Source: an optimization exercise on an open RTL-to-GDS flow (aim: small area, a short achievable clock period and few clock cycles per item). Production flows keep margins and buffers that such runs may drop. Function was checked by simulation only, so behaviour that the tests miss may differ from the original. Not every run is shown, and edits may drop behaviour that the tests do not exercise. No activity file was given, so power comes from the tool's default toggle rates.

## flow/config.mk

```make
export PLATFORM = sky130hd
export DESIGN_NAME = ripemd160
export DESIGN_NICKNAME = ripemd160
export VERILOG_FILES = /design/flow/design.v
export SDC_FILE = /design/flow/constraint.sdc
export NUM_CORES = 8
export LEC_CHECK = 0
export CAP_MARGIN = 20
export CORE_MARGIN = 2
export CORE_UTILIZATION = 65
export CTS_CLUSTER_DIAMETER = 100
export CTS_CLUSTER_SIZE = 30
export SLEW_MARGIN = 20
```

## flow/standard.sh

```bash
#!/bin/bash
# synth_recipe.tcl (not shown) runs the flow's synth.tcl, then flattens the netlist and writes it again
# the make line also repeats each setting of config.mk as NAME=value (left out here)
make -C /OpenROAD-flow-scripts/flow DESIGN_CONFIG=/design/flow/config.mk WORK_HOME=/design/flow/orfs CLKGATE_MAP_FILE= SYNTH_SCRIPT=/design/flow/synth_recipe.tcl "${@:-finish}"
```

## flow/flow/run.sh

```bash
#!/bin/bash
set -euo pipefail
cd "$(dirname "$0")/.."
export BUFFER_PORTS_ARGS="-buffer_cell sky130_fd_sc_hd__buf_1"
export SETUP_SLACK_MARGIN=10
bash ./standard.sh > standard.log 2>&1
```

## flow/design.v

```verilog
module ripemd160
(
    input  logic         clk,
    input  logic         rst,
    input  logic         valid_in,
    output logic         valid_out,
    input  logic [439:0] message,
    output logic [159:0] Hash_result
);
localparam logic [31:0] H0 = 32'h67452301;
localparam logic [31:0] H1 = 32'hefcdab89;
localparam logic [31:0] H2 = 32'h98badcfe;
localparam logic [31:0] H3 = 32'h10325476;
localparam logic [31:0] H4 = 32'hc3d2e1f0;
localparam logic [31:0] KL1 = 32'h5A827999, KL2 = 32'h6ED9EBA1, KL3 = 32'h8F1BBCDC, KL4 = 32'hA953FD4E;
localparam logic [31:0] KR0 = 32'h50A28BE6, KR1 = 32'h5C4DD124, KR2 = 32'h6D703EF3, KR3 = 32'h7A6D76E9;
localparam logic [31:0] CL0 = H1 ^ H2 ^ H3;
localparam logic [31:0] CR0 = (H1 ^ (H2 | ~H3)) + KR0;
function automatic logic [7:0] tt_next(input logic [7:0] t);
    case (t)
        8'd0: tt_next = 8'd0;
        8'd1: tt_next = 8'd0;
        8'd2: tt_next = 8'd150;
        8'd3: tt_next = 8'd45;
        8'd4: tt_next = 8'd150;
        8'd5: tt_next = 8'd45;
        8'd6: tt_next = 8'd150;
        8'd7: tt_next = 8'd45;
        8'd8: tt_next = 8'd150;
        8'd9: tt_next = 8'd45;
        8'd10: tt_next = 8'd150;
        8'd11: tt_next = 8'd45;
        8'd12: tt_next = 8'd150;
        8'd13: tt_next = 8'd45;
        8'd14: tt_next = 8'd150;
        8'd15: tt_next = 8'd45;
        8'd16: tt_next = 8'd150;
        8'd17: tt_next = 8'd45;
        8'd18: tt_next = 8'd150;
        8'd19: tt_next = 8'd45;
        8'd20: tt_next = 8'd150;
        8'd21: tt_next = 8'd45;
        8'd22: tt_next = 8'd150;
        8'd23: tt_next = 8'd45;
        8'd24: tt_next = 8'd150;
        8'd25: tt_next = 8'd45;
        8'd26: tt_next = 8'd150;
        8'd27: tt_next = 8'd45;
        8'd28: tt_next = 8'd150;
        8'd29: tt_next = 8'd45;
        8'd30: tt_next = 8'd150;
        8'd31: tt_next = 8'd45;
        8'd32: tt_next = 8'd202;
        8'd33: tt_next = 8'd228;
        8'd34: tt_next = 8'd202;
        8'd35: tt_next = 8'd228;
        8'd36: tt_next = 8'd202;
        8'd37: tt_next = 8'd228;
        8'd38: tt_next = 8'd202;
        8'd39: tt_next = 8'd228;
        8'd40: tt_next = 8'd202;
        8'd41: tt_next = 8'd228;
        8'd42: tt_next = 8'd202;
        8'd43: tt_next = 8'd228;
        8'd44: tt_next = 8'd202;
        8'd45: tt_next = 8'd228;
        8'd46: tt_next = 8'd202;
        8'd47: tt_next = 8'd228;
        8'd48: tt_next = 8'd202;
        8'd49: tt_next = 8'd228;
        8'd50: tt_next = 8'd202;
        8'd51: tt_next = 8'd228;
        8'd52: tt_next = 8'd202;
        8'd53: tt_next = 8'd228;
        8'd54: tt_next = 8'd202;
        8'd55: tt_next = 8'd228;
        8'd56: tt_next = 8'd202;
        8'd57: tt_next = 8'd228;
        8'd58: tt_next = 8'd202;
        8'd59: tt_next = 8'd228;
        8'd60: tt_next = 8'd202;
        8'd61: tt_next = 8'd228;
        8'd62: tt_next = 8'd202;
        8'd63: tt_next = 8'd228;
        8'd64: tt_next = 8'd89;
        8'd65: tt_next = 8'd89;
        8'd66: tt_next = 8'd89;
        8'd67: tt_next = 8'd89;
        8'd68: tt_next = 8'd89;
        8'd69: tt_next = 8'd89;
        8'd70: tt_next = 8'd89;
        8'd71: tt_next = 8'd89;
        8'd72: tt_next = 8'd89;
        8'd73: tt_next = 8'd89;
        8'd74: tt_next = 8'd89;
        8'd75: tt_next = 8'd89;
        8'd76: tt_next = 8'd89;
        8'd77: tt_next = 8'd89;
        8'd78: tt_next = 8'd89;
        8'd79: tt_next = 8'd89;
        8'd80: tt_next = 8'd89;
        8'd81: tt_next = 8'd89;
        8'd82: tt_next = 8'd89;
        8'd83: tt_next = 8'd89;
        8'd84: tt_next = 8'd89;
        8'd85: tt_next = 8'd89;
        8'd86: tt_next = 8'd89;
        8'd87: tt_next = 8'd89;
        8'd88: tt_next = 8'd89;
        8'd89: tt_next = 8'd89;
        8'd90: tt_next = 8'd89;
        8'd91: tt_next = 8'd89;
        8'd92: tt_next = 8'd89;
        8'd93: tt_next = 8'd89;
        8'd94: tt_next = 8'd89;
        8'd95: tt_next = 8'd89;
        8'd96: tt_next = 8'd228;
        8'd97: tt_next = 8'd202;
        8'd98: tt_next = 8'd228;
        8'd99: tt_next = 8'd202;
        8'd100: tt_next = 8'd228;
        8'd101: tt_next = 8'd202;
        8'd102: tt_next = 8'd228;
        8'd103: tt_next = 8'd202;
        8'd104: tt_next = 8'd228;
        8'd105: tt_next = 8'd202;
        8'd106: tt_next = 8'd228;
        8'd107: tt_next = 8'd202;
        8'd108: tt_next = 8'd228;
        8'd109: tt_next = 8'd202;
        8'd110: tt_next = 8'd228;
        8'd111: tt_next = 8'd202;
        8'd112: tt_next = 8'd228;
        8'd113: tt_next = 8'd202;
        8'd114: tt_next = 8'd228;
        8'd115: tt_next = 8'd202;
        8'd116: tt_next = 8'd228;
        8'd117: tt_next = 8'd202;
        8'd118: tt_next = 8'd228;
        8'd119: tt_next = 8'd202;
        8'd120: tt_next = 8'd228;
        8'd121: tt_next = 8'd202;
        8'd122: tt_next = 8'd228;
        8'd123: tt_next = 8'd202;
        8'd124: tt_next = 8'd228;
        8'd125: tt_next = 8'd202;
        8'd126: tt_next = 8'd228;
        8'd127: tt_next = 8'd202;
        8'd128: tt_next = 8'd45;
        8'd129: tt_next = 8'd150;
        8'd130: tt_next = 8'd45;
        8'd131: tt_next = 8'd150;
        8'd132: tt_next = 8'd45;
        8'd133: tt_next = 8'd150;
        8'd134: tt_next = 8'd45;
        8'd135: tt_next = 8'd150;
        8'd136: tt_next = 8'd45;
        8'd137: tt_next = 8'd150;
        8'd138: tt_next = 8'd45;
        8'd139: tt_next = 8'd150;
        8'd140: tt_next = 8'd45;
        8'd141: tt_next = 8'd150;
        8'd142: tt_next = 8'd45;
        8'd143: tt_next = 8'd150;
        8'd144: tt_next = 8'd45;
        8'd145: tt_next = 8'd150;
        8'd146: tt_next = 8'd45;
        8'd147: tt_next = 8'd150;
        8'd148: tt_next = 8'd45;
        8'd149: tt_next = 8'd150;
        8'd150: tt_next = 8'd45;
        8'd151: tt_next = 8'd150;
        8'd152: tt_next = 8'd45;
        8'd153: tt_next = 8'd150;
        8'd154: tt_next = 8'd45;
        8'd155: tt_next = 8'd150;
        8'd156: tt_next = 8'd45;
        8'd157: tt_next = 8'd150;
        8'd158: tt_next = 8'd45;
        8'd159: tt_next = 8'd150;
        8'd160: tt_next = 8'd0;
        8'd161: tt_next = 8'd0;
        8'd162: tt_next = 8'd0;
        8'd163: tt_next = 8'd0;
        8'd164: tt_next = 8'd0;
        8'd165: tt_next = 8'd0;
        8'd166: tt_next = 8'd0;
        8'd167: tt_next = 8'd0;
        8'd168: tt_next = 8'd0;
        default: tt_next = 8'd0;
    endcase
endfunction
function automatic logic [3:0] kidx_next2(input logic [7:0] t);
    case (t)
        8'd0: kidx_next2 = 4'd15;
        8'd1: kidx_next2 = 4'd0;
        8'd2: kidx_next2 = 4'd5;
        8'd3: kidx_next2 = 4'd0;
        8'd4: kidx_next2 = 4'd5;
        8'd5: kidx_next2 = 4'd0;
        8'd6: kidx_next2 = 4'd5;
        8'd7: kidx_next2 = 4'd0;
        8'd8: kidx_next2 = 4'd5;
        8'd9: kidx_next2 = 4'd0;
        8'd10: kidx_next2 = 4'd5;
        8'd11: kidx_next2 = 4'd0;
        8'd12: kidx_next2 = 4'd5;
        8'd13: kidx_next2 = 4'd0;
        8'd14: kidx_next2 = 4'd5;
        8'd15: kidx_next2 = 4'd0;
        8'd16: kidx_next2 = 4'd5;
        8'd17: kidx_next2 = 4'd0;
        8'd18: kidx_next2 = 4'd5;
        8'd19: kidx_next2 = 4'd0;
        8'd20: kidx_next2 = 4'd5;
        8'd21: kidx_next2 = 4'd0;
        8'd22: kidx_next2 = 4'd5;
        8'd23: kidx_next2 = 4'd0;
        8'd24: kidx_next2 = 4'd5;
        8'd25: kidx_next2 = 4'd0;
        8'd26: kidx_next2 = 4'd5;
        8'd27: kidx_next2 = 4'd0;
        8'd28: kidx_next2 = 4'd5;
        8'd29: kidx_next2 = 4'd0;
        8'd30: kidx_next2 = 4'd5;
        8'd31: kidx_next2 = 4'd1;
        8'd32: kidx_next2 = 4'd6;
        8'd33: kidx_next2 = 4'd1;
        8'd34: kidx_next2 = 4'd6;
        8'd35: kidx_next2 = 4'd1;
        8'd36: kidx_next2 = 4'd6;
        8'd37: kidx_next2 = 4'd1;
        8'd38: kidx_next2 = 4'd6;
        8'd39: kidx_next2 = 4'd1;
        8'd40: kidx_next2 = 4'd6;
        8'd41: kidx_next2 = 4'd1;
        8'd42: kidx_next2 = 4'd6;
        8'd43: kidx_next2 = 4'd1;
        8'd44: kidx_next2 = 4'd6;
        8'd45: kidx_next2 = 4'd1;
        8'd46: kidx_next2 = 4'd6;
        8'd47: kidx_next2 = 4'd1;
        8'd48: kidx_next2 = 4'd6;
        8'd49: kidx_next2 = 4'd1;
        8'd50: kidx_next2 = 4'd6;
        8'd51: kidx_next2 = 4'd1;
        8'd52: kidx_next2 = 4'd6;
        8'd53: kidx_next2 = 4'd1;
        8'd54: kidx_next2 = 4'd6;
        8'd55: kidx_next2 = 4'd1;
        8'd56: kidx_next2 = 4'd6;
        8'd57: kidx_next2 = 4'd1;
        8'd58: kidx_next2 = 4'd6;
        8'd59: kidx_next2 = 4'd1;
        8'd60: kidx_next2 = 4'd6;
        8'd61: kidx_next2 = 4'd1;
        8'd62: kidx_next2 = 4'd6;
        8'd63: kidx_next2 = 4'd2;
        8'd64: kidx_next2 = 4'd7;
        8'd65: kidx_next2 = 4'd2;
        8'd66: kidx_next2 = 4'd7;
        8'd67: kidx_next2 = 4'd2;
        8'd68: kidx_next2 = 4'd7;
        8'd69: kidx_next2 = 4'd2;
        8'd70: kidx_next2 = 4'd7;
        8'd71: kidx_next2 = 4'd2;
        8'd72: kidx_next2 = 4'd7;
        8'd73: kidx_next2 = 4'd2;
        8'd74: kidx_next2 = 4'd7;
        8'd75: kidx_next2 = 4'd2;
        8'd76: kidx_next2 = 4'd7;
        8'd77: kidx_next2 = 4'd2;
        8'd78: kidx_next2 = 4'd7;
        8'd79: kidx_next2 = 4'd2;
        8'd80: kidx_next2 = 4'd7;
        8'd81: kidx_next2 = 4'd2;
        8'd82: kidx_next2 = 4'd7;
        8'd83: kidx_next2 = 4'd2;
        8'd84: kidx_next2 = 4'd7;
        8'd85: kidx_next2 = 4'd2;
        8'd86: kidx_next2 = 4'd7;
        8'd87: kidx_next2 = 4'd2;
        8'd88: kidx_next2 = 4'd7;
        8'd89: kidx_next2 = 4'd2;
        8'd90: kidx_next2 = 4'd7;
        8'd91: kidx_next2 = 4'd2;
        8'd92: kidx_next2 = 4'd7;
        8'd93: kidx_next2 = 4'd2;
        8'd94: kidx_next2 = 4'd7;
        8'd95: kidx_next2 = 4'd3;
        8'd96: kidx_next2 = 4'd8;
        8'd97: kidx_next2 = 4'd3;
        8'd98: kidx_next2 = 4'd8;
        8'd99: kidx_next2 = 4'd3;
        8'd100: kidx_next2 = 4'd8;
        8'd101: kidx_next2 = 4'd3;
        8'd102: kidx_next2 = 4'd8;
        8'd103: kidx_next2 = 4'd3;
        8'd104: kidx_next2 = 4'd8;
        8'd105: kidx_next2 = 4'd3;
        8'd106: kidx_next2 = 4'd8;
        8'd107: kidx_next2 = 4'd3;
        8'd108: kidx_next2 = 4'd8;
        8'd109: kidx_next2 = 4'd3;
        8'd110: kidx_next2 = 4'd8;
        8'd111: kidx_next2 = 4'd3;
        8'd112: kidx_next2 = 4'd8;
        8'd113: kidx_next2 = 4'd3;
        8'd114: kidx_next2 = 4'd8;
        8'd115: kidx_next2 = 4'd3;
        8'd116: kidx_next2 = 4'd8;
        8'd117: kidx_next2 = 4'd3;
        8'd118: kidx_next2 = 4'd8;
        8'd119: kidx_next2 = 4'd3;
        8'd120: kidx_next2 = 4'd8;
        8'd121: kidx_next2 = 4'd3;
        8'd122: kidx_next2 = 4'd8;
        8'd123: kidx_next2 = 4'd3;
        8'd124: kidx_next2 = 4'd8;
        8'd125: kidx_next2 = 4'd3;
        8'd126: kidx_next2 = 4'd8;
        8'd127: kidx_next2 = 4'd4;
        8'd128: kidx_next2 = 4'd0;
        8'd129: kidx_next2 = 4'd4;
        8'd130: kidx_next2 = 4'd0;
        8'd131: kidx_next2 = 4'd4;
        8'd132: kidx_next2 = 4'd0;
        8'd133: kidx_next2 = 4'd4;
        8'd134: kidx_next2 = 4'd0;
        8'd135: kidx_next2 = 4'd4;
        8'd136: kidx_next2 = 4'd0;
        8'd137: kidx_next2 = 4'd4;
        8'd138: kidx_next2 = 4'd0;
        8'd139: kidx_next2 = 4'd4;
        8'd140: kidx_next2 = 4'd0;
        8'd141: kidx_next2 = 4'd4;
        8'd142: kidx_next2 = 4'd0;
        8'd143: kidx_next2 = 4'd4;
        8'd144: kidx_next2 = 4'd0;
        8'd145: kidx_next2 = 4'd4;
        8'd146: kidx_next2 = 4'd0;
        8'd147: kidx_next2 = 4'd4;
        8'd148: kidx_next2 = 4'd0;
        8'd149: kidx_next2 = 4'd4;
        8'd150: kidx_next2 = 4'd0;
        8'd151: kidx_next2 = 4'd4;
        8'd152: kidx_next2 = 4'd0;
        8'd153: kidx_next2 = 4'd4;
        8'd154: kidx_next2 = 4'd0;
        8'd155: kidx_next2 = 4'd4;
        8'd156: kidx_next2 = 4'd0;
        8'd157: kidx_next2 = 4'd4;
        8'd158: kidx_next2 = 4'd0;
        8'd159: kidx_next2 = 4'd13;
        8'd160: kidx_next2 = 4'd12;
        8'd161: kidx_next2 = 4'd0;
        8'd162: kidx_next2 = 4'd11;
        8'd163: kidx_next2 = 4'd0;
        8'd164: kidx_next2 = 4'd10;
        8'd165: kidx_next2 = 4'd0;
        8'd166: kidx_next2 = 4'd9;
        8'd167: kidx_next2 = 4'd0;
        8'd168: kidx_next2 = 4'd0;
        default: kidx_next2 = 4'd0;
    endcase
endfunction
function automatic logic [1:0] ein_next(input logic [7:0] t);
    case (t)
        8'd0: ein_next = 2'd1;
        8'd1: ein_next = 2'd1;
        8'd2: ein_next = 2'd1;
        8'd3: ein_next = 2'd1;
        8'd4: ein_next = 2'd1;
        8'd5: ein_next = 2'd1;
        8'd6: ein_next = 2'd1;
        8'd7: ein_next = 2'd1;
        8'd8: ein_next = 2'd1;
        8'd9: ein_next = 2'd1;
        8'd10: ein_next = 2'd1;
        8'd11: ein_next = 2'd1;
        8'd12: ein_next = 2'd1;
        8'd13: ein_next = 2'd1;
        8'd14: ein_next = 2'd1;
        8'd15: ein_next = 2'd1;
        8'd16: ein_next = 2'd1;
        8'd17: ein_next = 2'd1;
        8'd18: ein_next = 2'd1;
        8'd19: ein_next = 2'd1;
        8'd20: ein_next = 2'd1;
        8'd21: ein_next = 2'd1;
        8'd22: ein_next = 2'd1;
        8'd23: ein_next = 2'd1;
        8'd24: ein_next = 2'd1;
        8'd25: ein_next = 2'd1;
        8'd26: ein_next = 2'd1;
        8'd27: ein_next = 2'd1;
        8'd28: ein_next = 2'd1;
        8'd29: ein_next = 2'd1;
        8'd30: ein_next = 2'd1;
        8'd31: ein_next = 2'd1;
        8'd32: ein_next = 2'd1;
        8'd33: ein_next = 2'd1;
        8'd34: ein_next = 2'd1;
        8'd35: ein_next = 2'd1;
        8'd36: ein_next = 2'd1;
        8'd37: ein_next = 2'd1;
        8'd38: ein_next = 2'd1;
        8'd39: ein_next = 2'd1;
        8'd40: ein_next = 2'd1;
        8'd41: ein_next = 2'd1;
        8'd42: ein_next = 2'd1;
        8'd43: ein_next = 2'd1;
        8'd44: ein_next = 2'd1;
        8'd45: ein_next = 2'd1;
        8'd46: ein_next = 2'd1;
        8'd47: ein_next = 2'd1;
        8'd48: ein_next = 2'd1;
        8'd49: ein_next = 2'd1;
        8'd50: ein_next = 2'd1;
        8'd51: ein_next = 2'd1;
        8'd52: ein_next = 2'd1;
        8'd53: ein_next = 2'd1;
        8'd54: ein_next = 2'd1;
        8'd55: ein_next = 2'd1;
        8'd56: ein_next = 2'd1;
        8'd57: ein_next = 2'd1;
        8'd58: ein_next = 2'd1;
        8'd59: ein_next = 2'd1;
        8'd60: ein_next = 2'd1;
        8'd61: ein_next = 2'd1;
        8'd62: ein_next = 2'd1;
        8'd63: ein_next = 2'd1;
        8'd64: ein_next = 2'd1;
        8'd65: ein_next = 2'd1;
        8'd66: ein_next = 2'd1;
        8'd67: ein_next = 2'd1;
        8'd68: ein_next = 2'd1;
        8'd69: ein_next = 2'd1;
        8'd70: ein_next = 2'd1;
        8'd71: ein_next = 2'd1;
        8'd72: ein_next = 2'd1;
        8'd73: ein_next = 2'd1;
        8'd74: ein_next = 2'd1;
        8'd75: ein_next = 2'd1;
        8'd76: ein_next = 2'd1;
        8'd77: ein_next = 2'd1;
        8'd78: ein_next = 2'd1;
        8'd79: ein_next = 2'd1;
        8'd80: ein_next = 2'd1;
        8'd81: ein_next = 2'd1;
        8'd82: ein_next = 2'd1;
        8'd83: ein_next = 2'd1;
        8'd84: ein_next = 2'd1;
        8'd85: ein_next = 2'd1;
        8'd86: ein_next = 2'd1;
        8'd87: ein_next = 2'd1;
        8'd88: ein_next = 2'd1;
        8'd89: ein_next = 2'd1;
        8'd90: ein_next = 2'd1;
        8'd91: ein_next = 2'd1;
        8'd92: ein_next = 2'd1;
        8'd93: ein_next = 2'd1;
        8'd94: ein_next = 2'd1;
        8'd95: ein_next = 2'd1;
        8'd96: ein_next = 2'd1;
        8'd97: ein_next = 2'd1;
        8'd98: ein_next = 2'd1;
        8'd99: ein_next = 2'd1;
        8'd100: ein_next = 2'd1;
        8'd101: ein_next = 2'd1;
        8'd102: ein_next = 2'd1;
        8'd103: ein_next = 2'd1;
        8'd104: ein_next = 2'd1;
        8'd105: ein_next = 2'd1;
        8'd106: ein_next = 2'd1;
        8'd107: ein_next = 2'd1;
        8'd108: ein_next = 2'd1;
        8'd109: ein_next = 2'd1;
        8'd110: ein_next = 2'd1;
        8'd111: ein_next = 2'd1;
        8'd112: ein_next = 2'd1;
        8'd113: ein_next = 2'd1;
        8'd114: ein_next = 2'd1;
        8'd115: ein_next = 2'd1;
        8'd116: ein_next = 2'd1;
        8'd117: ein_next = 2'd1;
        8'd118: ein_next = 2'd1;
        8'd119: ein_next = 2'd1;
        8'd120: ein_next = 2'd1;
        8'd121: ein_next = 2'd1;
        8'd122: ein_next = 2'd1;
        8'd123: ein_next = 2'd1;
        8'd124: ein_next = 2'd1;
        8'd125: ein_next = 2'd1;
        8'd126: ein_next = 2'd1;
        8'd127: ein_next = 2'd1;
        8'd128: ein_next = 2'd1;
        8'd129: ein_next = 2'd1;
        8'd130: ein_next = 2'd1;
        8'd131: ein_next = 2'd1;
        8'd132: ein_next = 2'd1;
        8'd133: ein_next = 2'd1;
        8'd134: ein_next = 2'd1;
        8'd135: ein_next = 2'd1;
        8'd136: ein_next = 2'd1;
        8'd137: ein_next = 2'd1;
        8'd138: ein_next = 2'd1;
        8'd139: ein_next = 2'd1;
        8'd140: ein_next = 2'd1;
        8'd141: ein_next = 2'd1;
        8'd142: ein_next = 2'd1;
        8'd143: ein_next = 2'd1;
        8'd144: ein_next = 2'd1;
        8'd145: ein_next = 2'd1;
        8'd146: ein_next = 2'd1;
        8'd147: ein_next = 2'd1;
        8'd148: ein_next = 2'd1;
        8'd149: ein_next = 2'd1;
        8'd150: ein_next = 2'd1;
        8'd151: ein_next = 2'd1;
        8'd152: ein_next = 2'd1;
        8'd153: ein_next = 2'd1;
        8'd154: ein_next = 2'd1;
        8'd155: ein_next = 2'd1;
        8'd156: ein_next = 2'd1;
        8'd157: ein_next = 2'd1;
        8'd158: ein_next = 2'd1;
        8'd159: ein_next = 2'd1;
        8'd160: ein_next = 2'd1;
        8'd161: ein_next = 2'd2;
        8'd162: ein_next = 2'd0;
        8'd163: ein_next = 2'd0;
        8'd164: ein_next = 2'd0;
        8'd165: ein_next = 2'd0;
        8'd166: ein_next = 2'd0;
        8'd167: ein_next = 2'd0;
        8'd168: ein_next = 2'd0;
        default: ein_next = 2'd0;
    endcase
endfunction
function automatic logic [3:0] rho_pow(input logic [2:0] k, input logic [3:0] x);
    case ({k, x})
        7'd0: rho_pow = 4'd0;
        7'd1: rho_pow = 4'd1;
        7'd2: rho_pow = 4'd2;
        7'd3: rho_pow = 4'd3;
        7'd4: rho_pow = 4'd4;
        7'd5: rho_pow = 4'd5;
        7'd6: rho_pow = 4'd6;
        7'd7: rho_pow = 4'd7;
        7'd8: rho_pow = 4'd8;
        7'd9: rho_pow = 4'd9;
        7'd10: rho_pow = 4'd10;
        7'd11: rho_pow = 4'd11;
        7'd12: rho_pow = 4'd12;
        7'd13: rho_pow = 4'd13;
        7'd14: rho_pow = 4'd14;
        7'd15: rho_pow = 4'd15;
        7'd16: rho_pow = 4'd7;
        7'd17: rho_pow = 4'd4;
        7'd18: rho_pow = 4'd13;
        7'd19: rho_pow = 4'd1;
        7'd20: rho_pow = 4'd10;
        7'd21: rho_pow = 4'd6;
        7'd22: rho_pow = 4'd15;
        7'd23: rho_pow = 4'd3;
        7'd24: rho_pow = 4'd12;
        7'd25: rho_pow = 4'd0;
        7'd26: rho_pow = 4'd9;
        7'd27: rho_pow = 4'd5;
        7'd28: rho_pow = 4'd2;
        7'd29: rho_pow = 4'd14;
        7'd30: rho_pow = 4'd11;
        7'd31: rho_pow = 4'd8;
        7'd32: rho_pow = 4'd3;
        7'd33: rho_pow = 4'd10;
        7'd34: rho_pow = 4'd14;
        7'd35: rho_pow = 4'd4;
        7'd36: rho_pow = 4'd9;
        7'd37: rho_pow = 4'd15;
        7'd38: rho_pow = 4'd8;
        7'd39: rho_pow = 4'd1;
        7'd40: rho_pow = 4'd2;
        7'd41: rho_pow = 4'd7;
        7'd42: rho_pow = 4'd0;
        7'd43: rho_pow = 4'd6;
        7'd44: rho_pow = 4'd13;
        7'd45: rho_pow = 4'd11;
        7'd46: rho_pow = 4'd5;
        7'd47: rho_pow = 4'd12;
        7'd48: rho_pow = 4'd1;
        7'd49: rho_pow = 4'd9;
        7'd50: rho_pow = 4'd11;
        7'd51: rho_pow = 4'd10;
        7'd52: rho_pow = 4'd0;
        7'd53: rho_pow = 4'd8;
        7'd54: rho_pow = 4'd12;
        7'd55: rho_pow = 4'd4;
        7'd56: rho_pow = 4'd13;
        7'd57: rho_pow = 4'd3;
        7'd58: rho_pow = 4'd7;
        7'd59: rho_pow = 4'd15;
        7'd60: rho_pow = 4'd14;
        7'd61: rho_pow = 4'd5;
        7'd62: rho_pow = 4'd6;
        7'd63: rho_pow = 4'd2;
        7'd64: rho_pow = 4'd4;
        7'd65: rho_pow = 4'd0;
        7'd66: rho_pow = 4'd5;
        7'd67: rho_pow = 4'd9;
        7'd68: rho_pow = 4'd7;
        7'd69: rho_pow = 4'd12;
        7'd70: rho_pow = 4'd2;
        7'd71: rho_pow = 4'd10;
        7'd72: rho_pow = 4'd14;
        7'd73: rho_pow = 4'd1;
        7'd74: rho_pow = 4'd3;
        7'd75: rho_pow = 4'd8;
        7'd76: rho_pow = 4'd11;
        7'd77: rho_pow = 4'd6;
        7'd78: rho_pow = 4'd15;
        7'd79: rho_pow = 4'd13;
        default: rho_pow = 4'd15;
    endcase
endfunction
function automatic logic [3:0] shift_of(input logic [2:0] k, input logic [3:0] w);
    case ({k, w})
        7'd0: shift_of = 4'd11;
        7'd1: shift_of = 4'd14;
        7'd2: shift_of = 4'd15;
        7'd3: shift_of = 4'd12;
        7'd4: shift_of = 4'd5;
        7'd5: shift_of = 4'd8;
        7'd6: shift_of = 4'd7;
        7'd7: shift_of = 4'd9;
        7'd8: shift_of = 4'd11;
        7'd9: shift_of = 4'd13;
        7'd10: shift_of = 4'd14;
        7'd11: shift_of = 4'd15;
        7'd12: shift_of = 4'd6;
        7'd13: shift_of = 4'd7;
        7'd14: shift_of = 4'd9;
        7'd15: shift_of = 4'd8;
        7'd16: shift_of = 4'd12;
        7'd17: shift_of = 4'd13;
        7'd18: shift_of = 4'd11;
        7'd19: shift_of = 4'd15;
        7'd20: shift_of = 4'd6;
        7'd21: shift_of = 4'd9;
        7'd22: shift_of = 4'd9;
        7'd23: shift_of = 4'd7;
        7'd24: shift_of = 4'd12;
        7'd25: shift_of = 4'd15;
        7'd26: shift_of = 4'd11;
        7'd27: shift_of = 4'd13;
        7'd28: shift_of = 4'd7;
        7'd29: shift_of = 4'd8;
        7'd30: shift_of = 4'd7;
        7'd31: shift_of = 4'd7;
        7'd32: shift_of = 4'd13;
        7'd33: shift_of = 4'd15;
        7'd34: shift_of = 4'd14;
        7'd35: shift_of = 4'd11;
        7'd36: shift_of = 4'd7;
        7'd37: shift_of = 4'd7;
        7'd38: shift_of = 4'd6;
        7'd39: shift_of = 4'd8;
        7'd40: shift_of = 4'd13;
        7'd41: shift_of = 4'd14;
        7'd42: shift_of = 4'd13;
        7'd43: shift_of = 4'd12;
        7'd44: shift_of = 4'd5;
        7'd45: shift_of = 4'd5;
        7'd46: shift_of = 4'd6;
        7'd47: shift_of = 4'd9;
        7'd48: shift_of = 4'd14;
        7'd49: shift_of = 4'd11;
        7'd50: shift_of = 4'd12;
        7'd51: shift_of = 4'd14;
        7'd52: shift_of = 4'd8;
        7'd53: shift_of = 4'd6;
        7'd54: shift_of = 4'd5;
        7'd55: shift_of = 4'd5;
        7'd56: shift_of = 4'd15;
        7'd57: shift_of = 4'd12;
        7'd58: shift_of = 4'd15;
        7'd59: shift_of = 4'd14;
        7'd60: shift_of = 4'd9;
        7'd61: shift_of = 4'd9;
        7'd62: shift_of = 4'd8;
        7'd63: shift_of = 4'd6;
        7'd64: shift_of = 4'd15;
        7'd65: shift_of = 4'd12;
        7'd66: shift_of = 4'd13;
        7'd67: shift_of = 4'd13;
        7'd68: shift_of = 4'd9;
        7'd69: shift_of = 4'd5;
        7'd70: shift_of = 4'd8;
        7'd71: shift_of = 4'd6;
        7'd72: shift_of = 4'd14;
        7'd73: shift_of = 4'd11;
        7'd74: shift_of = 4'd12;
        7'd75: shift_of = 4'd11;
        7'd76: shift_of = 4'd8;
        7'd77: shift_of = 4'd6;
        7'd78: shift_of = 4'd5;
        7'd79: shift_of = 4'd5;
        default: shift_of = 4'd0;
    endcase
endfunction
function automatic logic [31:0] k_of(input logic [3:0] i);
    case (i)
        4'd1:    k_of = KL1;
        4'd2:    k_of = KL2;
        4'd3:    k_of = KL3;
        4'd4:    k_of = KL4;
        4'd5:    k_of = KR0;
        4'd6:    k_of = KR1;
        4'd7:    k_of = KR2;
        4'd8:    k_of = KR3;
        4'd9:    k_of = H0;
        4'd10:   k_of = H1;
        4'd11:   k_of = H2;
        4'd12:   k_of = H3;
        4'd13:   k_of = H4;
        4'd14:   k_of = CL0;
        4'd15:   k_of = CR0;
        default: k_of = '0;
    endcase
endfunction
function automatic logic [31:0] add32(input logic [31:0] a, input logic [31:0] b);
    logic [31:0] g, p, gn, pn;
    begin
        g = a & b;
        p = a ^ b;
        for (int l = 0; l < 5; l++) begin
            gn = g;
            pn = p;
            for (int i = 0; i < 32; i++)
                if (((i >> l) & 1) == 1) begin
                    gn[i] = g[i] | (p[i] & g[((i >> l) << l) - 1]);
                    pn[i] = p[i] & p[((i >> l) << l) - 1];
                end
            g = gn;
            p = pn;
        end
        add32 = a ^ b ^ {g[30:0], 1'b0};
    end
endfunction
function automatic logic [31:0] bswap(input logic [31:0] x);
    bswap = {x[7:0], x[15:8], x[23:16], x[31:24]};
endfunction
logic [439:0] msg_q;
logic         busy;
logic         vout;
logic [7:0]   n;
logic [7:0]   ttn;
logic [3:0]   rlo, rhi;
logic [6:0]   wq;                    
logic [2:0]   xr;
logic [3:0]   xj, xin, xi, sh;
logic         xok, xe;               
logic [1:0]   ein;
logic [3:0]   kidx;                  
logic         init, first, unrot;
logic [31:0]  B0, C0, D0, E0;        
logic [31:0]  B1, C1, D1, E1;        
logic [31:0]  AXs, AXc;              
logic [31:0]  Sq;
logic [31:0]  G0, G1, G0n, G1n, C0n, D0n;
logic [511:0] xw;
logic [31:0]  x, xn, an, k, f, s2, c2, S, R1, R, ea, T;
wire accept = valid_in & ~busy;
wire [7:0] n_next = busy ? n + 8'd1 : 8'd1;
wire [7:0] n_idx  = busy ? n : 8'd0;
always_comb begin
    for (int i = 0; i < 13; i++)
        xw[32*i +: 32] = bswap(msg_q[439-32*i -: 32]);
    xw[32*13 +: 32] = {8'h80, msg_q[7:0], msg_q[15:8], msg_q[23:16]};
    xw[32*14 +: 32] = 32'h000001b8;
    xw[32*15 +: 32] = 32'h00000000;
end
always_ff @(posedge clk) begin
    if (!busy)
        msg_q <= message;
end
always_ff @(posedge clk) begin
    if (rst) begin
        busy <= 1'b0;
        vout <= 1'b0;
    end else begin
        vout <= busy & (n == 8'd168);
        if (accept)
            busy <= 1'b1;
        else if (n == 8'd168)
            busy <= 1'b0;
    end
end
always_ff @(posedge clk) begin
    n     <= n_next;
    wq    <= busy ? {n[7:5], xi} : 7'd0;    
    xi    <= xin;
    xok   <= n_next <= 8'd159;
    xe    <= n_next >= 8'd161 && n_next[0];
    rlo   <= (busy && n >= 8'd161) ? 4'b0001 : 4'b0001 << sh[1:0];
    rhi   <= (busy && n >= 8'd161) ? 4'b0001 : 4'b0001 << sh[3:2];
    ein   <= ein_next(n_idx);
    kidx  <= kidx_next2(n_idx);
    init  <= !busy;                        
    first <= busy && (n == 8'd1 || n == 8'd2);
    unrot <= busy && n >= 8'd161;
end
always_comb begin
    f = (B0 & G1) | (~B0 & G0);
    s2 = f ^ AXs ^ AXc;
    c2 = {(f[30:0] & AXs[30:0]) | (f[30:0] & AXc[30:0]) | (AXs[30:0] & AXc[30:0]), 1'b0};
    S = add32(s2, c2);
end
always_comb begin
    R1 = ({32{rlo[0]}} & Sq) | ({32{rlo[1]}} & {Sq[30:0], Sq[31]})
       | ({32{rlo[2]}} & {Sq[29:0], Sq[31:30]}) | ({32{rlo[3]}} & {Sq[28:0], Sq[31:29]});
    R  = ({32{rhi[0]}} & R1) | ({32{rhi[1]}} & {R1[27:0], R1[31:28]})
       | ({32{rhi[2]}} & {R1[23:0], R1[31:24]}) | ({32{rhi[3]}} & {R1[19:0], R1[31:20]});
    ea = ({32{ein[0]}} & E1) | ({32{ein[1]}} & B0);
    T = add32(R, ea);
end
always_comb begin
    sh = shift_of(wq[6:4], wq[3:0]);
    xr  = n_next[7:5];
    xj  = n_next[0] ? n_next[4:1] + {n_next[1], 3'b101} : n_next[4:1];
    xin = rho_pow(xr, xj);
    x = xe ? E0 : '0;                      
    for (int i = 0; i < 16; i++)
        x = x | (xw[32*i +: 32] & {32{xok && xi == i}});
    xn = busy ? x : bswap(message[439 -: 32]);             
    an = (init || !busy) ? H0 : E1;                         
    k  = busy ? k_of(kidx) : CL0;                          
    C0n = (init || !busy) ? H2 : first ? H1 : B1;
    D0n = (init || !busy) ? H3 : unrot ? C1 : {C1[21:0], C1[31:22]};
    ttn = tt_next(n_idx);
    for (int i = 0; i < 32; i++) begin
        G1n[i] = ttn[{1'b1, C0n[i], D0n[i]}];
        G0n[i] = ttn[{1'b0, C0n[i], D0n[i]}];
    end
end
always_ff @(posedge clk) begin
    Sq <= S;
    AXs <= an ^ xn ^ k;
    AXc <= {(an[30:0] & xn[30:0]) | (an[30:0] & k[30:0]) | (xn[30:0] & k[30:0]), 1'b0};
    B1 <= B0;
    C1 <= C0;
    D1 <= D0;
    E1 <= E0;
    B0 <= T;
    C0 <= C0n;
    D0 <= D0n;
    E0 <= (init || !busy) ? H4 : D1;
    G1 <= G1n;
    G0 <= G0n;
end
assign valid_out   = vout;
assign Hash_result = {bswap(B1), bswap(C1), bswap(D1), bswap(E0), bswap(Sq)};
endmodule
```

## flow/constraint.sdc

```tcl
create_clock -name core_clock -period 14.0 [get_ports {clk}]
set_input_delay 2.8000 -clock core_clock [delete_from_list [all_inputs] [get_ports {clk}]]
set_output_delay 2.8000 -clock core_clock [all_outputs]
set_load 0.01 [all_outputs]
```

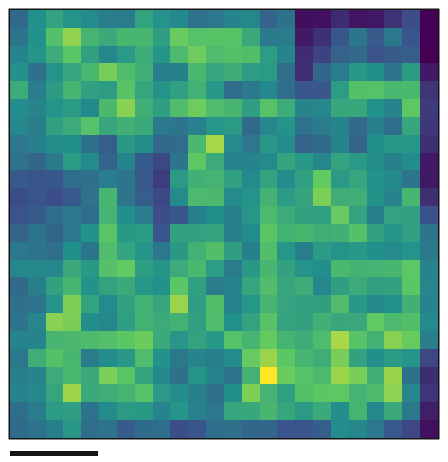
(run_1/route_heat.png)
Bar = 50 um. The die is cut into 24 by 24 equal tiles; dark purple is low, yellow is high, scaled to the fullest tile. Values are wire area over tile area, all layers added.
- mean over tiles: 0.44
- fullest tile: 0.86
- nearly empty tiles: 0.50%
- emptiest ninth of the die: upper right
overall routed net length: 139 mm
routed vias: 29,819
routed len/inst: 32.3 um
aggregate global-route resource usage: 46.4%

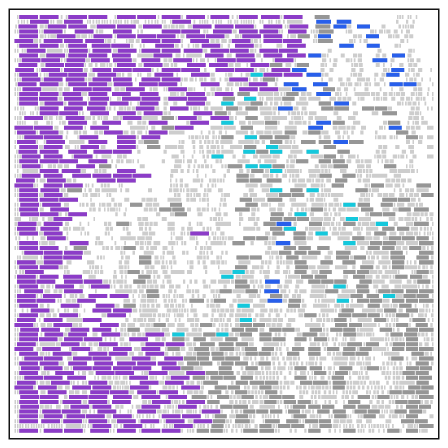
(run_1/ff_map.png)
- AXc: cyan (placed flops 31)
- Sq: blue (placed flops 32)
- msg_q: purple (placed flops 440)
Seq. pwr: 3.47 mW
sequential share of cell area: 54.3%
FF/Latch Area: 22,600 um2
final core occ: 74.1%

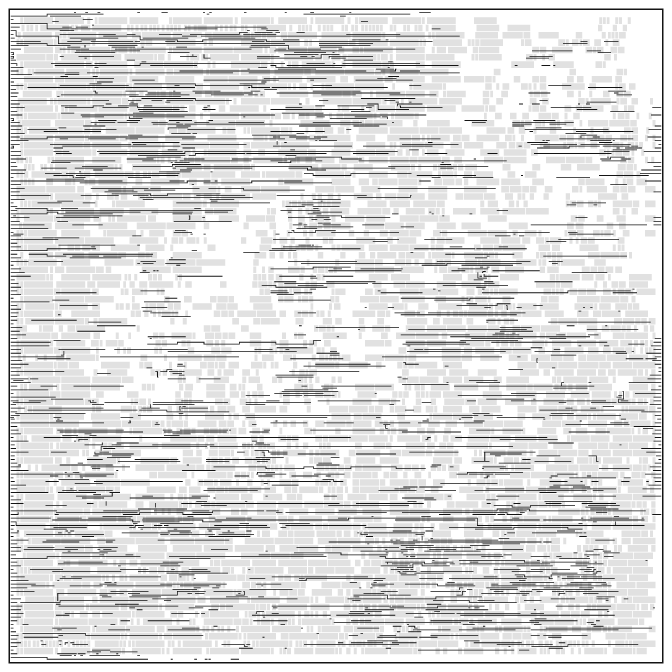
(run_1/m3.png)
- longest straight run: 126 um
- nets with wire on the layer: 960
- main direction: horizontal
met3 Resource Use GR: 11.6%

==> run 1: cell type report <==
type | instances | area, um2 | share of cell area, %
antenna | 24 | 60.1 | 0.144
clock buffer | 53 | 1020 | 2.44
clock inverter | 6 | 63.8 | 0.153
inverter | 67 | 268 | 0.643
multi-input combinational | 1845 | 13700 | 32.9
sequential | 892 | 22600 | 54.3
tap | 756 | 946 | 2.27
timing repair buffer | 673 | 2980 | 7.15
==> run 1: logic make-up after synthesis <==
family,synth area share (%)
compound gates,16.3
simple gates,8.85
mux,3.59
buf+inv,2.65
flops,60.5
xor+xnor,1.42
fa+ha+maj,6.70
==> run 1: final timing paths <==
path	from	slack, ns	cells after the start	to
setup reg to reg	xi[2]	10.04	7	AXs[0]
hold / removal	D0[9]	0.33	0	D1[9]
hold reg to reg	D0[9]	0.33	0	D1[9]
setup / recovery	E0[28]	9.96	1	Hash_result[36]
==> run 1: power by group <==
group / total [mW] / switching [mW] / internal (mW)
sequential: 3.47 / 0.353 / 3.12
clock: 1.34 / 0.814 / 0.523
combinational: 1.77 / 1.12 / 0.647
==> run 1: layout by cell type (no fill, tap or decap), drive strengths merged, types with 13 or more instances in the layout <==
| master | synthesis | layout |
|---|---|---|
| a31oi | 13 | 13 |
| nand2 | 176 | 176 |
| inv | 63 | 67 |
| a22o | 62 | 62 |
| a211oi | 23 | 23 |
| nand2b | 21 | 21 |
| ha | 85 | 85 |
| a221oi | 50 | 50 |
| nand3 | 90 | 90 |
| nor2 | 163 | 163 |
| mux2 | 35 | 35 |
| o21ai | 146 | 146 |
| a21oi | 125 | 125 |
| fa | 70 | 70 |
| mux2i | 52 | 52 |
| a22oi | 237 | 237 |
| o22a | 32 | 32 |
| and2 | 46 | 46 |
| mux4 | 18 | 18 |
| o211ai | 27 | 27 |
| a221o | 18 | 18 |
| xnor2 | 38 | 38 |
| edfxtp | 440 | 440 |
| diode | 0 | 24 |
| xor2 | 21 | 21 |
| clkbuf | 126 | 83 |
| dfxtp | 452 | 452 |
| a21o | 20 | 20 |
| buf | 52 | 643 |
| nor3 | 71 | 71 |
| a222oi | 19 | 19 |
| o22ai | 15 | 15 |
| nand4 | 31 | 31 |
| or2 | 30 | 30 |
==> run 1: repair_timing <==
item,CTS,global route
setup endpoints to repair,126,84
gates resized for setup,216,83
pin swaps,0,2
buffers inserted,20,5
endpoints found under the hold margin,0,0
==> reports/qor.txt, run 1 <==
Outcome = finished clean
H-tree depth = 2
Tightest Hold Check Type = reg2reg
Setup CP Type = reg2out
CTS root buf = clkbuf_16
Cell with the most instances after synthesis = dfxtp_1
Post-synth ARST share = 0%
Type of element capturing the critical path = output port
I/O pin count = 604
Synth cell count leaders = dfxtp_1 (452), edfxtp_1 (440), a22oi_1 (237)
Slowest-stage cell, CP = dfxtp_4
DP HPWL = 103 mm
Final hold viol count = 0
Wire length on met2 = 62.2 mm
GR peak layer = met2
Data arrival time of the worst path = 1.24 ns
Post-Synthesis Cells = 2,982
FF+latch count, synth = 892
Area growth, synth to finish = 13.2%
Clock latency (worst-skew pair) = 0.63 ns
Worst setup SP type = flop
Yosys top cell area share = 35.9%
Overall power = 6.58 mW
GRT overflow = 0
Family with the most delay on the worst path = flip-flops
Final non-filler cell total = 4,316
Placer Congestion = 1.08
Worst hold slack = 0.326 ns
DR pass1 iterations = 9
CTS tree = done
Nets@finish = 4,113
Site Rows = 87
Largest net degree at the start of global routing = 186
Unrepaired setup endpoints after global routing = yes
Synth cell types = 79
Mapped cell area = 36,800 um2
Port Buffer Count = 603
Final instance area = 41,600 um2
Fin. max-slew vios = 0
M1 WL = 45.9 mm
Floorplan Core Area = 56,200 um2
Top reg by flops = msg_q
Largest area contributor in the synthesized netlist = edfxtp_1
PwrDens = 158 nW/um2
Full die area = 58,500 um2
Clock buffer depth = 3
Crit path max fanout = 3
Worst Path Required = 11.20 ns
Max-cap violations = 0
Minimum clock period = 4.04 ns
Initial antenna violation count = 37
Clock slew at reported path FFs = 0.11 ns
Max reg flops = 440
DP Worst Slack = 9.66 ns
CTS Hold Bufs = 0
Initial Util = 65.5%
Vias in the first global route = 28,230
Highest routed layer = met5
Post-synth EDFFs = 440
DIE WIDTH = 242 um
Fill cell count = 3,671
First-pass GRT wire length = 196 mm
Worst stage delay on the critical path = 0.48 ns
Final critical-path share of the clock period = 28.8%
F_max = 0.248 GHz
VDD IR max = 0.000155 V
Critical path, cell by cell = buf_6
Die H = 242 um
Met1 Use GR = 57.5%
Sequential element share of the synthesized area = 60.5%
Lkg Pwr = 15.2 nW
# clock sinks = 892
Worst Path Buf+Inv = 1
Yosys warns = 1
Placed Instance Area = 39,800 um2
WL met3 = 17.6 mm
Placed cells = 4,207
Setup Viol. Count Final = 0
Synth Flop Type = dfxtp_1
Synth top area cells = edfxtp_1 (36%), dfxtp_1 (25%), a22oi_1 (4.8%)
Synthesized area per cell = 12.3 um2
Testbench counts for the RTL of run 1, summed over its fixed seeds: cycles 43,272, hashes 256.
==> run_1/cts.png <==
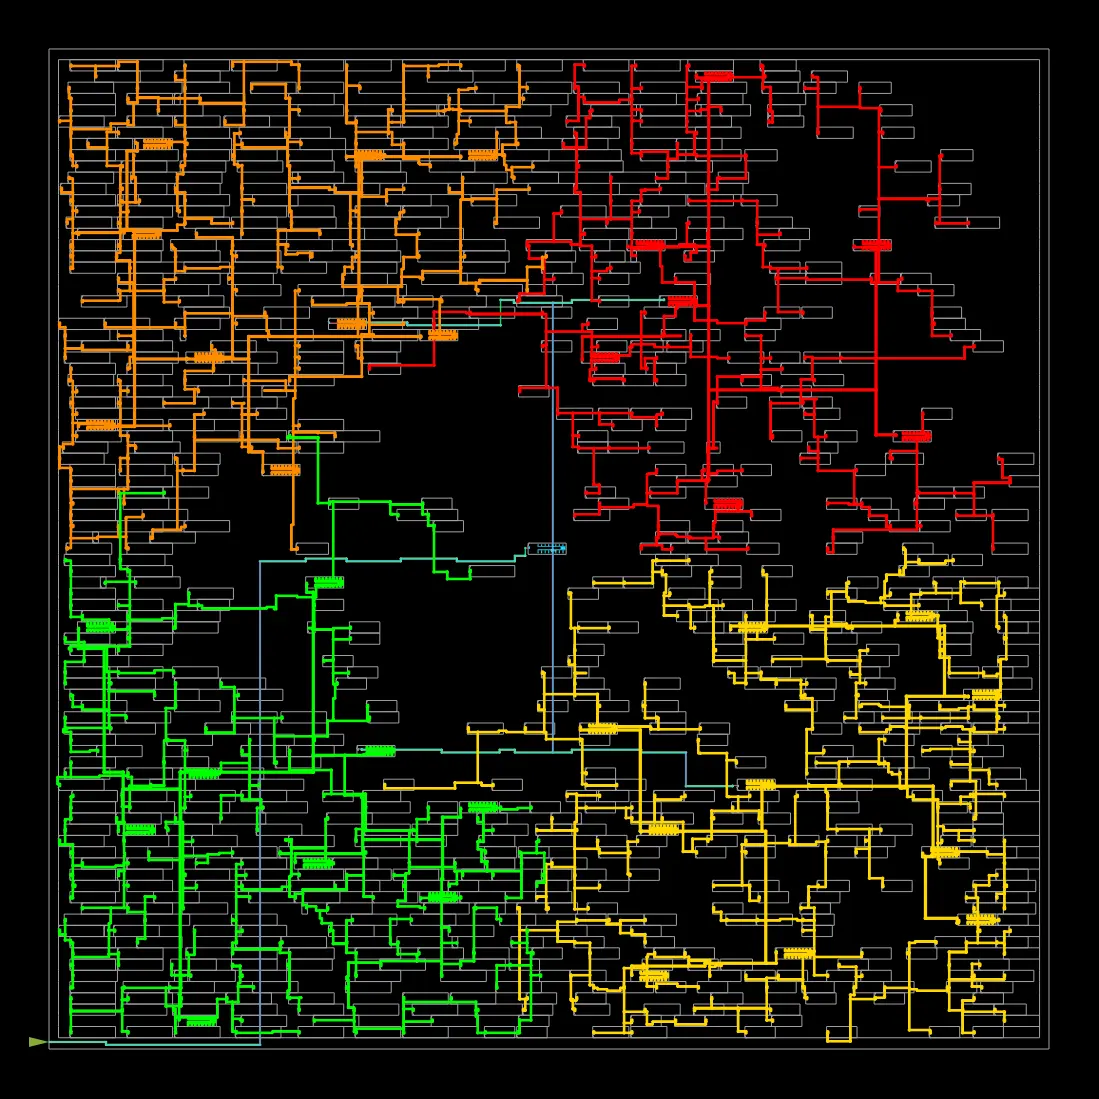

==> run 2: changes to the inputs <==
--- a/flow/design.v
+++ b/flow/design.v
@@ -182,9 +182,6 @@
         8'd161: tt_next = 8'd0;
-        8'd162: tt_next = 8'd0;
+        8'd162: tt_next = 8'd170;
         8'd163: tt_next = 8'd0;
-        8'd164: tt_next = 8'd0;
+        8'd164: tt_next = 8'd170;
         8'd165: tt_next = 8'd0;
-        8'd166: tt_next = 8'd0;
-        8'd167: tt_next = 8'd0;
-        8'd168: tt_next = 8'd0;
         default: tt_next = 8'd0;
@@ -355,10 +352,7 @@
         8'd160: kidx_next2 = 4'd12;
-        8'd161: kidx_next2 = 4'd0;
+        8'd161: kidx_next2 = 4'd10;
         8'd162: kidx_next2 = 4'd11;
-        8'd163: kidx_next2 = 4'd0;
-        8'd164: kidx_next2 = 4'd10;
+        8'd163: kidx_next2 = 4'd9;
+        8'd164: kidx_next2 = 4'd0;
         8'd165: kidx_next2 = 4'd0;
-        8'd166: kidx_next2 = 4'd9;
-        8'd167: kidx_next2 = 4'd0;
-        8'd168: kidx_next2 = 4'd0;
         default: kidx_next2 = 4'd0;
@@ -534,5 +528,2 @@
         8'd165: ein_next = 2'd0;
-        8'd166: ein_next = 2'd0;
-        8'd167: ein_next = 2'd0;
-        8'd168: ein_next = 2'd0;
         default: ein_next = 2'd0;
@@ -757,3 +748,3 @@
 logic [7:0]   ttn;
-logic [3:0]   rlo, rhi;
+logic [3:0]   rlo, rhi;              
 logic [6:0]   wq;                    
@@ -761,3 +752,4 @@
 logic [3:0]   xj, xin, xi, sh;
-logic         xok, xe;               
+logic         xok, xe, xd;           
+logic         az;                    
 logic [1:0]   ein;
@@ -769,5 +761,5 @@
 logic [31:0]  Sq;
-logic [31:0]  G0, G1, G0n, G1n, C0n, D0n;
+logic [31:0]  Fq, G0n, G1n, C0n, D0n;
 logic [511:0] xw;
-logic [31:0]  x, xn, an, k, f, s2, c2, S, R1, R, ea, T;
+logic [31:0]  x, xn, an, k, s2, c2, S, R1, R, ea, T;
 wire accept = valid_in & ~busy;
@@ -791,6 +783,6 @@
     end else begin
-        vout <= busy & (n == 8'd168);
+        vout <= busy & (n == 8'd165);
         if (accept)
             busy <= 1'b1;
-        else if (n == 8'd168)
+        else if (n == 8'd165)
             busy <= 1'b0;
@@ -803,4 +795,5 @@
     xok   <= n_next <= 8'd159;
-    xe    <= n_next >= 8'd161 && n_next[0];
-    rlo   <= (busy && n >= 8'd161) ? 4'b0001 : 4'b0001 << sh[1:0];
+    xe    <= n_next == 8'd161 || n_next == 8'd163;
+    xd    <= n_next == 8'd162 || n_next == 8'd164;
+    az    <= n_next == 8'd162 || n_next == 8'd164;
     rhi   <= (busy && n >= 8'd161) ? 4'b0001 : 4'b0001 << sh[3:2];
@@ -813,12 +806,13 @@
 always_comb begin
-    f = (B0 & G1) | (~B0 & G0);
-    s2 = f ^ AXs ^ AXc;
-    c2 = {(f[30:0] & AXs[30:0]) | (f[30:0] & AXc[30:0]) | (AXs[30:0] & AXc[30:0]), 1'b0};
+    s2 = Fq ^ AXs ^ AXc;
+    c2 = {(Fq[30:0] & AXs[30:0]) | (Fq[30:0] & AXc[30:0]) | (AXs[30:0] & AXc[30:0]), 1'b0};
     S = add32(s2, c2);
+    sh = shift_of(wq[6:4], wq[3:0]);
+    rlo = (busy && n >= 8'd161) ? 4'b0001 : 4'b0001 << sh[1:0];
+    R1 = ({32{rlo[0]}} & S) | ({32{rlo[1]}} & {S[30:0], S[31]})
+       | ({32{rlo[2]}} & {S[29:0], S[31:30]}) | ({32{rlo[3]}} & {S[28:0], S[31:29]});
 end
 always_comb begin
-    R1 = ({32{rlo[0]}} & Sq) | ({32{rlo[1]}} & {Sq[30:0], Sq[31]})
-       | ({32{rlo[2]}} & {Sq[29:0], Sq[31:30]}) | ({32{rlo[3]}} & {Sq[28:0], Sq[31:29]});
-    R  = ({32{rhi[0]}} & R1) | ({32{rhi[1]}} & {R1[27:0], R1[31:28]})
-       | ({32{rhi[2]}} & {R1[23:0], R1[31:24]}) | ({32{rhi[3]}} & {R1[19:0], R1[31:20]});
+    R  = ({32{rhi[0]}} & Sq) | ({32{rhi[1]}} & {Sq[27:0], Sq[31:28]})
+       | ({32{rhi[2]}} & {Sq[23:0], Sq[31:24]}) | ({32{rhi[3]}} & {Sq[19:0], Sq[31:20]});
     ea = ({32{ein[0]}} & E1) | ({32{ein[1]}} & B0);
@@ -827,3 +821,2 @@
 always_comb begin
-    sh = shift_of(wq[6:4], wq[3:0]);
     xr  = n_next[7:5];
@@ -831,3 +824,3 @@
     xin = rho_pow(xr, xj);
-    x = xe ? E0 : '0;                      
+    x = ({32{xe}} & E0) | ({32{xd}} & D0);   
     for (int i = 0; i < 16; i++)
@@ -835,3 +828,3 @@
     xn = busy ? x : bswap(message[439 -: 32]);             
-    an = (init || !busy) ? H0 : E1;                         
+    an = (init || !busy) ? H0 : az ? '0 : E1;               
     k  = busy ? k_of(kidx) : CL0;                          
@@ -846,3 +839,3 @@
 always_ff @(posedge clk) begin
-    Sq <= S;
+    Sq <= R1;
     AXs <= an ^ xn ^ k;
@@ -857,7 +850,6 @@
     E0 <= (init || !busy) ? H4 : D1;
-    G1 <= G1n;
-    G0 <= G0n;
+    Fq <= (T & G1n) | (~T & G0n);
 end
 assign valid_out   = vout;
-assign Hash_result = {bswap(B1), bswap(C1), bswap(D1), bswap(E0), bswap(Sq)};
+assign Hash_result = {bswap(B1), bswap(B0), bswap(C0), bswap(C1), bswap(Sq)};
 endmodule
--- a/flow/config.mk
+++ b/flow/config.mk
@@ -10,4 +10,4 @@
 export CORE_UTILIZATION = 65
-export CTS_CLUSTER_DIAMETER = 100
-export CTS_CLUSTER_SIZE = 30
+export CTS_CLUSTER_DIAMETER = 80
+export CTS_CLUSTER_SIZE = 25
 export SLEW_MARGIN = 20
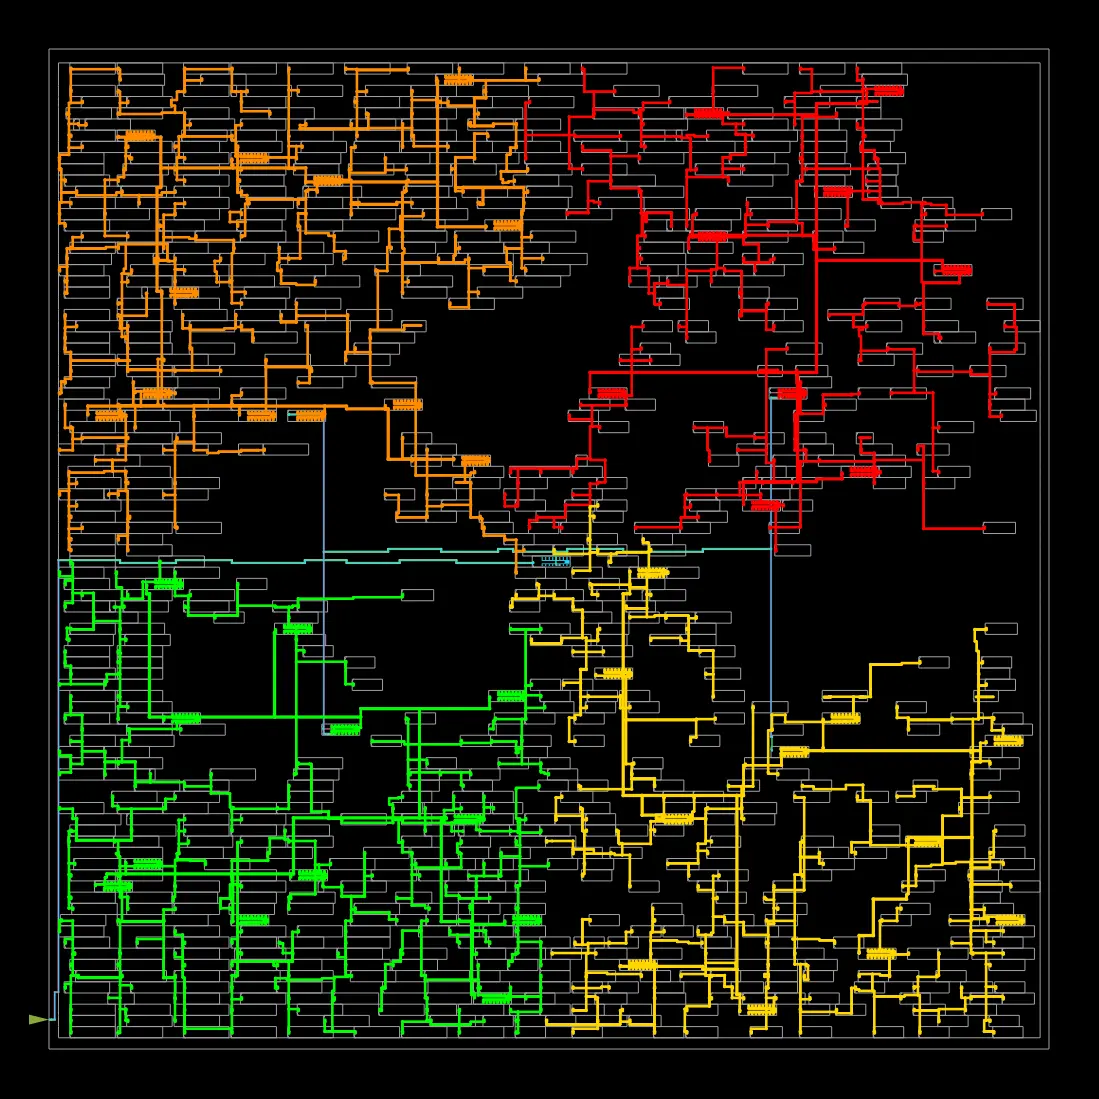
(run_2/cts.png)
# clock sinks: 857
CTS root buf: clkbuf_16
H-tree depth: 2

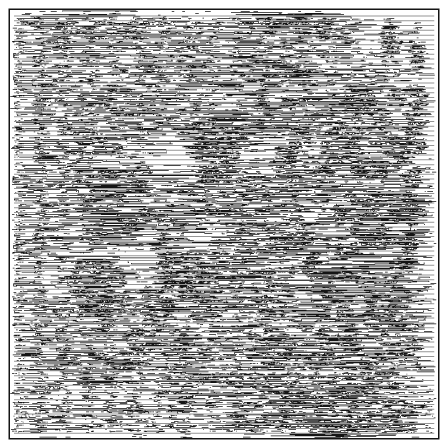
(run_2/m1.png)
Supply wires on this layer in grey.
- share of all routed wire: 34%
- longest straight run: 95.7 um
- main direction: horizontal
- nets with wire on the layer: 3,776
met1 Use GR: 59.2%
overall routed net length: 140 mm
routed vias: 30,101

==> reports/qor.txt, run 2 <==
Syn_nets = 3,611
Top reg by flops = msg_q
DIE WIDTH = 243 um
Minimum clock period = 4.01 ns
Worst stage delay on the critical path = 0.40 ns
Post-synth ARST share = 0%
Post-Synthesis Cells = 3,005
Commonest non-fill, non-tap cell in the layout = buf_1
Yosys warns = 1
Initial Util = 65.7%
Worst Path Required = 11.20 ns
Worst rel slew slack = 20.0%
DP HPWL = 105 mm
First-pass GRT wire length = 196 mm
CTS tree = done
Number of buffers created by CTS = 45
VDD IR max = 0.000146 V
Clock latency (worst-skew pair) = 0.64 ns
Synth Flop Type = edfxtp_1
Type of element capturing the critical path = output port
Placed cells = 4,222
Synth top area cells = edfxtp_1 (36%), dfxtp_1 (23%), a22oi_1 (4.4%)
Setup ws final = 9.99 ns
Tightest Hold Check Type = reg2reg
Remaining antenna violation count = 0
Setup CP Type = reg2out
Final critical-path share of the clock period = 28.7%
Placer Congestion = 1.03
Nets@finish = 4,122
Yosys top cell area share = 35.7%
Vias per cell = 6.97
Vias in the first global route = 28,230
Synth cell count leaders = edfxtp_1 (440), dfxtp_1 (417), a22oi_1 (218)
Max-cap violations = 0
Fin. max-slew vios = 0
Routed len/inst = 32.4 um
Outcome = finished clean
Clock slew at reported path FFs = 0.10 ns
Number of remaining DRC errors = 0
Worst-Margin Slew = 1.20 ns
Synthesized area per cell = 12.3 um2
Final non-filler cell total = 4,320
Critical path, cell by cell = buf_1
Port Buffer Count = 603
Largest net degree at the start of global routing = 131
Worst Path Buf+Inv = 1
PwrDens = 180 nW/um2
I/O pin count = 604
Aggregate global-route resource usage = 46.0%
TNS Setup = 0 ns
Area growth, synth to finish = 12.9%
Post-synth EDFFs = 440
Slowest-stage cell, CP = dfxtp_1
Crit path max fanout = 2
Setup Viol. Count Final = 0
Site Rows = 87
Full die area = 58,900 um2
1st-iter DRT viols = 5,337
Largest area contributor in the synthesized netlist = edfxtp_1
Fraction of layout cells with a size suffix above 1 = 10.5%
Max reg flops = 440
Mapped cell area = 37,000 um2
FF+latch count, synth = 857
Die H = 243 um
Floorplan Core Area = 56,400 um2
Unrepaired setup endpoints after global routing = yes
Final hold viol count = 0
Family with the most delay on the worst path = flip-flops
DP Worst Slack = 9.67 ns
Synth cell types = 94
Most frequent cells in the layout = buf_1 (563), edfxtp_1 (440), dfxtp_1 (320)
Data arrival time of the worst path = 1.21 ns
Sequential element share of the synthesized area = 58.2%
GRT overflow = 0
Worst setup SP type = flop
Cell with the most instances after synthesis = edfxtp_1
Setup Skew = 0.0424 ns
Lkg Pwr = 15.3 nW
DR pass1 iterations = 7
Overall power = 7.54 mW
Initial antenna violation count = 16
Clock buffer depth = 3
F_max = 0.249 GHz
Testbench counts for the RTL of run 2, summed over its fixed seeds: cycles 42,504, hashes 256.
## run 2: layout make-up
cell class              instances  area (um2)
flip-flops and latches        857       21800
fillers                      3684       14600
clock buffers                  63        1210
well taps                     756         946
repair buffers                652        2700
diodes                         17        42.5
multi-input cells            1880       14600
clock inverters                15         209
inverters                      80         312
## run 2: cell families (layout without fill, tap and decap cells)
kind of cell / after synthesis / count (layout) / share of synthesized area [%]
DFF: 857 / 857 / 58.2
buffers and inverters: 270 / 810 / 2.86
adders and majority gates: 163 / 163 / 6.92
xor gates and xnor gates: 61 / 61 / 1.51
and+or+nand+nor: 630 / 630 / 8.06
muxes: 173 / 173 / 5.80
other: 0 / 17 / 0
AOI/OAI and AO/OA: 851 / 853 / 16.6
## run 2: timing repair
item,in CTS,in global routing
resized for setup,145,36
setup endpoints to repair,117,75
pin swaps,0,1
cloned,0,2
hold buffers,0,0
buffers inserted,0,1
## run 2: path summary, 6_finish.rpt
check                             from          endpoint  slack (ns)  cells after the start
worst min register to register  E0[12]            E1[12]        0.33                      0
worst max-delay path            B1[11]  Hash_result[147]        9.99                      1
worst min-delay path            E0[12]            E1[12]        0.33                      0
worst max register to register    busy             Fq[7]       10.08                      9
## run 2: metrics by stage
step,cell area (um2),hold WS [ns],util [%]
floorplan,37100,0.330,-
global route,41800,0.352,74.1
finish,41800,0.332,74.2
CTS,41600,0.343,73.9
detailed placement,40000,0.335,70.9
global placement,40000,0.335,70.9
## run 2: routing by layer
metal  share of wire, %  vias up  GRT usage (%)
met1                 34    14411           59.2
met2                 44     2753           68.5
li1                   -    12412              -
met5              0.016        -              0
met3                 14      521           12.4
met4                8.5        4           31.1
## run 2: report_power, final
group          internal (mW)  switching [mW]  total [mW]
registers               3.05           0.392        3.44
clock network          0.646           0.847        1.49
logic                  0.973            1.63        2.60
total                   4.67            2.87        7.54
==> run 3: changes to the inputs <==
--- a/flow/design.v
+++ b/flow/design.v
@@ -1 +1,24 @@
+module rmd_add32 (
+    input  logic [31:0] a,
+    input  logic [31:0] b,
+    output logic [31:0] s
+);
+    logic [31:0] g [0:5];
+    logic [31:0] p [0:5];
+    assign g[0] = a & b;
+    assign p[0] = a ^ b;
+    for (genvar l = 0; l < 5; l++) begin : lvl
+        for (genvar i = 0; i < 32; i++) begin : bit_
+            if (((i >> l) & 1) == 1) begin : merge
+                localparam int J = ((i >> l) << l) - 1;
+                assign g[l+1][i] = g[l][i] | (p[l][i] & g[l][J]);
+                assign p[l+1][i] = p[l][i] & p[l][J];
+            end else begin : pass
+                assign g[l+1][i] = g[l][i];
+                assign p[l+1][i] = p[l][i];
+            end
+        end
+    end
+    assign s = p[0] ^ {g[5][30:0], 1'b0};
+endmodule
 module ripemd160
@@ -721,19 +744,9 @@
 endfunction
-function automatic logic [31:0] add32(input logic [31:0] a, input logic [31:0] b);
-    logic [31:0] g, p, gn, pn;
+function automatic logic [31:0] pick_x(input logic [511:0] w, input logic ok, input logic [3:0] i);
+    logic [31:0] v;
     begin
-        g = a & b;
-        p = a ^ b;
-        for (int l = 0; l < 5; l++) begin
-            gn = g;
-            pn = p;
-            for (int i = 0; i < 32; i++)
-                if (((i >> l) & 1) == 1) begin
-                    gn[i] = g[i] | (p[i] & g[((i >> l) << l) - 1]);
-                    pn[i] = p[i] & p[((i >> l) << l) - 1];
-                end
-            g = gn;
-            p = pn;
-        end
-        add32 = a ^ b ^ {g[30:0], 1'b0};
+        v = '0;
+        for (int j = 0; j < 16; j++)
+            v = v | (w[32*j +: 32] & {32{ok && i == j}});
+        pick_x = v;
     end
@@ -767,9 +780,8 @@
 wire [7:0] n_idx  = busy ? n : 8'd0;
-always_comb begin
-    for (int i = 0; i < 13; i++)
-        xw[32*i +: 32] = bswap(msg_q[439-32*i -: 32]);
-    xw[32*13 +: 32] = {8'h80, msg_q[7:0], msg_q[15:8], msg_q[23:16]};
-    xw[32*14 +: 32] = 32'h000001b8;
-    xw[32*15 +: 32] = 32'h00000000;
+for (genvar i = 0; i < 13; i++) begin : g_xw
+    assign xw[32*i +: 32] = bswap(msg_q[439-32*i -: 32]);
 end
+assign xw[32*13 +: 32] = {8'h80, msg_q[7:0], msg_q[15:8], msg_q[23:16]};
+assign xw[32*14 +: 32] = 32'h000001b8;
+assign xw[32*15 +: 32] = 32'h00000000;
 always_ff @(posedge clk) begin
@@ -805,34 +817,26 @@
 end
-always_comb begin
-    s2 = Fq ^ AXs ^ AXc;
-    c2 = {(Fq[30:0] & AXs[30:0]) | (Fq[30:0] & AXc[30:0]) | (AXs[30:0] & AXc[30:0]), 1'b0};
-    S = add32(s2, c2);
-    sh = shift_of(wq[6:4], wq[3:0]);
-    rlo = (busy && n >= 8'd161) ? 4'b0001 : 4'b0001 << sh[1:0];
-    R1 = ({32{rlo[0]}} & S) | ({32{rlo[1]}} & {S[30:0], S[31]})
-       | ({32{rlo[2]}} & {S[29:0], S[31:30]}) | ({32{rlo[3]}} & {S[28:0], S[31:29]});
-end
-always_comb begin
-    R  = ({32{rhi[0]}} & Sq) | ({32{rhi[1]}} & {Sq[27:0], Sq[31:28]})
-       | ({32{rhi[2]}} & {Sq[23:0], Sq[31:24]}) | ({32{rhi[3]}} & {Sq[19:0], Sq[31:20]});
-    ea = ({32{ein[0]}} & E1) | ({32{ein[1]}} & B0);
-    T = add32(R, ea);
-end
-always_comb begin
-    xr  = n_next[7:5];
-    xj  = n_next[0] ? n_next[4:1] + {n_next[1], 3'b101} : n_next[4:1];
-    xin = rho_pow(xr, xj);
-    x = ({32{xe}} & E0) | ({32{xd}} & D0);   
-    for (int i = 0; i < 16; i++)
-        x = x | (xw[32*i +: 32] & {32{xok && xi == i}});
-    xn = busy ? x : bswap(message[439 -: 32]);             
-    an = (init || !busy) ? H0 : az ? '0 : E1;               
-    k  = busy ? k_of(kidx) : CL0;                          
-    C0n = (init || !busy) ? H2 : first ? H1 : B1;
-    D0n = (init || !busy) ? H3 : unrot ? C1 : {C1[21:0], C1[31:22]};
-    ttn = tt_next(n_idx);
-    for (int i = 0; i < 32; i++) begin
-        G1n[i] = ttn[{1'b1, C0n[i], D0n[i]}];
-        G0n[i] = ttn[{1'b0, C0n[i], D0n[i]}];
-    end
+assign s2 = Fq ^ AXs ^ AXc;
+assign c2 = {(Fq[30:0] & AXs[30:0]) | (Fq[30:0] & AXc[30:0]) | (AXs[30:0] & AXc[30:0]), 1'b0};
+rmd_add32 u_add_s (.a(s2), .b(c2), .s(S));
+assign sh  = shift_of(wq[6:4], wq[3:0]);
+assign rlo = (busy && n >= 8'd161) ? 4'b0001 : 4'b0001 << sh[1:0];
+assign R1  = ({32{rlo[0]}} & S) | ({32{rlo[1]}} & {S[30:0], S[31]})
+           | ({32{rlo[2]}} & {S[29:0], S[31:30]}) | ({32{rlo[3]}} & {S[28:0], S[31:29]});
+assign R  = ({32{rhi[0]}} & Sq) | ({32{rhi[1]}} & {Sq[27:0], Sq[31:28]})
+          | ({32{rhi[2]}} & {Sq[23:0], Sq[31:24]}) | ({32{rhi[3]}} & {Sq[19:0], Sq[31:20]});
+assign ea = ({32{ein[0]}} & E1) | ({32{ein[1]}} & B0);
+rmd_add32 u_add_t (.a(R), .b(ea), .s(T));
+assign xr  = n_next[7:5];
+assign xj  = n_next[0] ? n_next[4:1] + {n_next[1], 3'b101} : n_next[4:1];
+assign xin = rho_pow(xr, xj);
+assign x   = pick_x(xw, xok, xi) | ({32{xe}} & E0) | ({32{xd}} & D0);   
+assign xn  = busy ? x : bswap(message[439 -: 32]);           
+assign an  = (init || !busy) ? H0 : az ? '0 : E1;             
+assign k   = busy ? k_of(kidx) : CL0;                        
+assign C0n = (init || !busy) ? H2 : first ? H1 : B1;
+assign D0n = (init || !busy) ? H3 : unrot ? C1 : {C1[21:0], C1[31:22]};
+assign ttn = tt_next(n_idx);
+for (genvar i = 0; i < 32; i++) begin : g_lut
+    assign G1n[i] = ttn[{1'b1, C0n[i], D0n[i]}];
+    assign G0n[i] = ttn[{1'b0, C0n[i], D0n[i]}];
 end
==> reports/qor.txt, run 3 <==
Synth cell types = 92
Floorplan Core Area = 56,300 um2
Max reg flops = 440
Mapped cell area = 37,000 um2
Yosys warns = 4
Crit path max fanout = 2
Family with the most delay on the worst path = flip-flops
GRT overflow = 0
Overall power = 7.55 mW
Type of element capturing the critical path = output port
CTS tree = done
Outcome = finished clean
Top reg by flops = msg_q
H-tree depth = 2
CTS root buf = clkbuf_16
Final critical-path share of the clock period = 28.6%
Syn_nets = 3,577
Placer Congestion = 1.02
DIE WIDTH = 242 um
F_max = 0.250 GHz
Fraction of layout cells with a size suffix above 1 = 10.1%
Post-synth ARST share = 0%
Unrepaired setup endpoints after global routing = no
Port Buffer Count = 603
Fin. max-slew vios = 0
Data arrival time of the worst path = 1.21 ns
Largest area contributor in the synthesized netlist = edfxtp_1
Worst Path Required = 11.20 ns
PwrDens = 182 nW/um2
Max-cap violations = 0
Routed len/inst = 32.3 um
Final hold viol count = 0
Site Rows = 87
Setup Skew = 0.0529 ns
Lkg Pwr = 15.2 nW
First-pass GRT wire length = 193 mm
Largest net degree at the start of global routing = 198
Most frequent cells in the layout = buf_1 (551), edfxtp_1 (440), dfxtp_1 (330)
Vias per cell = 6.95
Critical path, cell by cell = buf_1
Minimum clock period = 4.01 ns
FF+latch count, synth = 857
TNS Setup = 0 ns
1st-iter DRT viols = 5,430
Synth cell count leaders = edfxtp_1 (440), dfxtp_1 (417), a22oi_1 (231)
Number of remaining DRC errors = 0
Setup Viol. Count Final = 0
Initial antenna violation count = 18
Post-synth EDFFs = 440
Yosys top cell area share = 35.7%
Worst setup SP type = flop
Worst-Margin Slew = 1.13 ns
Remaining antenna violation count = 0
Full die area = 58,800 um2
Slowest-stage cell, CP = dfxtp_1
Setup CP Type = reg2out
Worst rel slew slack = 24.3%
Worst Path Buf+Inv = 1
Sequential element share of the synthesized area = 58.3%
DR pass1 iterations = 8
Post-Synthesis Cells = 2,971
Cell with the most instances after synthesis = edfxtp_1
Die H = 242 um
Clock buffer depth = 3
Area growth, synth to finish = 12.4%
Clock slew at reported path FFs = 0.10 ns
Synthesized area per cell = 12.4 um2
Aggregate global-route resource usage = 45.7%
Testbench counts for the RTL of run 3, summed over its fixed seeds: cycles 42,504, hashes 256.
## run 3: kinds of logic after synthesis
group,Yosys count,synth area share [%]
flip-flops,857,58.3
XOR/XNOR,56,1.33
adder cells (fa/ha/maj),163,6.94
AO/OA/AOI/OAI,838,16.3
buffers and inverters,267,2.84
AND/OR/NAND/NOR,597,7.74
multiplexers,193,6.50
## run 3: path summary, 6_finish.rpt
| path | slack, ns | depth (start not counted) | endpoint | startpoint |
|---|---|---|---|---|
| max | 9.99 | 1 | Hash_result[142] | B1[22] |
| min | 0.34 | 0 | E1[22] | E0[22] |
| max reg2reg | 10.07 | 11 | Sq[28] | Fq[13] |
| min reg2reg | 0.34 | 0 | E1[22] | E0[22] |
## run 3: area by class of cell
| type | count | area (um2) |
|---|---|---|
| Timing Repair Buffer | 650 | 2740 |
| Clock buffer | 62 | 1160 |
| Clock inverter | 12 | 149 |
| Fill cell | 3678 | 14700 |
| Sequential cell | 857 | 21700 |
| Antenna cell | 19 | 47.5 |
| Multi-Input combinational cell | 1847 | 14500 |
| Tap cell | 756 | 946 |
| Inverter | 74 | 285 |
## run 3: through the flow
stage	std cells	setup slack, ns	utilization, %	hold WS [ns]
2_1_floorplan	2971	10.04	-	0.330
3_3_place_gp	4182	10.06	70.9	0.333
3_5_place_dp	4182	10.0	70.9	0.337
4_1_cts	4256	9.97	73.4	0.347
5_1_grt	4269	10.0	73.8	0.352
6_report	4277	9.99	73.8	0.344
## run 3: per-layer routing
metal,part of all wire [%],routed length (um),vias to the layer above,global-route usage [%]
met3,14,19000,541,12.1
met2,45,61700,2721,69.4
met1,33,46000,14151,57.6
li1,-,-,12300,-
met4,8.4,11600,8,31.4
met5,0.040,55,-,0
## run 3: what timing repair did
item	4_1_cts	5_1_grt
hold buffers	0	0
gates resized for setup	104	62
buffers inserted	0	1
endpoints found under the setup margin	181	71
cloned	0	0
## run 3: report_power, final
group	total (mW)	leakage, nW	switching [mW]	internal [mW]
clock network	1.44	0.628	0.822	0.616
registers	3.43	7.87	0.387	3.04
logic	2.69	6.66	1.70	0.991
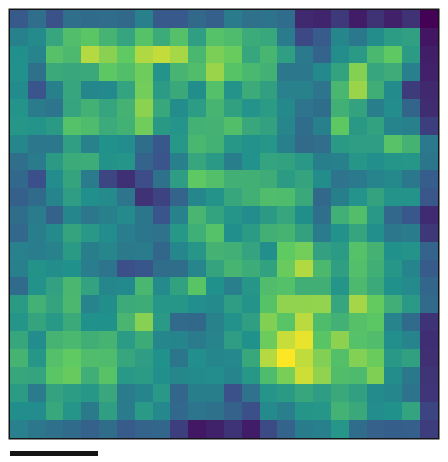
(run_3/route_heat.png)
Bar = 50 um. The die is cut into 24 by 24 equal tiles; dark purple is low, yellow is high, scaled to the fullest tile. Values are wire area over tile area, all layers added.
routed vias: 29,721
overall routed net length: 138 mm

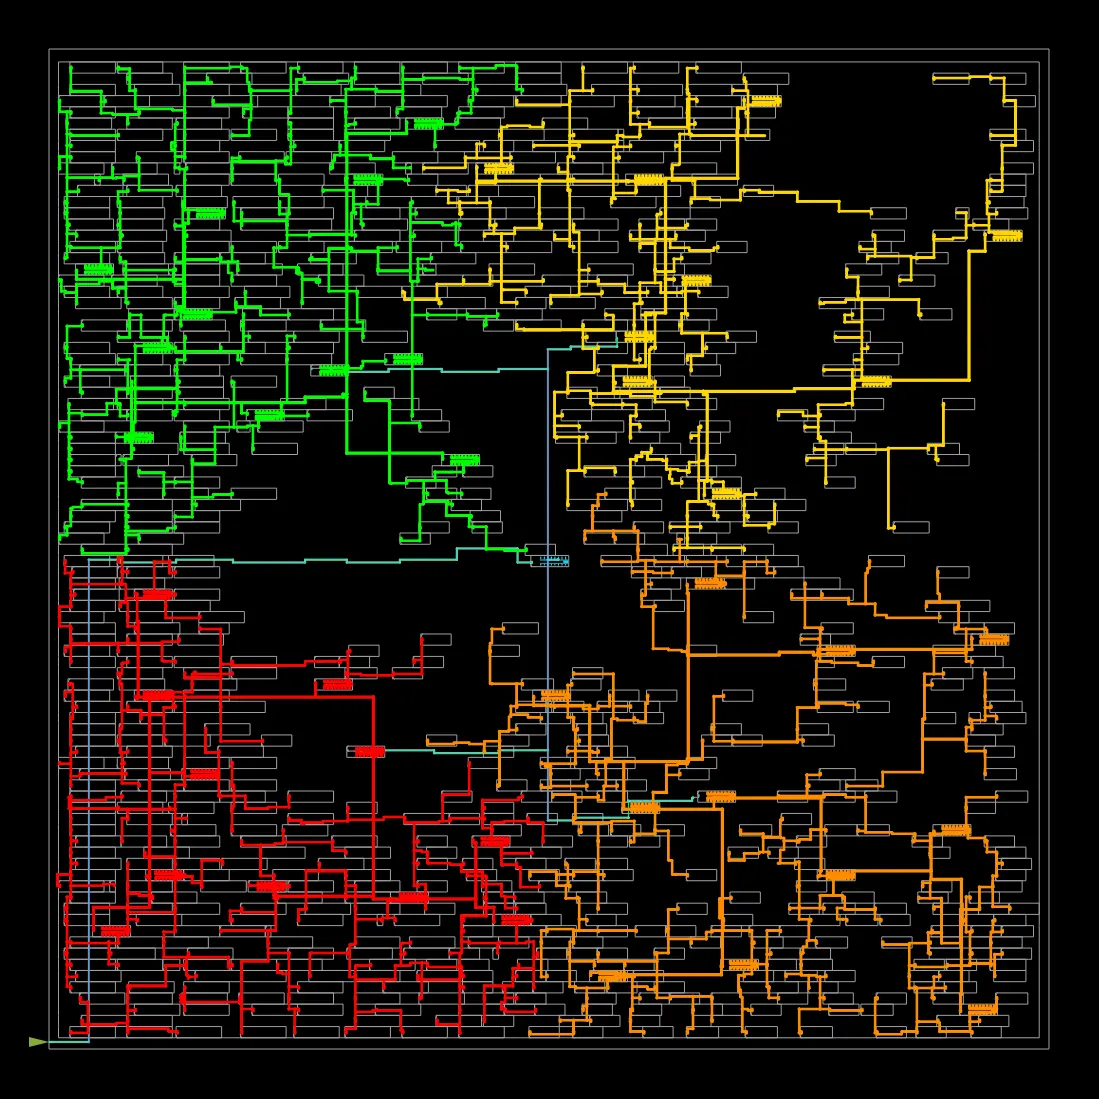
(run_3/cts.png)
number of buffers created by CTS: 43
layout sequential cell count: 857

==> run_3/m1.png <==
Supply wires on this layer in grey.
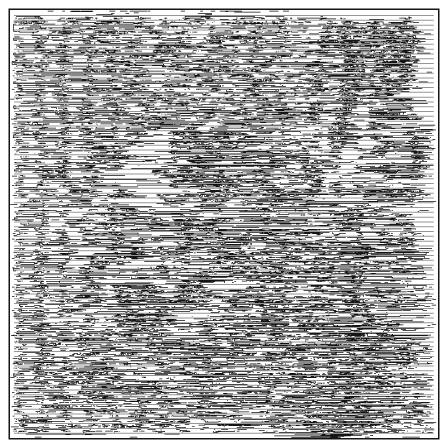

==> run 4: changes to the inputs <==
==> flow/run.sh (new file) <==
#!/bin/bash
# synth_recipe.tcl (not shown) runs the flow's synth.tcl, then flattens the netlist and writes it again
# the make line also repeats each setting of config.mk as NAME=value (left out here)
make -C /OpenROAD-flow-scripts/flow DESIGN_CONFIG=/design/flow/config.mk WORK_HOME=/design/flow/orfs CLKGATE_MAP_FILE= SYNTH_SCRIPT=/design/flow/synth_recipe.tcl finish
removed: flow/flow/run.sh
removed: flow/standard.sh
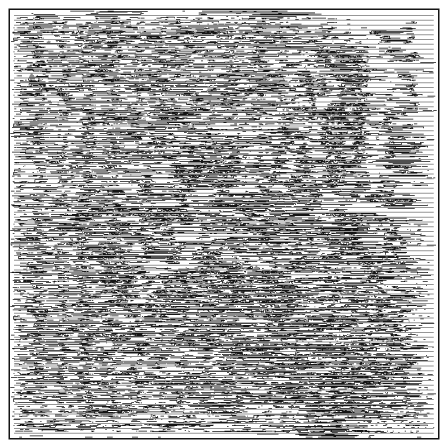
(run_4/m1.png)
Supply wires on this layer in grey.
- main direction: horizontal
- wire length on this layer: 46.2 mm
- share of all routed wire: 31%
routed vias: 31,000
met1 Use GR: 58.4%
overall routed net length: 151 mm

==> reports/qor.txt, run 4 <==
Tightest Hold Check Type = reg2reg
Max-cap violations = 0
I/O pin count = 604
Crit path max fanout = 3
Initial Util = 65.7%
Max reg flops = 440
DIE WIDTH = 242 um
Fin. max-slew vios = 0
Synth Flop Type = edfxtp_1
Most frequent cells in the layout = clkdlybuf4s50_1 (603), edfxtp_1 (440), dfxtp_1 (416)
H-tree depth = 2
DP Worst Slack = 9.72 ns
Largest net degree at the start of global routing = 97
Die H = 242 um
Site Rows = 87
Setup Skew = 0.0395 ns
TNS Setup = 0 ns
PwrDens = 173 nW/um2
Routed len/inst = 35.0 um
Number of remaining DRC errors = 0
VDD IR max = 0.000119 V
Critical path, cell by cell = clkdlybuf4s50_1
Placer Congestion = 1.06
Minimum clock period = 4.55 ns
CTS root buf = clkbuf_16
Outcome = finished clean
Worst Path Required = 11.20 ns
Fill cell count = 3,033
Number of buffers created by CTS = 43
Worst-Margin Slew = 1.26 ns
Mapped cell area = 37,000 um2
Worst stage delay on the critical path = 0.61 ns
CTS Hold Bufs = 0
Synth cell count leaders = edfxtp_1 (440), dfxtp_1 (417), a22oi_1 (231)
Final non-filler cell total = 4,302
Final critical-path share of the clock period = 32.5%
Yosys warns = 4
Setup CP Type = reg2out
Fraction of layout cells with a size suffix above 1 = 5.94%
Post-Synthesis Cells = 2,971
Worst setup SP type = flop
1st-iter DRT viols = 6,118
F_max = 0.220 GHz
Synth top area cells = edfxtp_1 (36%), dfxtp_1 (23%), a22oi_1 (4.7%)
Remaining antenna violation count = 0
Cell with the most instances after synthesis = edfxtp_1
Unrepaired setup endpoints after global routing = no
GRT overflow = 0
FF+latch count, synth = 857
Nets@finish = 4,079
Data arrival time of the worst path = 1.75 ns
Synth cell types = 92
Worst path depth = 1
Family with the most delay on the worst path = buffers and inverters
Placed cells = 4,183
Aggregate global-route resource usage = 49.2%
Largest area contributor in the synthesized netlist = edfxtp_1
Worst rel slew slack = 15.9%
Clock buffer depth = 3
First-pass GRT wire length = 208 mm
R2R cell count = 7
Full die area = 58,800 um2
Initial antenna violation count = 46
Area growth, synth to finish = 22.0%
DR pass1 iterations = 10
Worst hold slack = 0.355 ns
Vias per cell = 7.21
Floorplan Core Area = 56,300 um2
DP HPWL = 110 mm
Lkg Pwr = 16.6 nW
Vias in the first global route = 29,541
Final hold viol count = 0
Worst Hold Depth = 0
Synthesized area per cell = 12.4 um2
Worst Path Buf+Inv = 1
# clock sinks = 857
Top reg by flops = msg_q
Clock latency (worst-skew pair) = 0.64 ns
Setup Viol. Count Final = 0
CTS tree = done
Post-CTS resize count = 0
Syn_nets = 3,577
Port Buffer Count = 603
Overall power = 7.80 mW
Commonest non-fill, non-tap cell in the layout = clkdlybuf4s50_1
Setup ws final = 9.45 ns
Post-synth EDFFs = 440
Type of element capturing the critical path = output port
Slowest-stage cell, CP = clkdlybuf4s50_1
Yosys top cell area share = 35.7%
Sequential element share of the synthesized area = 58.3%
Clock slew at reported path FFs = 0.10 ns
Post-synth ARST share = 0%
Post-CTS setup buffer count = 0
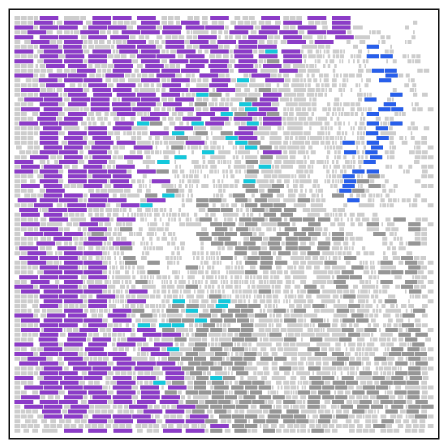
(run_4/ff_map.png)
- Sq: blue (placed flops 32)
- AXc: cyan (placed flops 31)
- msg_q: purple (placed flops 440)
- not coloured: 354
Seq. pwr: 3.39 mW
FF/Latch Area: 21,600 um2
final core occ: 80.1%
sequential share of cell area: 47.8%

[run 4: metrics by stage]
step / utilization (%) / instance area [um2]
after CTS: 79.9 / 45000
final: 80.1 / 45100
after global routing: 80.1 / 45100
after floorplan: - / 37000
after global placement: 77.6 / 43600
after detailed placement: 77.6 / 43600
[run 4: worst paths after layout]
kind | start | to | slack (ns)
setup / recovery | B0[2] | Hash_result[122] | 9.45
setup reg to reg | busy | Fq[27] | 9.49
hold reg to reg | E0[10] | E1[10] | 0.35
hold / removal | E0[10] | E1[10] | 0.35
[run 4: area by class of cell]
class	instances	area, um2	area share, %
well taps	756	946	2.10
flip-flops and latches	857	21600	47.8
multi-input cells	1847	14500	32.1
clock inverters	10	111	0.247
repair buffers	650	6410	14.2
inverters	74	285	0.632
diodes	45	113	0.250
clock buffers	63	1190	2.65
[run 4: cells by family after synthesis]
family	after synthesis	synth area share, %
AO/OA/AOI/OAI	838	16.3
XOR/XNOR	56	1.33
adder cells (fa/ha/maj)	163	6.94
buffers and inverters	267	2.84
flip-flops	857	58.3
multiplexers	193	6.50
AND/OR/NAND/NOR	597	7.74
[run 4: per-layer routing]
layer  part of all wire [%]  global-route usage [%]
met5                  0.023                       0
met1                     31                    58.4
met4                     11                    40.1
met3                     15                    15.6
met2                     43                    74.0
[run 4: where the power goes]
part	internal (mW)	total, mW	switching [mW]
Clock	0.616	1.47	0.852
Combinational	1.23	2.94	1.71
Sequential	3.00	3.39	0.387
==> run_4/cts.png <==
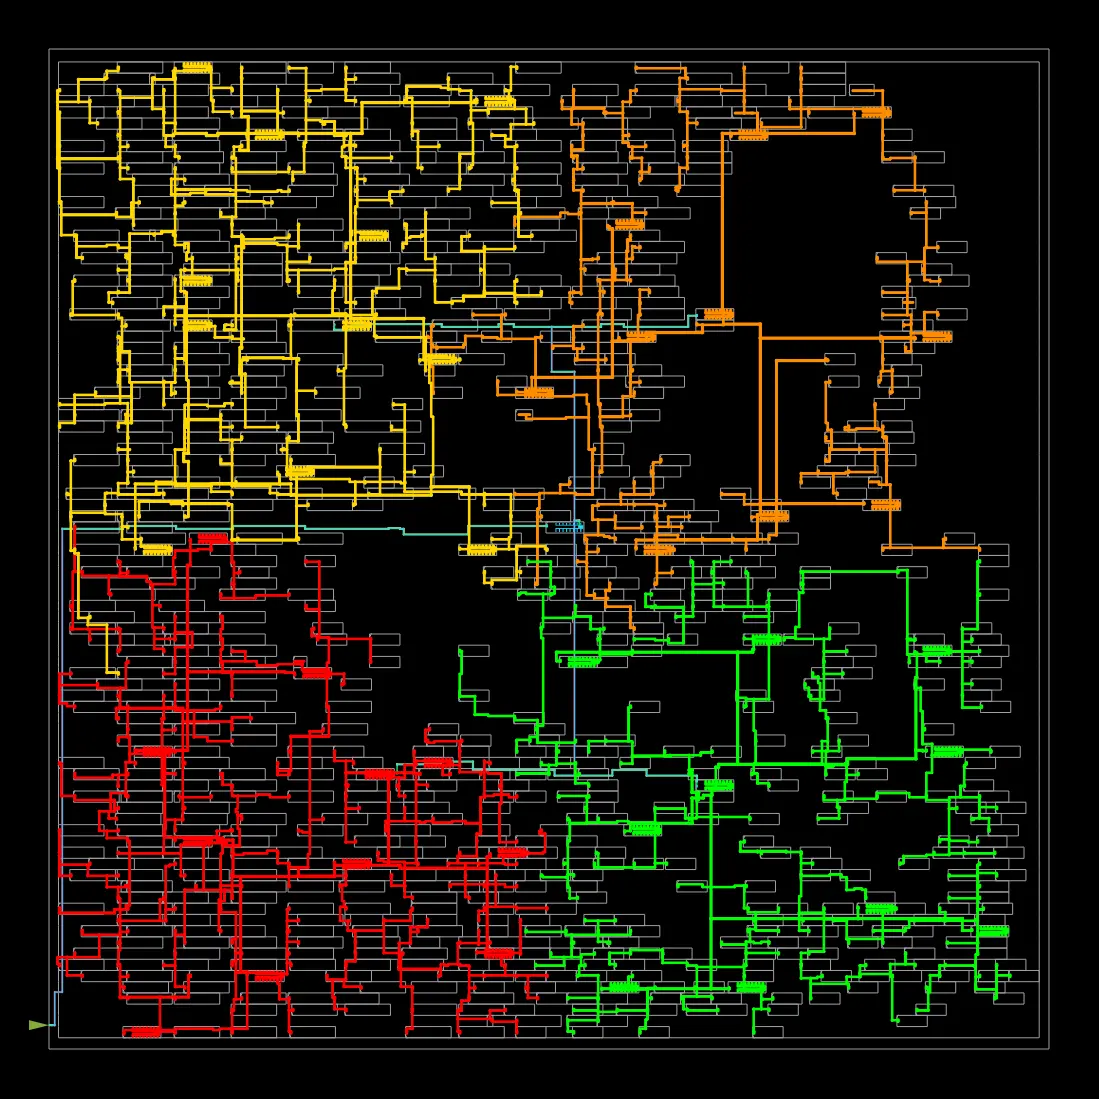

==> run 5: changes to the inputs <==
--- a/flow/config.mk
+++ b/flow/config.mk
@@ -9,5 +9,5 @@
 export CORE_MARGIN = 2
-export CORE_UTILIZATION = 65
+export CORE_UTILIZATION = 60
 export CTS_CLUSTER_DIAMETER = 80
 export CTS_CLUSTER_SIZE = 25
-export SLEW_MARGIN = 20
+export SLEW_MARGIN = 70
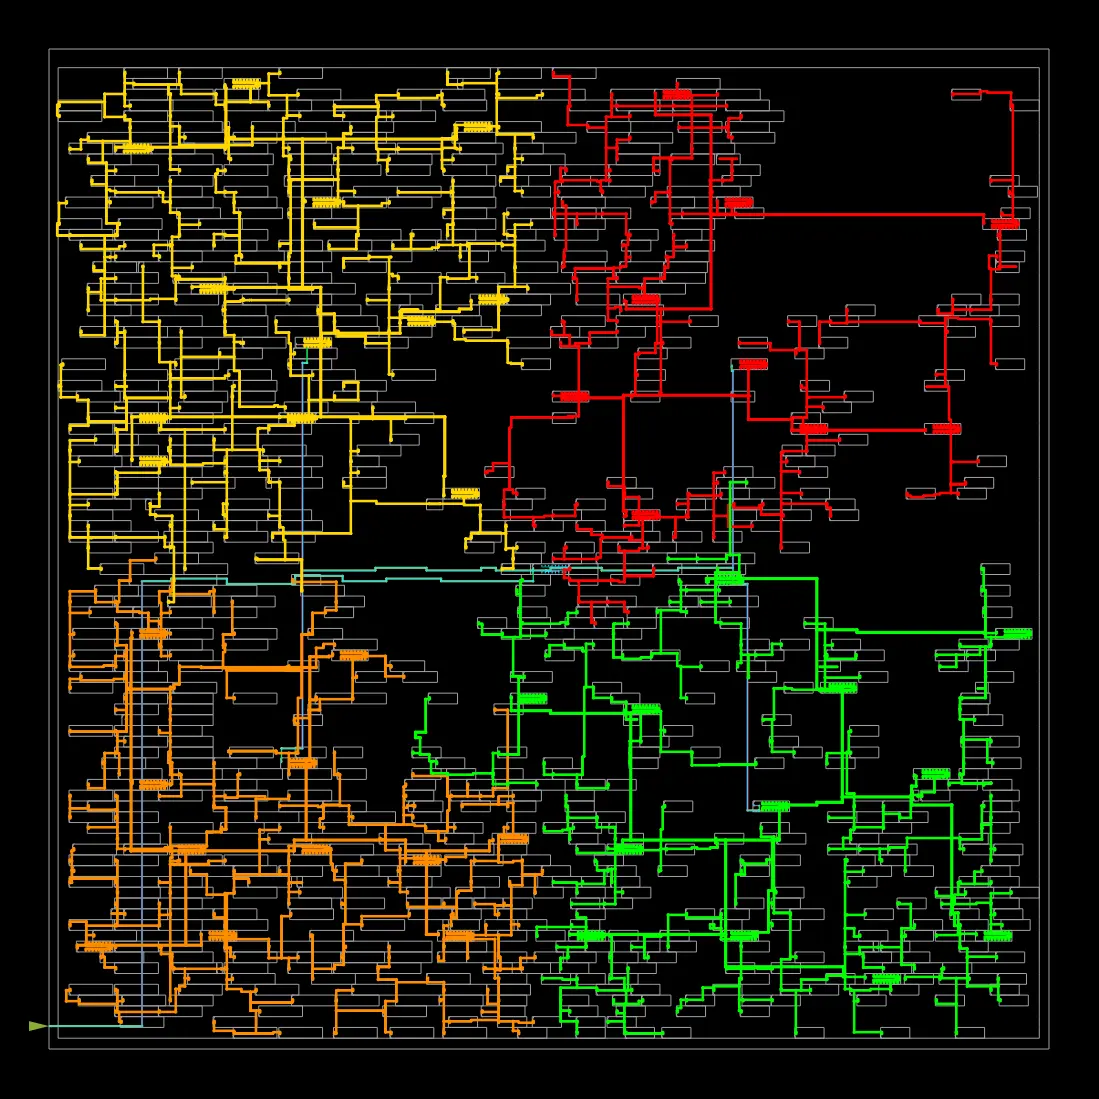
(run_5/cts.png)
number of buffers created by CTS: 45

==> reports/qor.txt, run 5 <==
Final hold viol count = 0
DP HPWL = 112 mm
Setup Skew = 0.0644 ns
GRT overflow = 0
CTS tree = done
Post-synth ARST share = 0%
VDD IR max = 0.000133 V
Family with the most delay on the worst path = buffers and inverters
Post-CTS resize count = 0
R2R cell count = 11
Site Rows = 90
Lkg Pwr = 17.1 nW
Worst-Margin Slew = 0.502 ns
Unrepaired setup endpoints after global routing = no
Area share of fa/ha/maj cells after synthesis = 6.94%
TNS Setup = 0 ns
Clock slew at reported path FFs = 0.10 ns
Tightest Hold Check Type = reg2reg
Fraction of layout cells with a size suffix above 1 = 10.2%
Mapped cell area = 37,000 um2
Most frequent cells in the layout = clkdlybuf4s50_1 (604), edfxtp_1 (440), dfxtp_1 (402)
Post-Synthesis Cells = 2,971
DIE WIDTH = 252 um
Post-synthesis compound-gate area fraction = 16.3%
Post-synth EDFFs = 440
Nets@finish = 4,128
Initial Util = 61.0%
Placer Congestion = 1.07
Largest area contributor in the synthesized netlist = edfxtp_1
Data arrival time of the worst path = 1.77 ns
First-pass GRT wire length = 203 mm
Routed len/inst = 33.8 um
Vias in the first global route = 28,549
Top reg by flops = msg_q
Final critical-path share of the clock period = 32.6%
Sequential element share of the synthesized area = 58.3%
Post-CTS setup buffer count = 0
Clock latency (worst-skew pair) = 0.67 ns
Initial antenna violation count = 32
Overall power = 7.98 mW
Yosys warns = 4
Aggregate global-route resource usage = 45.0%
Floorplan Core Area = 60,600 um2
Max reg flops = 440
1st-iter DRT viols = 5,205
FF+latch count, synth = 857
Die H = 252 um
Synth cell count leaders = edfxtp_1 (440), dfxtp_1 (417), a22oi_1 (231)
Number of remaining DRC errors = 0
Worst Hold Depth = 0
Remaining antenna violation count = 0
Max-cap violations = 0
Post-Synth XOR/XNOR Area = 1.33%
I/O pin count = 604
Worst path depth = 1
Synth top area cells = edfxtp_1 (36%), dfxtp_1 (23%), a22oi_1 (4.7%)
Full die area = 63,600 um2
CTS root buf = clkbuf_16
Worst Path Required = 11.20 ns
Synth Flop Type = edfxtp_1
Mux share of post-synthesis cell area = 6.50%
DR pass1 iterations = 9
Minimum clock period = 4.57 ns
Area growth, synth to finish = 25.2%
Yosys top cell area share = 35.7%
Synth cell types = 92
Worst stage delay on the critical path = 0.60 ns
CTS Hold Bufs = 0
Commonest non-fill, non-tap cell in the layout = clkdlybuf4s50_1
Setup Viol. Count Final = 0
Outcome = finished clean
Vias per cell = 6.87
Slowest-stage cell, CP = clkdlybuf4s50_1
Fin. max-slew vios = 0
Port Buffer Count = 603
Post-Synth Simple-Gate Area = 7.74%
Synthesized area per cell = 12.4 um2
# clock sinks = 857
H-tree depth = 2
Final core occ = 76.4%
Setup CP Type = reg2out
Syn_nets = 3,577
Worst Path Buf+Inv = 1
Critical path, cell by cell = clkdlybuf4s50_1
Type of element capturing the critical path = output port
Worst rel slew slack = 66.5%
Largest net degree at the start of global routing = 97
Cell with the most instances after synthesis = edfxtp_1
Crit path max fanout = 3
Worst hold slack = 0.322 ns
Largest family of logic cells by synthesized area = compound AO/OA/AOI/OAI gates
F_max = 0.219 GHz
Worst setup SP type = flop
PwrDens = 172 nW/um2
Clock buffer depth = 3
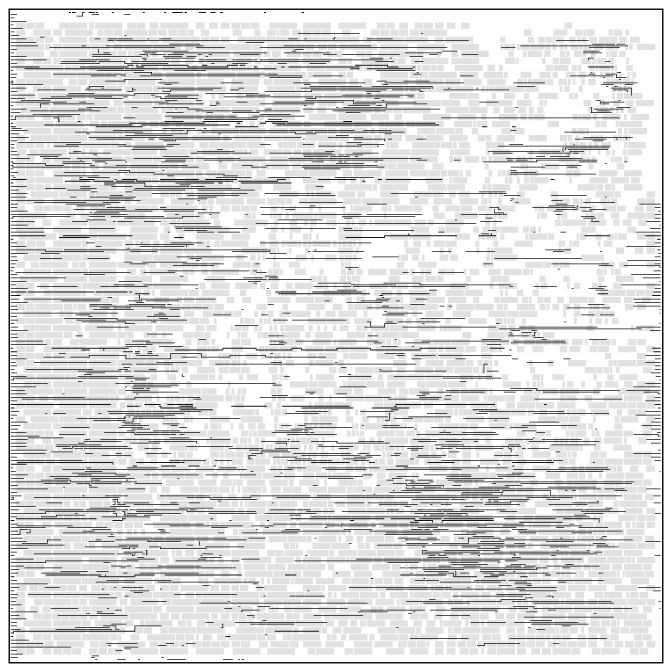
(run_5/m3.png)
- wire length on this layer: 18,900 um
- share of all routed wire: 13%
- longest straight run: 136 um
routed vias: 30,002
overall routed net length: 147 mm
met3 Resource Use GR: 10.6%

==> run 5: path summary, 6_finish.rpt <==
check	start	end	slack, ns
max	B0[16]	Hash_result[104]	9.43
min	E0[29]	E1[29]	0.32
max reg2reg	AXc[12]	Sq[28]	10.11
min reg2reg	E0[29]	E1[29]	0.32
==> run 5: area by class of cell <==
class | count | area [um2]
fill | 3659 | 14300
inverter | 74 | 307
clock inverter | 15 | 183
timing repair buffer | 697 | 6950
sequential | 857 | 21600
antenna | 27 | 67.6
tap | 782 | 978
multi-input combinational | 1847 | 15000
clock buffer | 65 | 1230
==> run 5: cell families after synthesis <==
kind of cell    count (synthesis)
flops                         857
xor+xnor                       56
compound gates                838
simple gates                  597
buf+inv                       267
fa+ha+maj                     163
mux                           193
==> run 5: metrics by stage <==
stage / std cells / worst slack, ns / area (um2)
CTS: 4330 / 9.45 / 45900
finish: 4364 / 9.43 / 46300
global route: 4360 / 9.42 / 46300
detailed placement: 4250 / 9.85 / 44500
floorplan: 2971 / 0.254 / 37000
global placement: 4208 / 9.90 / 43700
==> run 5: layer usage <==
metal	global-route usage (%)	share of wire [%]	vias up
met4	33.8	9.6	4
met1	56.6	33	14283
li1	-	-	12415
met5	0	0.018	-
met3	10.6	13	577
met2	68.0	44	2723
==> run 5: report_power, final <==
| group | leakage (nW) | switching, mW | internal [mW] |
|---|---|---|---|
| Combinational | 8.52 | 1.75 | 1.32 |
| Clock | 0.684 | 0.873 | 0.645 |
| Sequential | 7.87 | 0.386 | 3.00 |
| Total | 17.1 | 3.01 | 4.97 |

==> notes/layouts.md <==
Pictures saved along the way, in no particular order.

Register map, names as in the netlist.
(a)
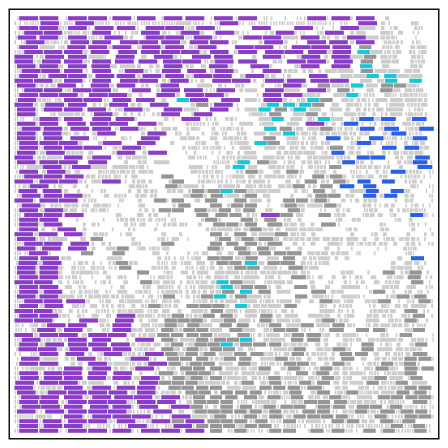
(b)
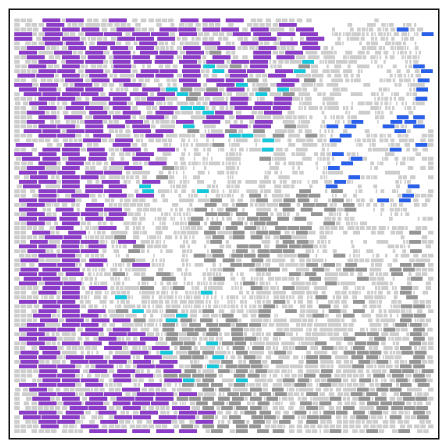
(b): run 5
(a): run 2

Key to (a):
- msg_q: purple (placed flops 440)
- Sq: blue (placed flops 32)
- AXc: cyan (placed flops 31)


==> screenshots <==
Wire density map.
image #1
Bar = 50 um. The die is cut into 24 by 24 equal tiles; dark purple is low, yellow is high, scaled to the fullest tile. Values are wire area over tile area, all layers added.
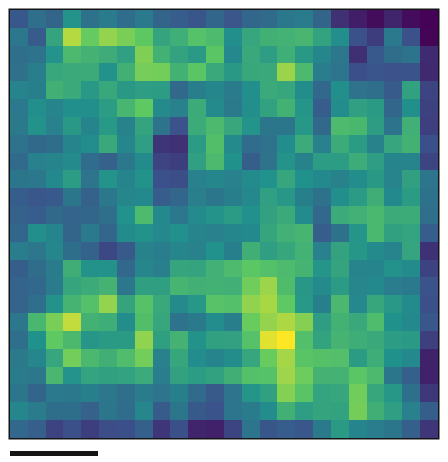
image #2
Bar = 100 um. The die is cut into 25 by 25 equal tiles; dark purple is low, yellow is high, scaled to the fullest tile. Values are wire area over tile area, all layers added.
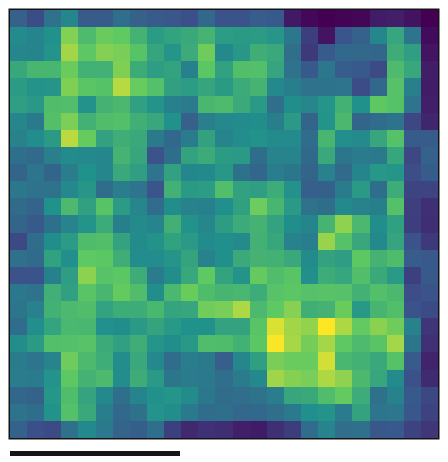
image #1 -> run 2
image #2 -> run 5

Key to image #2:
- tiles over half the peak: 51%
- densest ninth of the die: upper left
- mean over tiles: 0.42
- emptiest ninth of the die: upper right
- nearly empty tiles: 0.60%

-- what the ideal ports hide --
The results above use ideal ports. As a check the final layouts listed here were re-extracted and re-timed, cells and wires unchanged. Step 1: set_driving_cell puts a clkbuf_16 on clk and a buf_2 on each other input, an assumption about the parent block. Step 2 adds t to the input delays and takes it off the output delays; t is the mean of the earliest and latest rising clock arrival at the registers after step 1. Input paths then give back, and output paths get back, about the clock's delay inside the block. Three values: ideal ports, drivers, drivers and shift; two values: the first two.
run	t (ns)	setup WS [ns]	worst hold slack (ns)	worst setup path after step 2	cell pins on the clock port's net
run 1	0.673	9.965 / 9.899 / 9.966	0.326 / 0.326 / 0.326	input to register	1
run 2	0.684	9.987 / 9.918 / 10.003	0.332 / 0.332 / 0.332	input to register	1
run 3	0.678	9.992 / 9.924 / 10.070	0.344 / 0.344 / 0.344	register to register	1
run 4	0.695	9.448 / 9.373 / 9.495	0.355 / 0.355 / 0.355	register to register	1
run 5	0.706	9.431 / 9.363 / 9.794	0.322 / 0.322 / 0.322	input to register	1
After both steps every run listed still meets setup and hold.
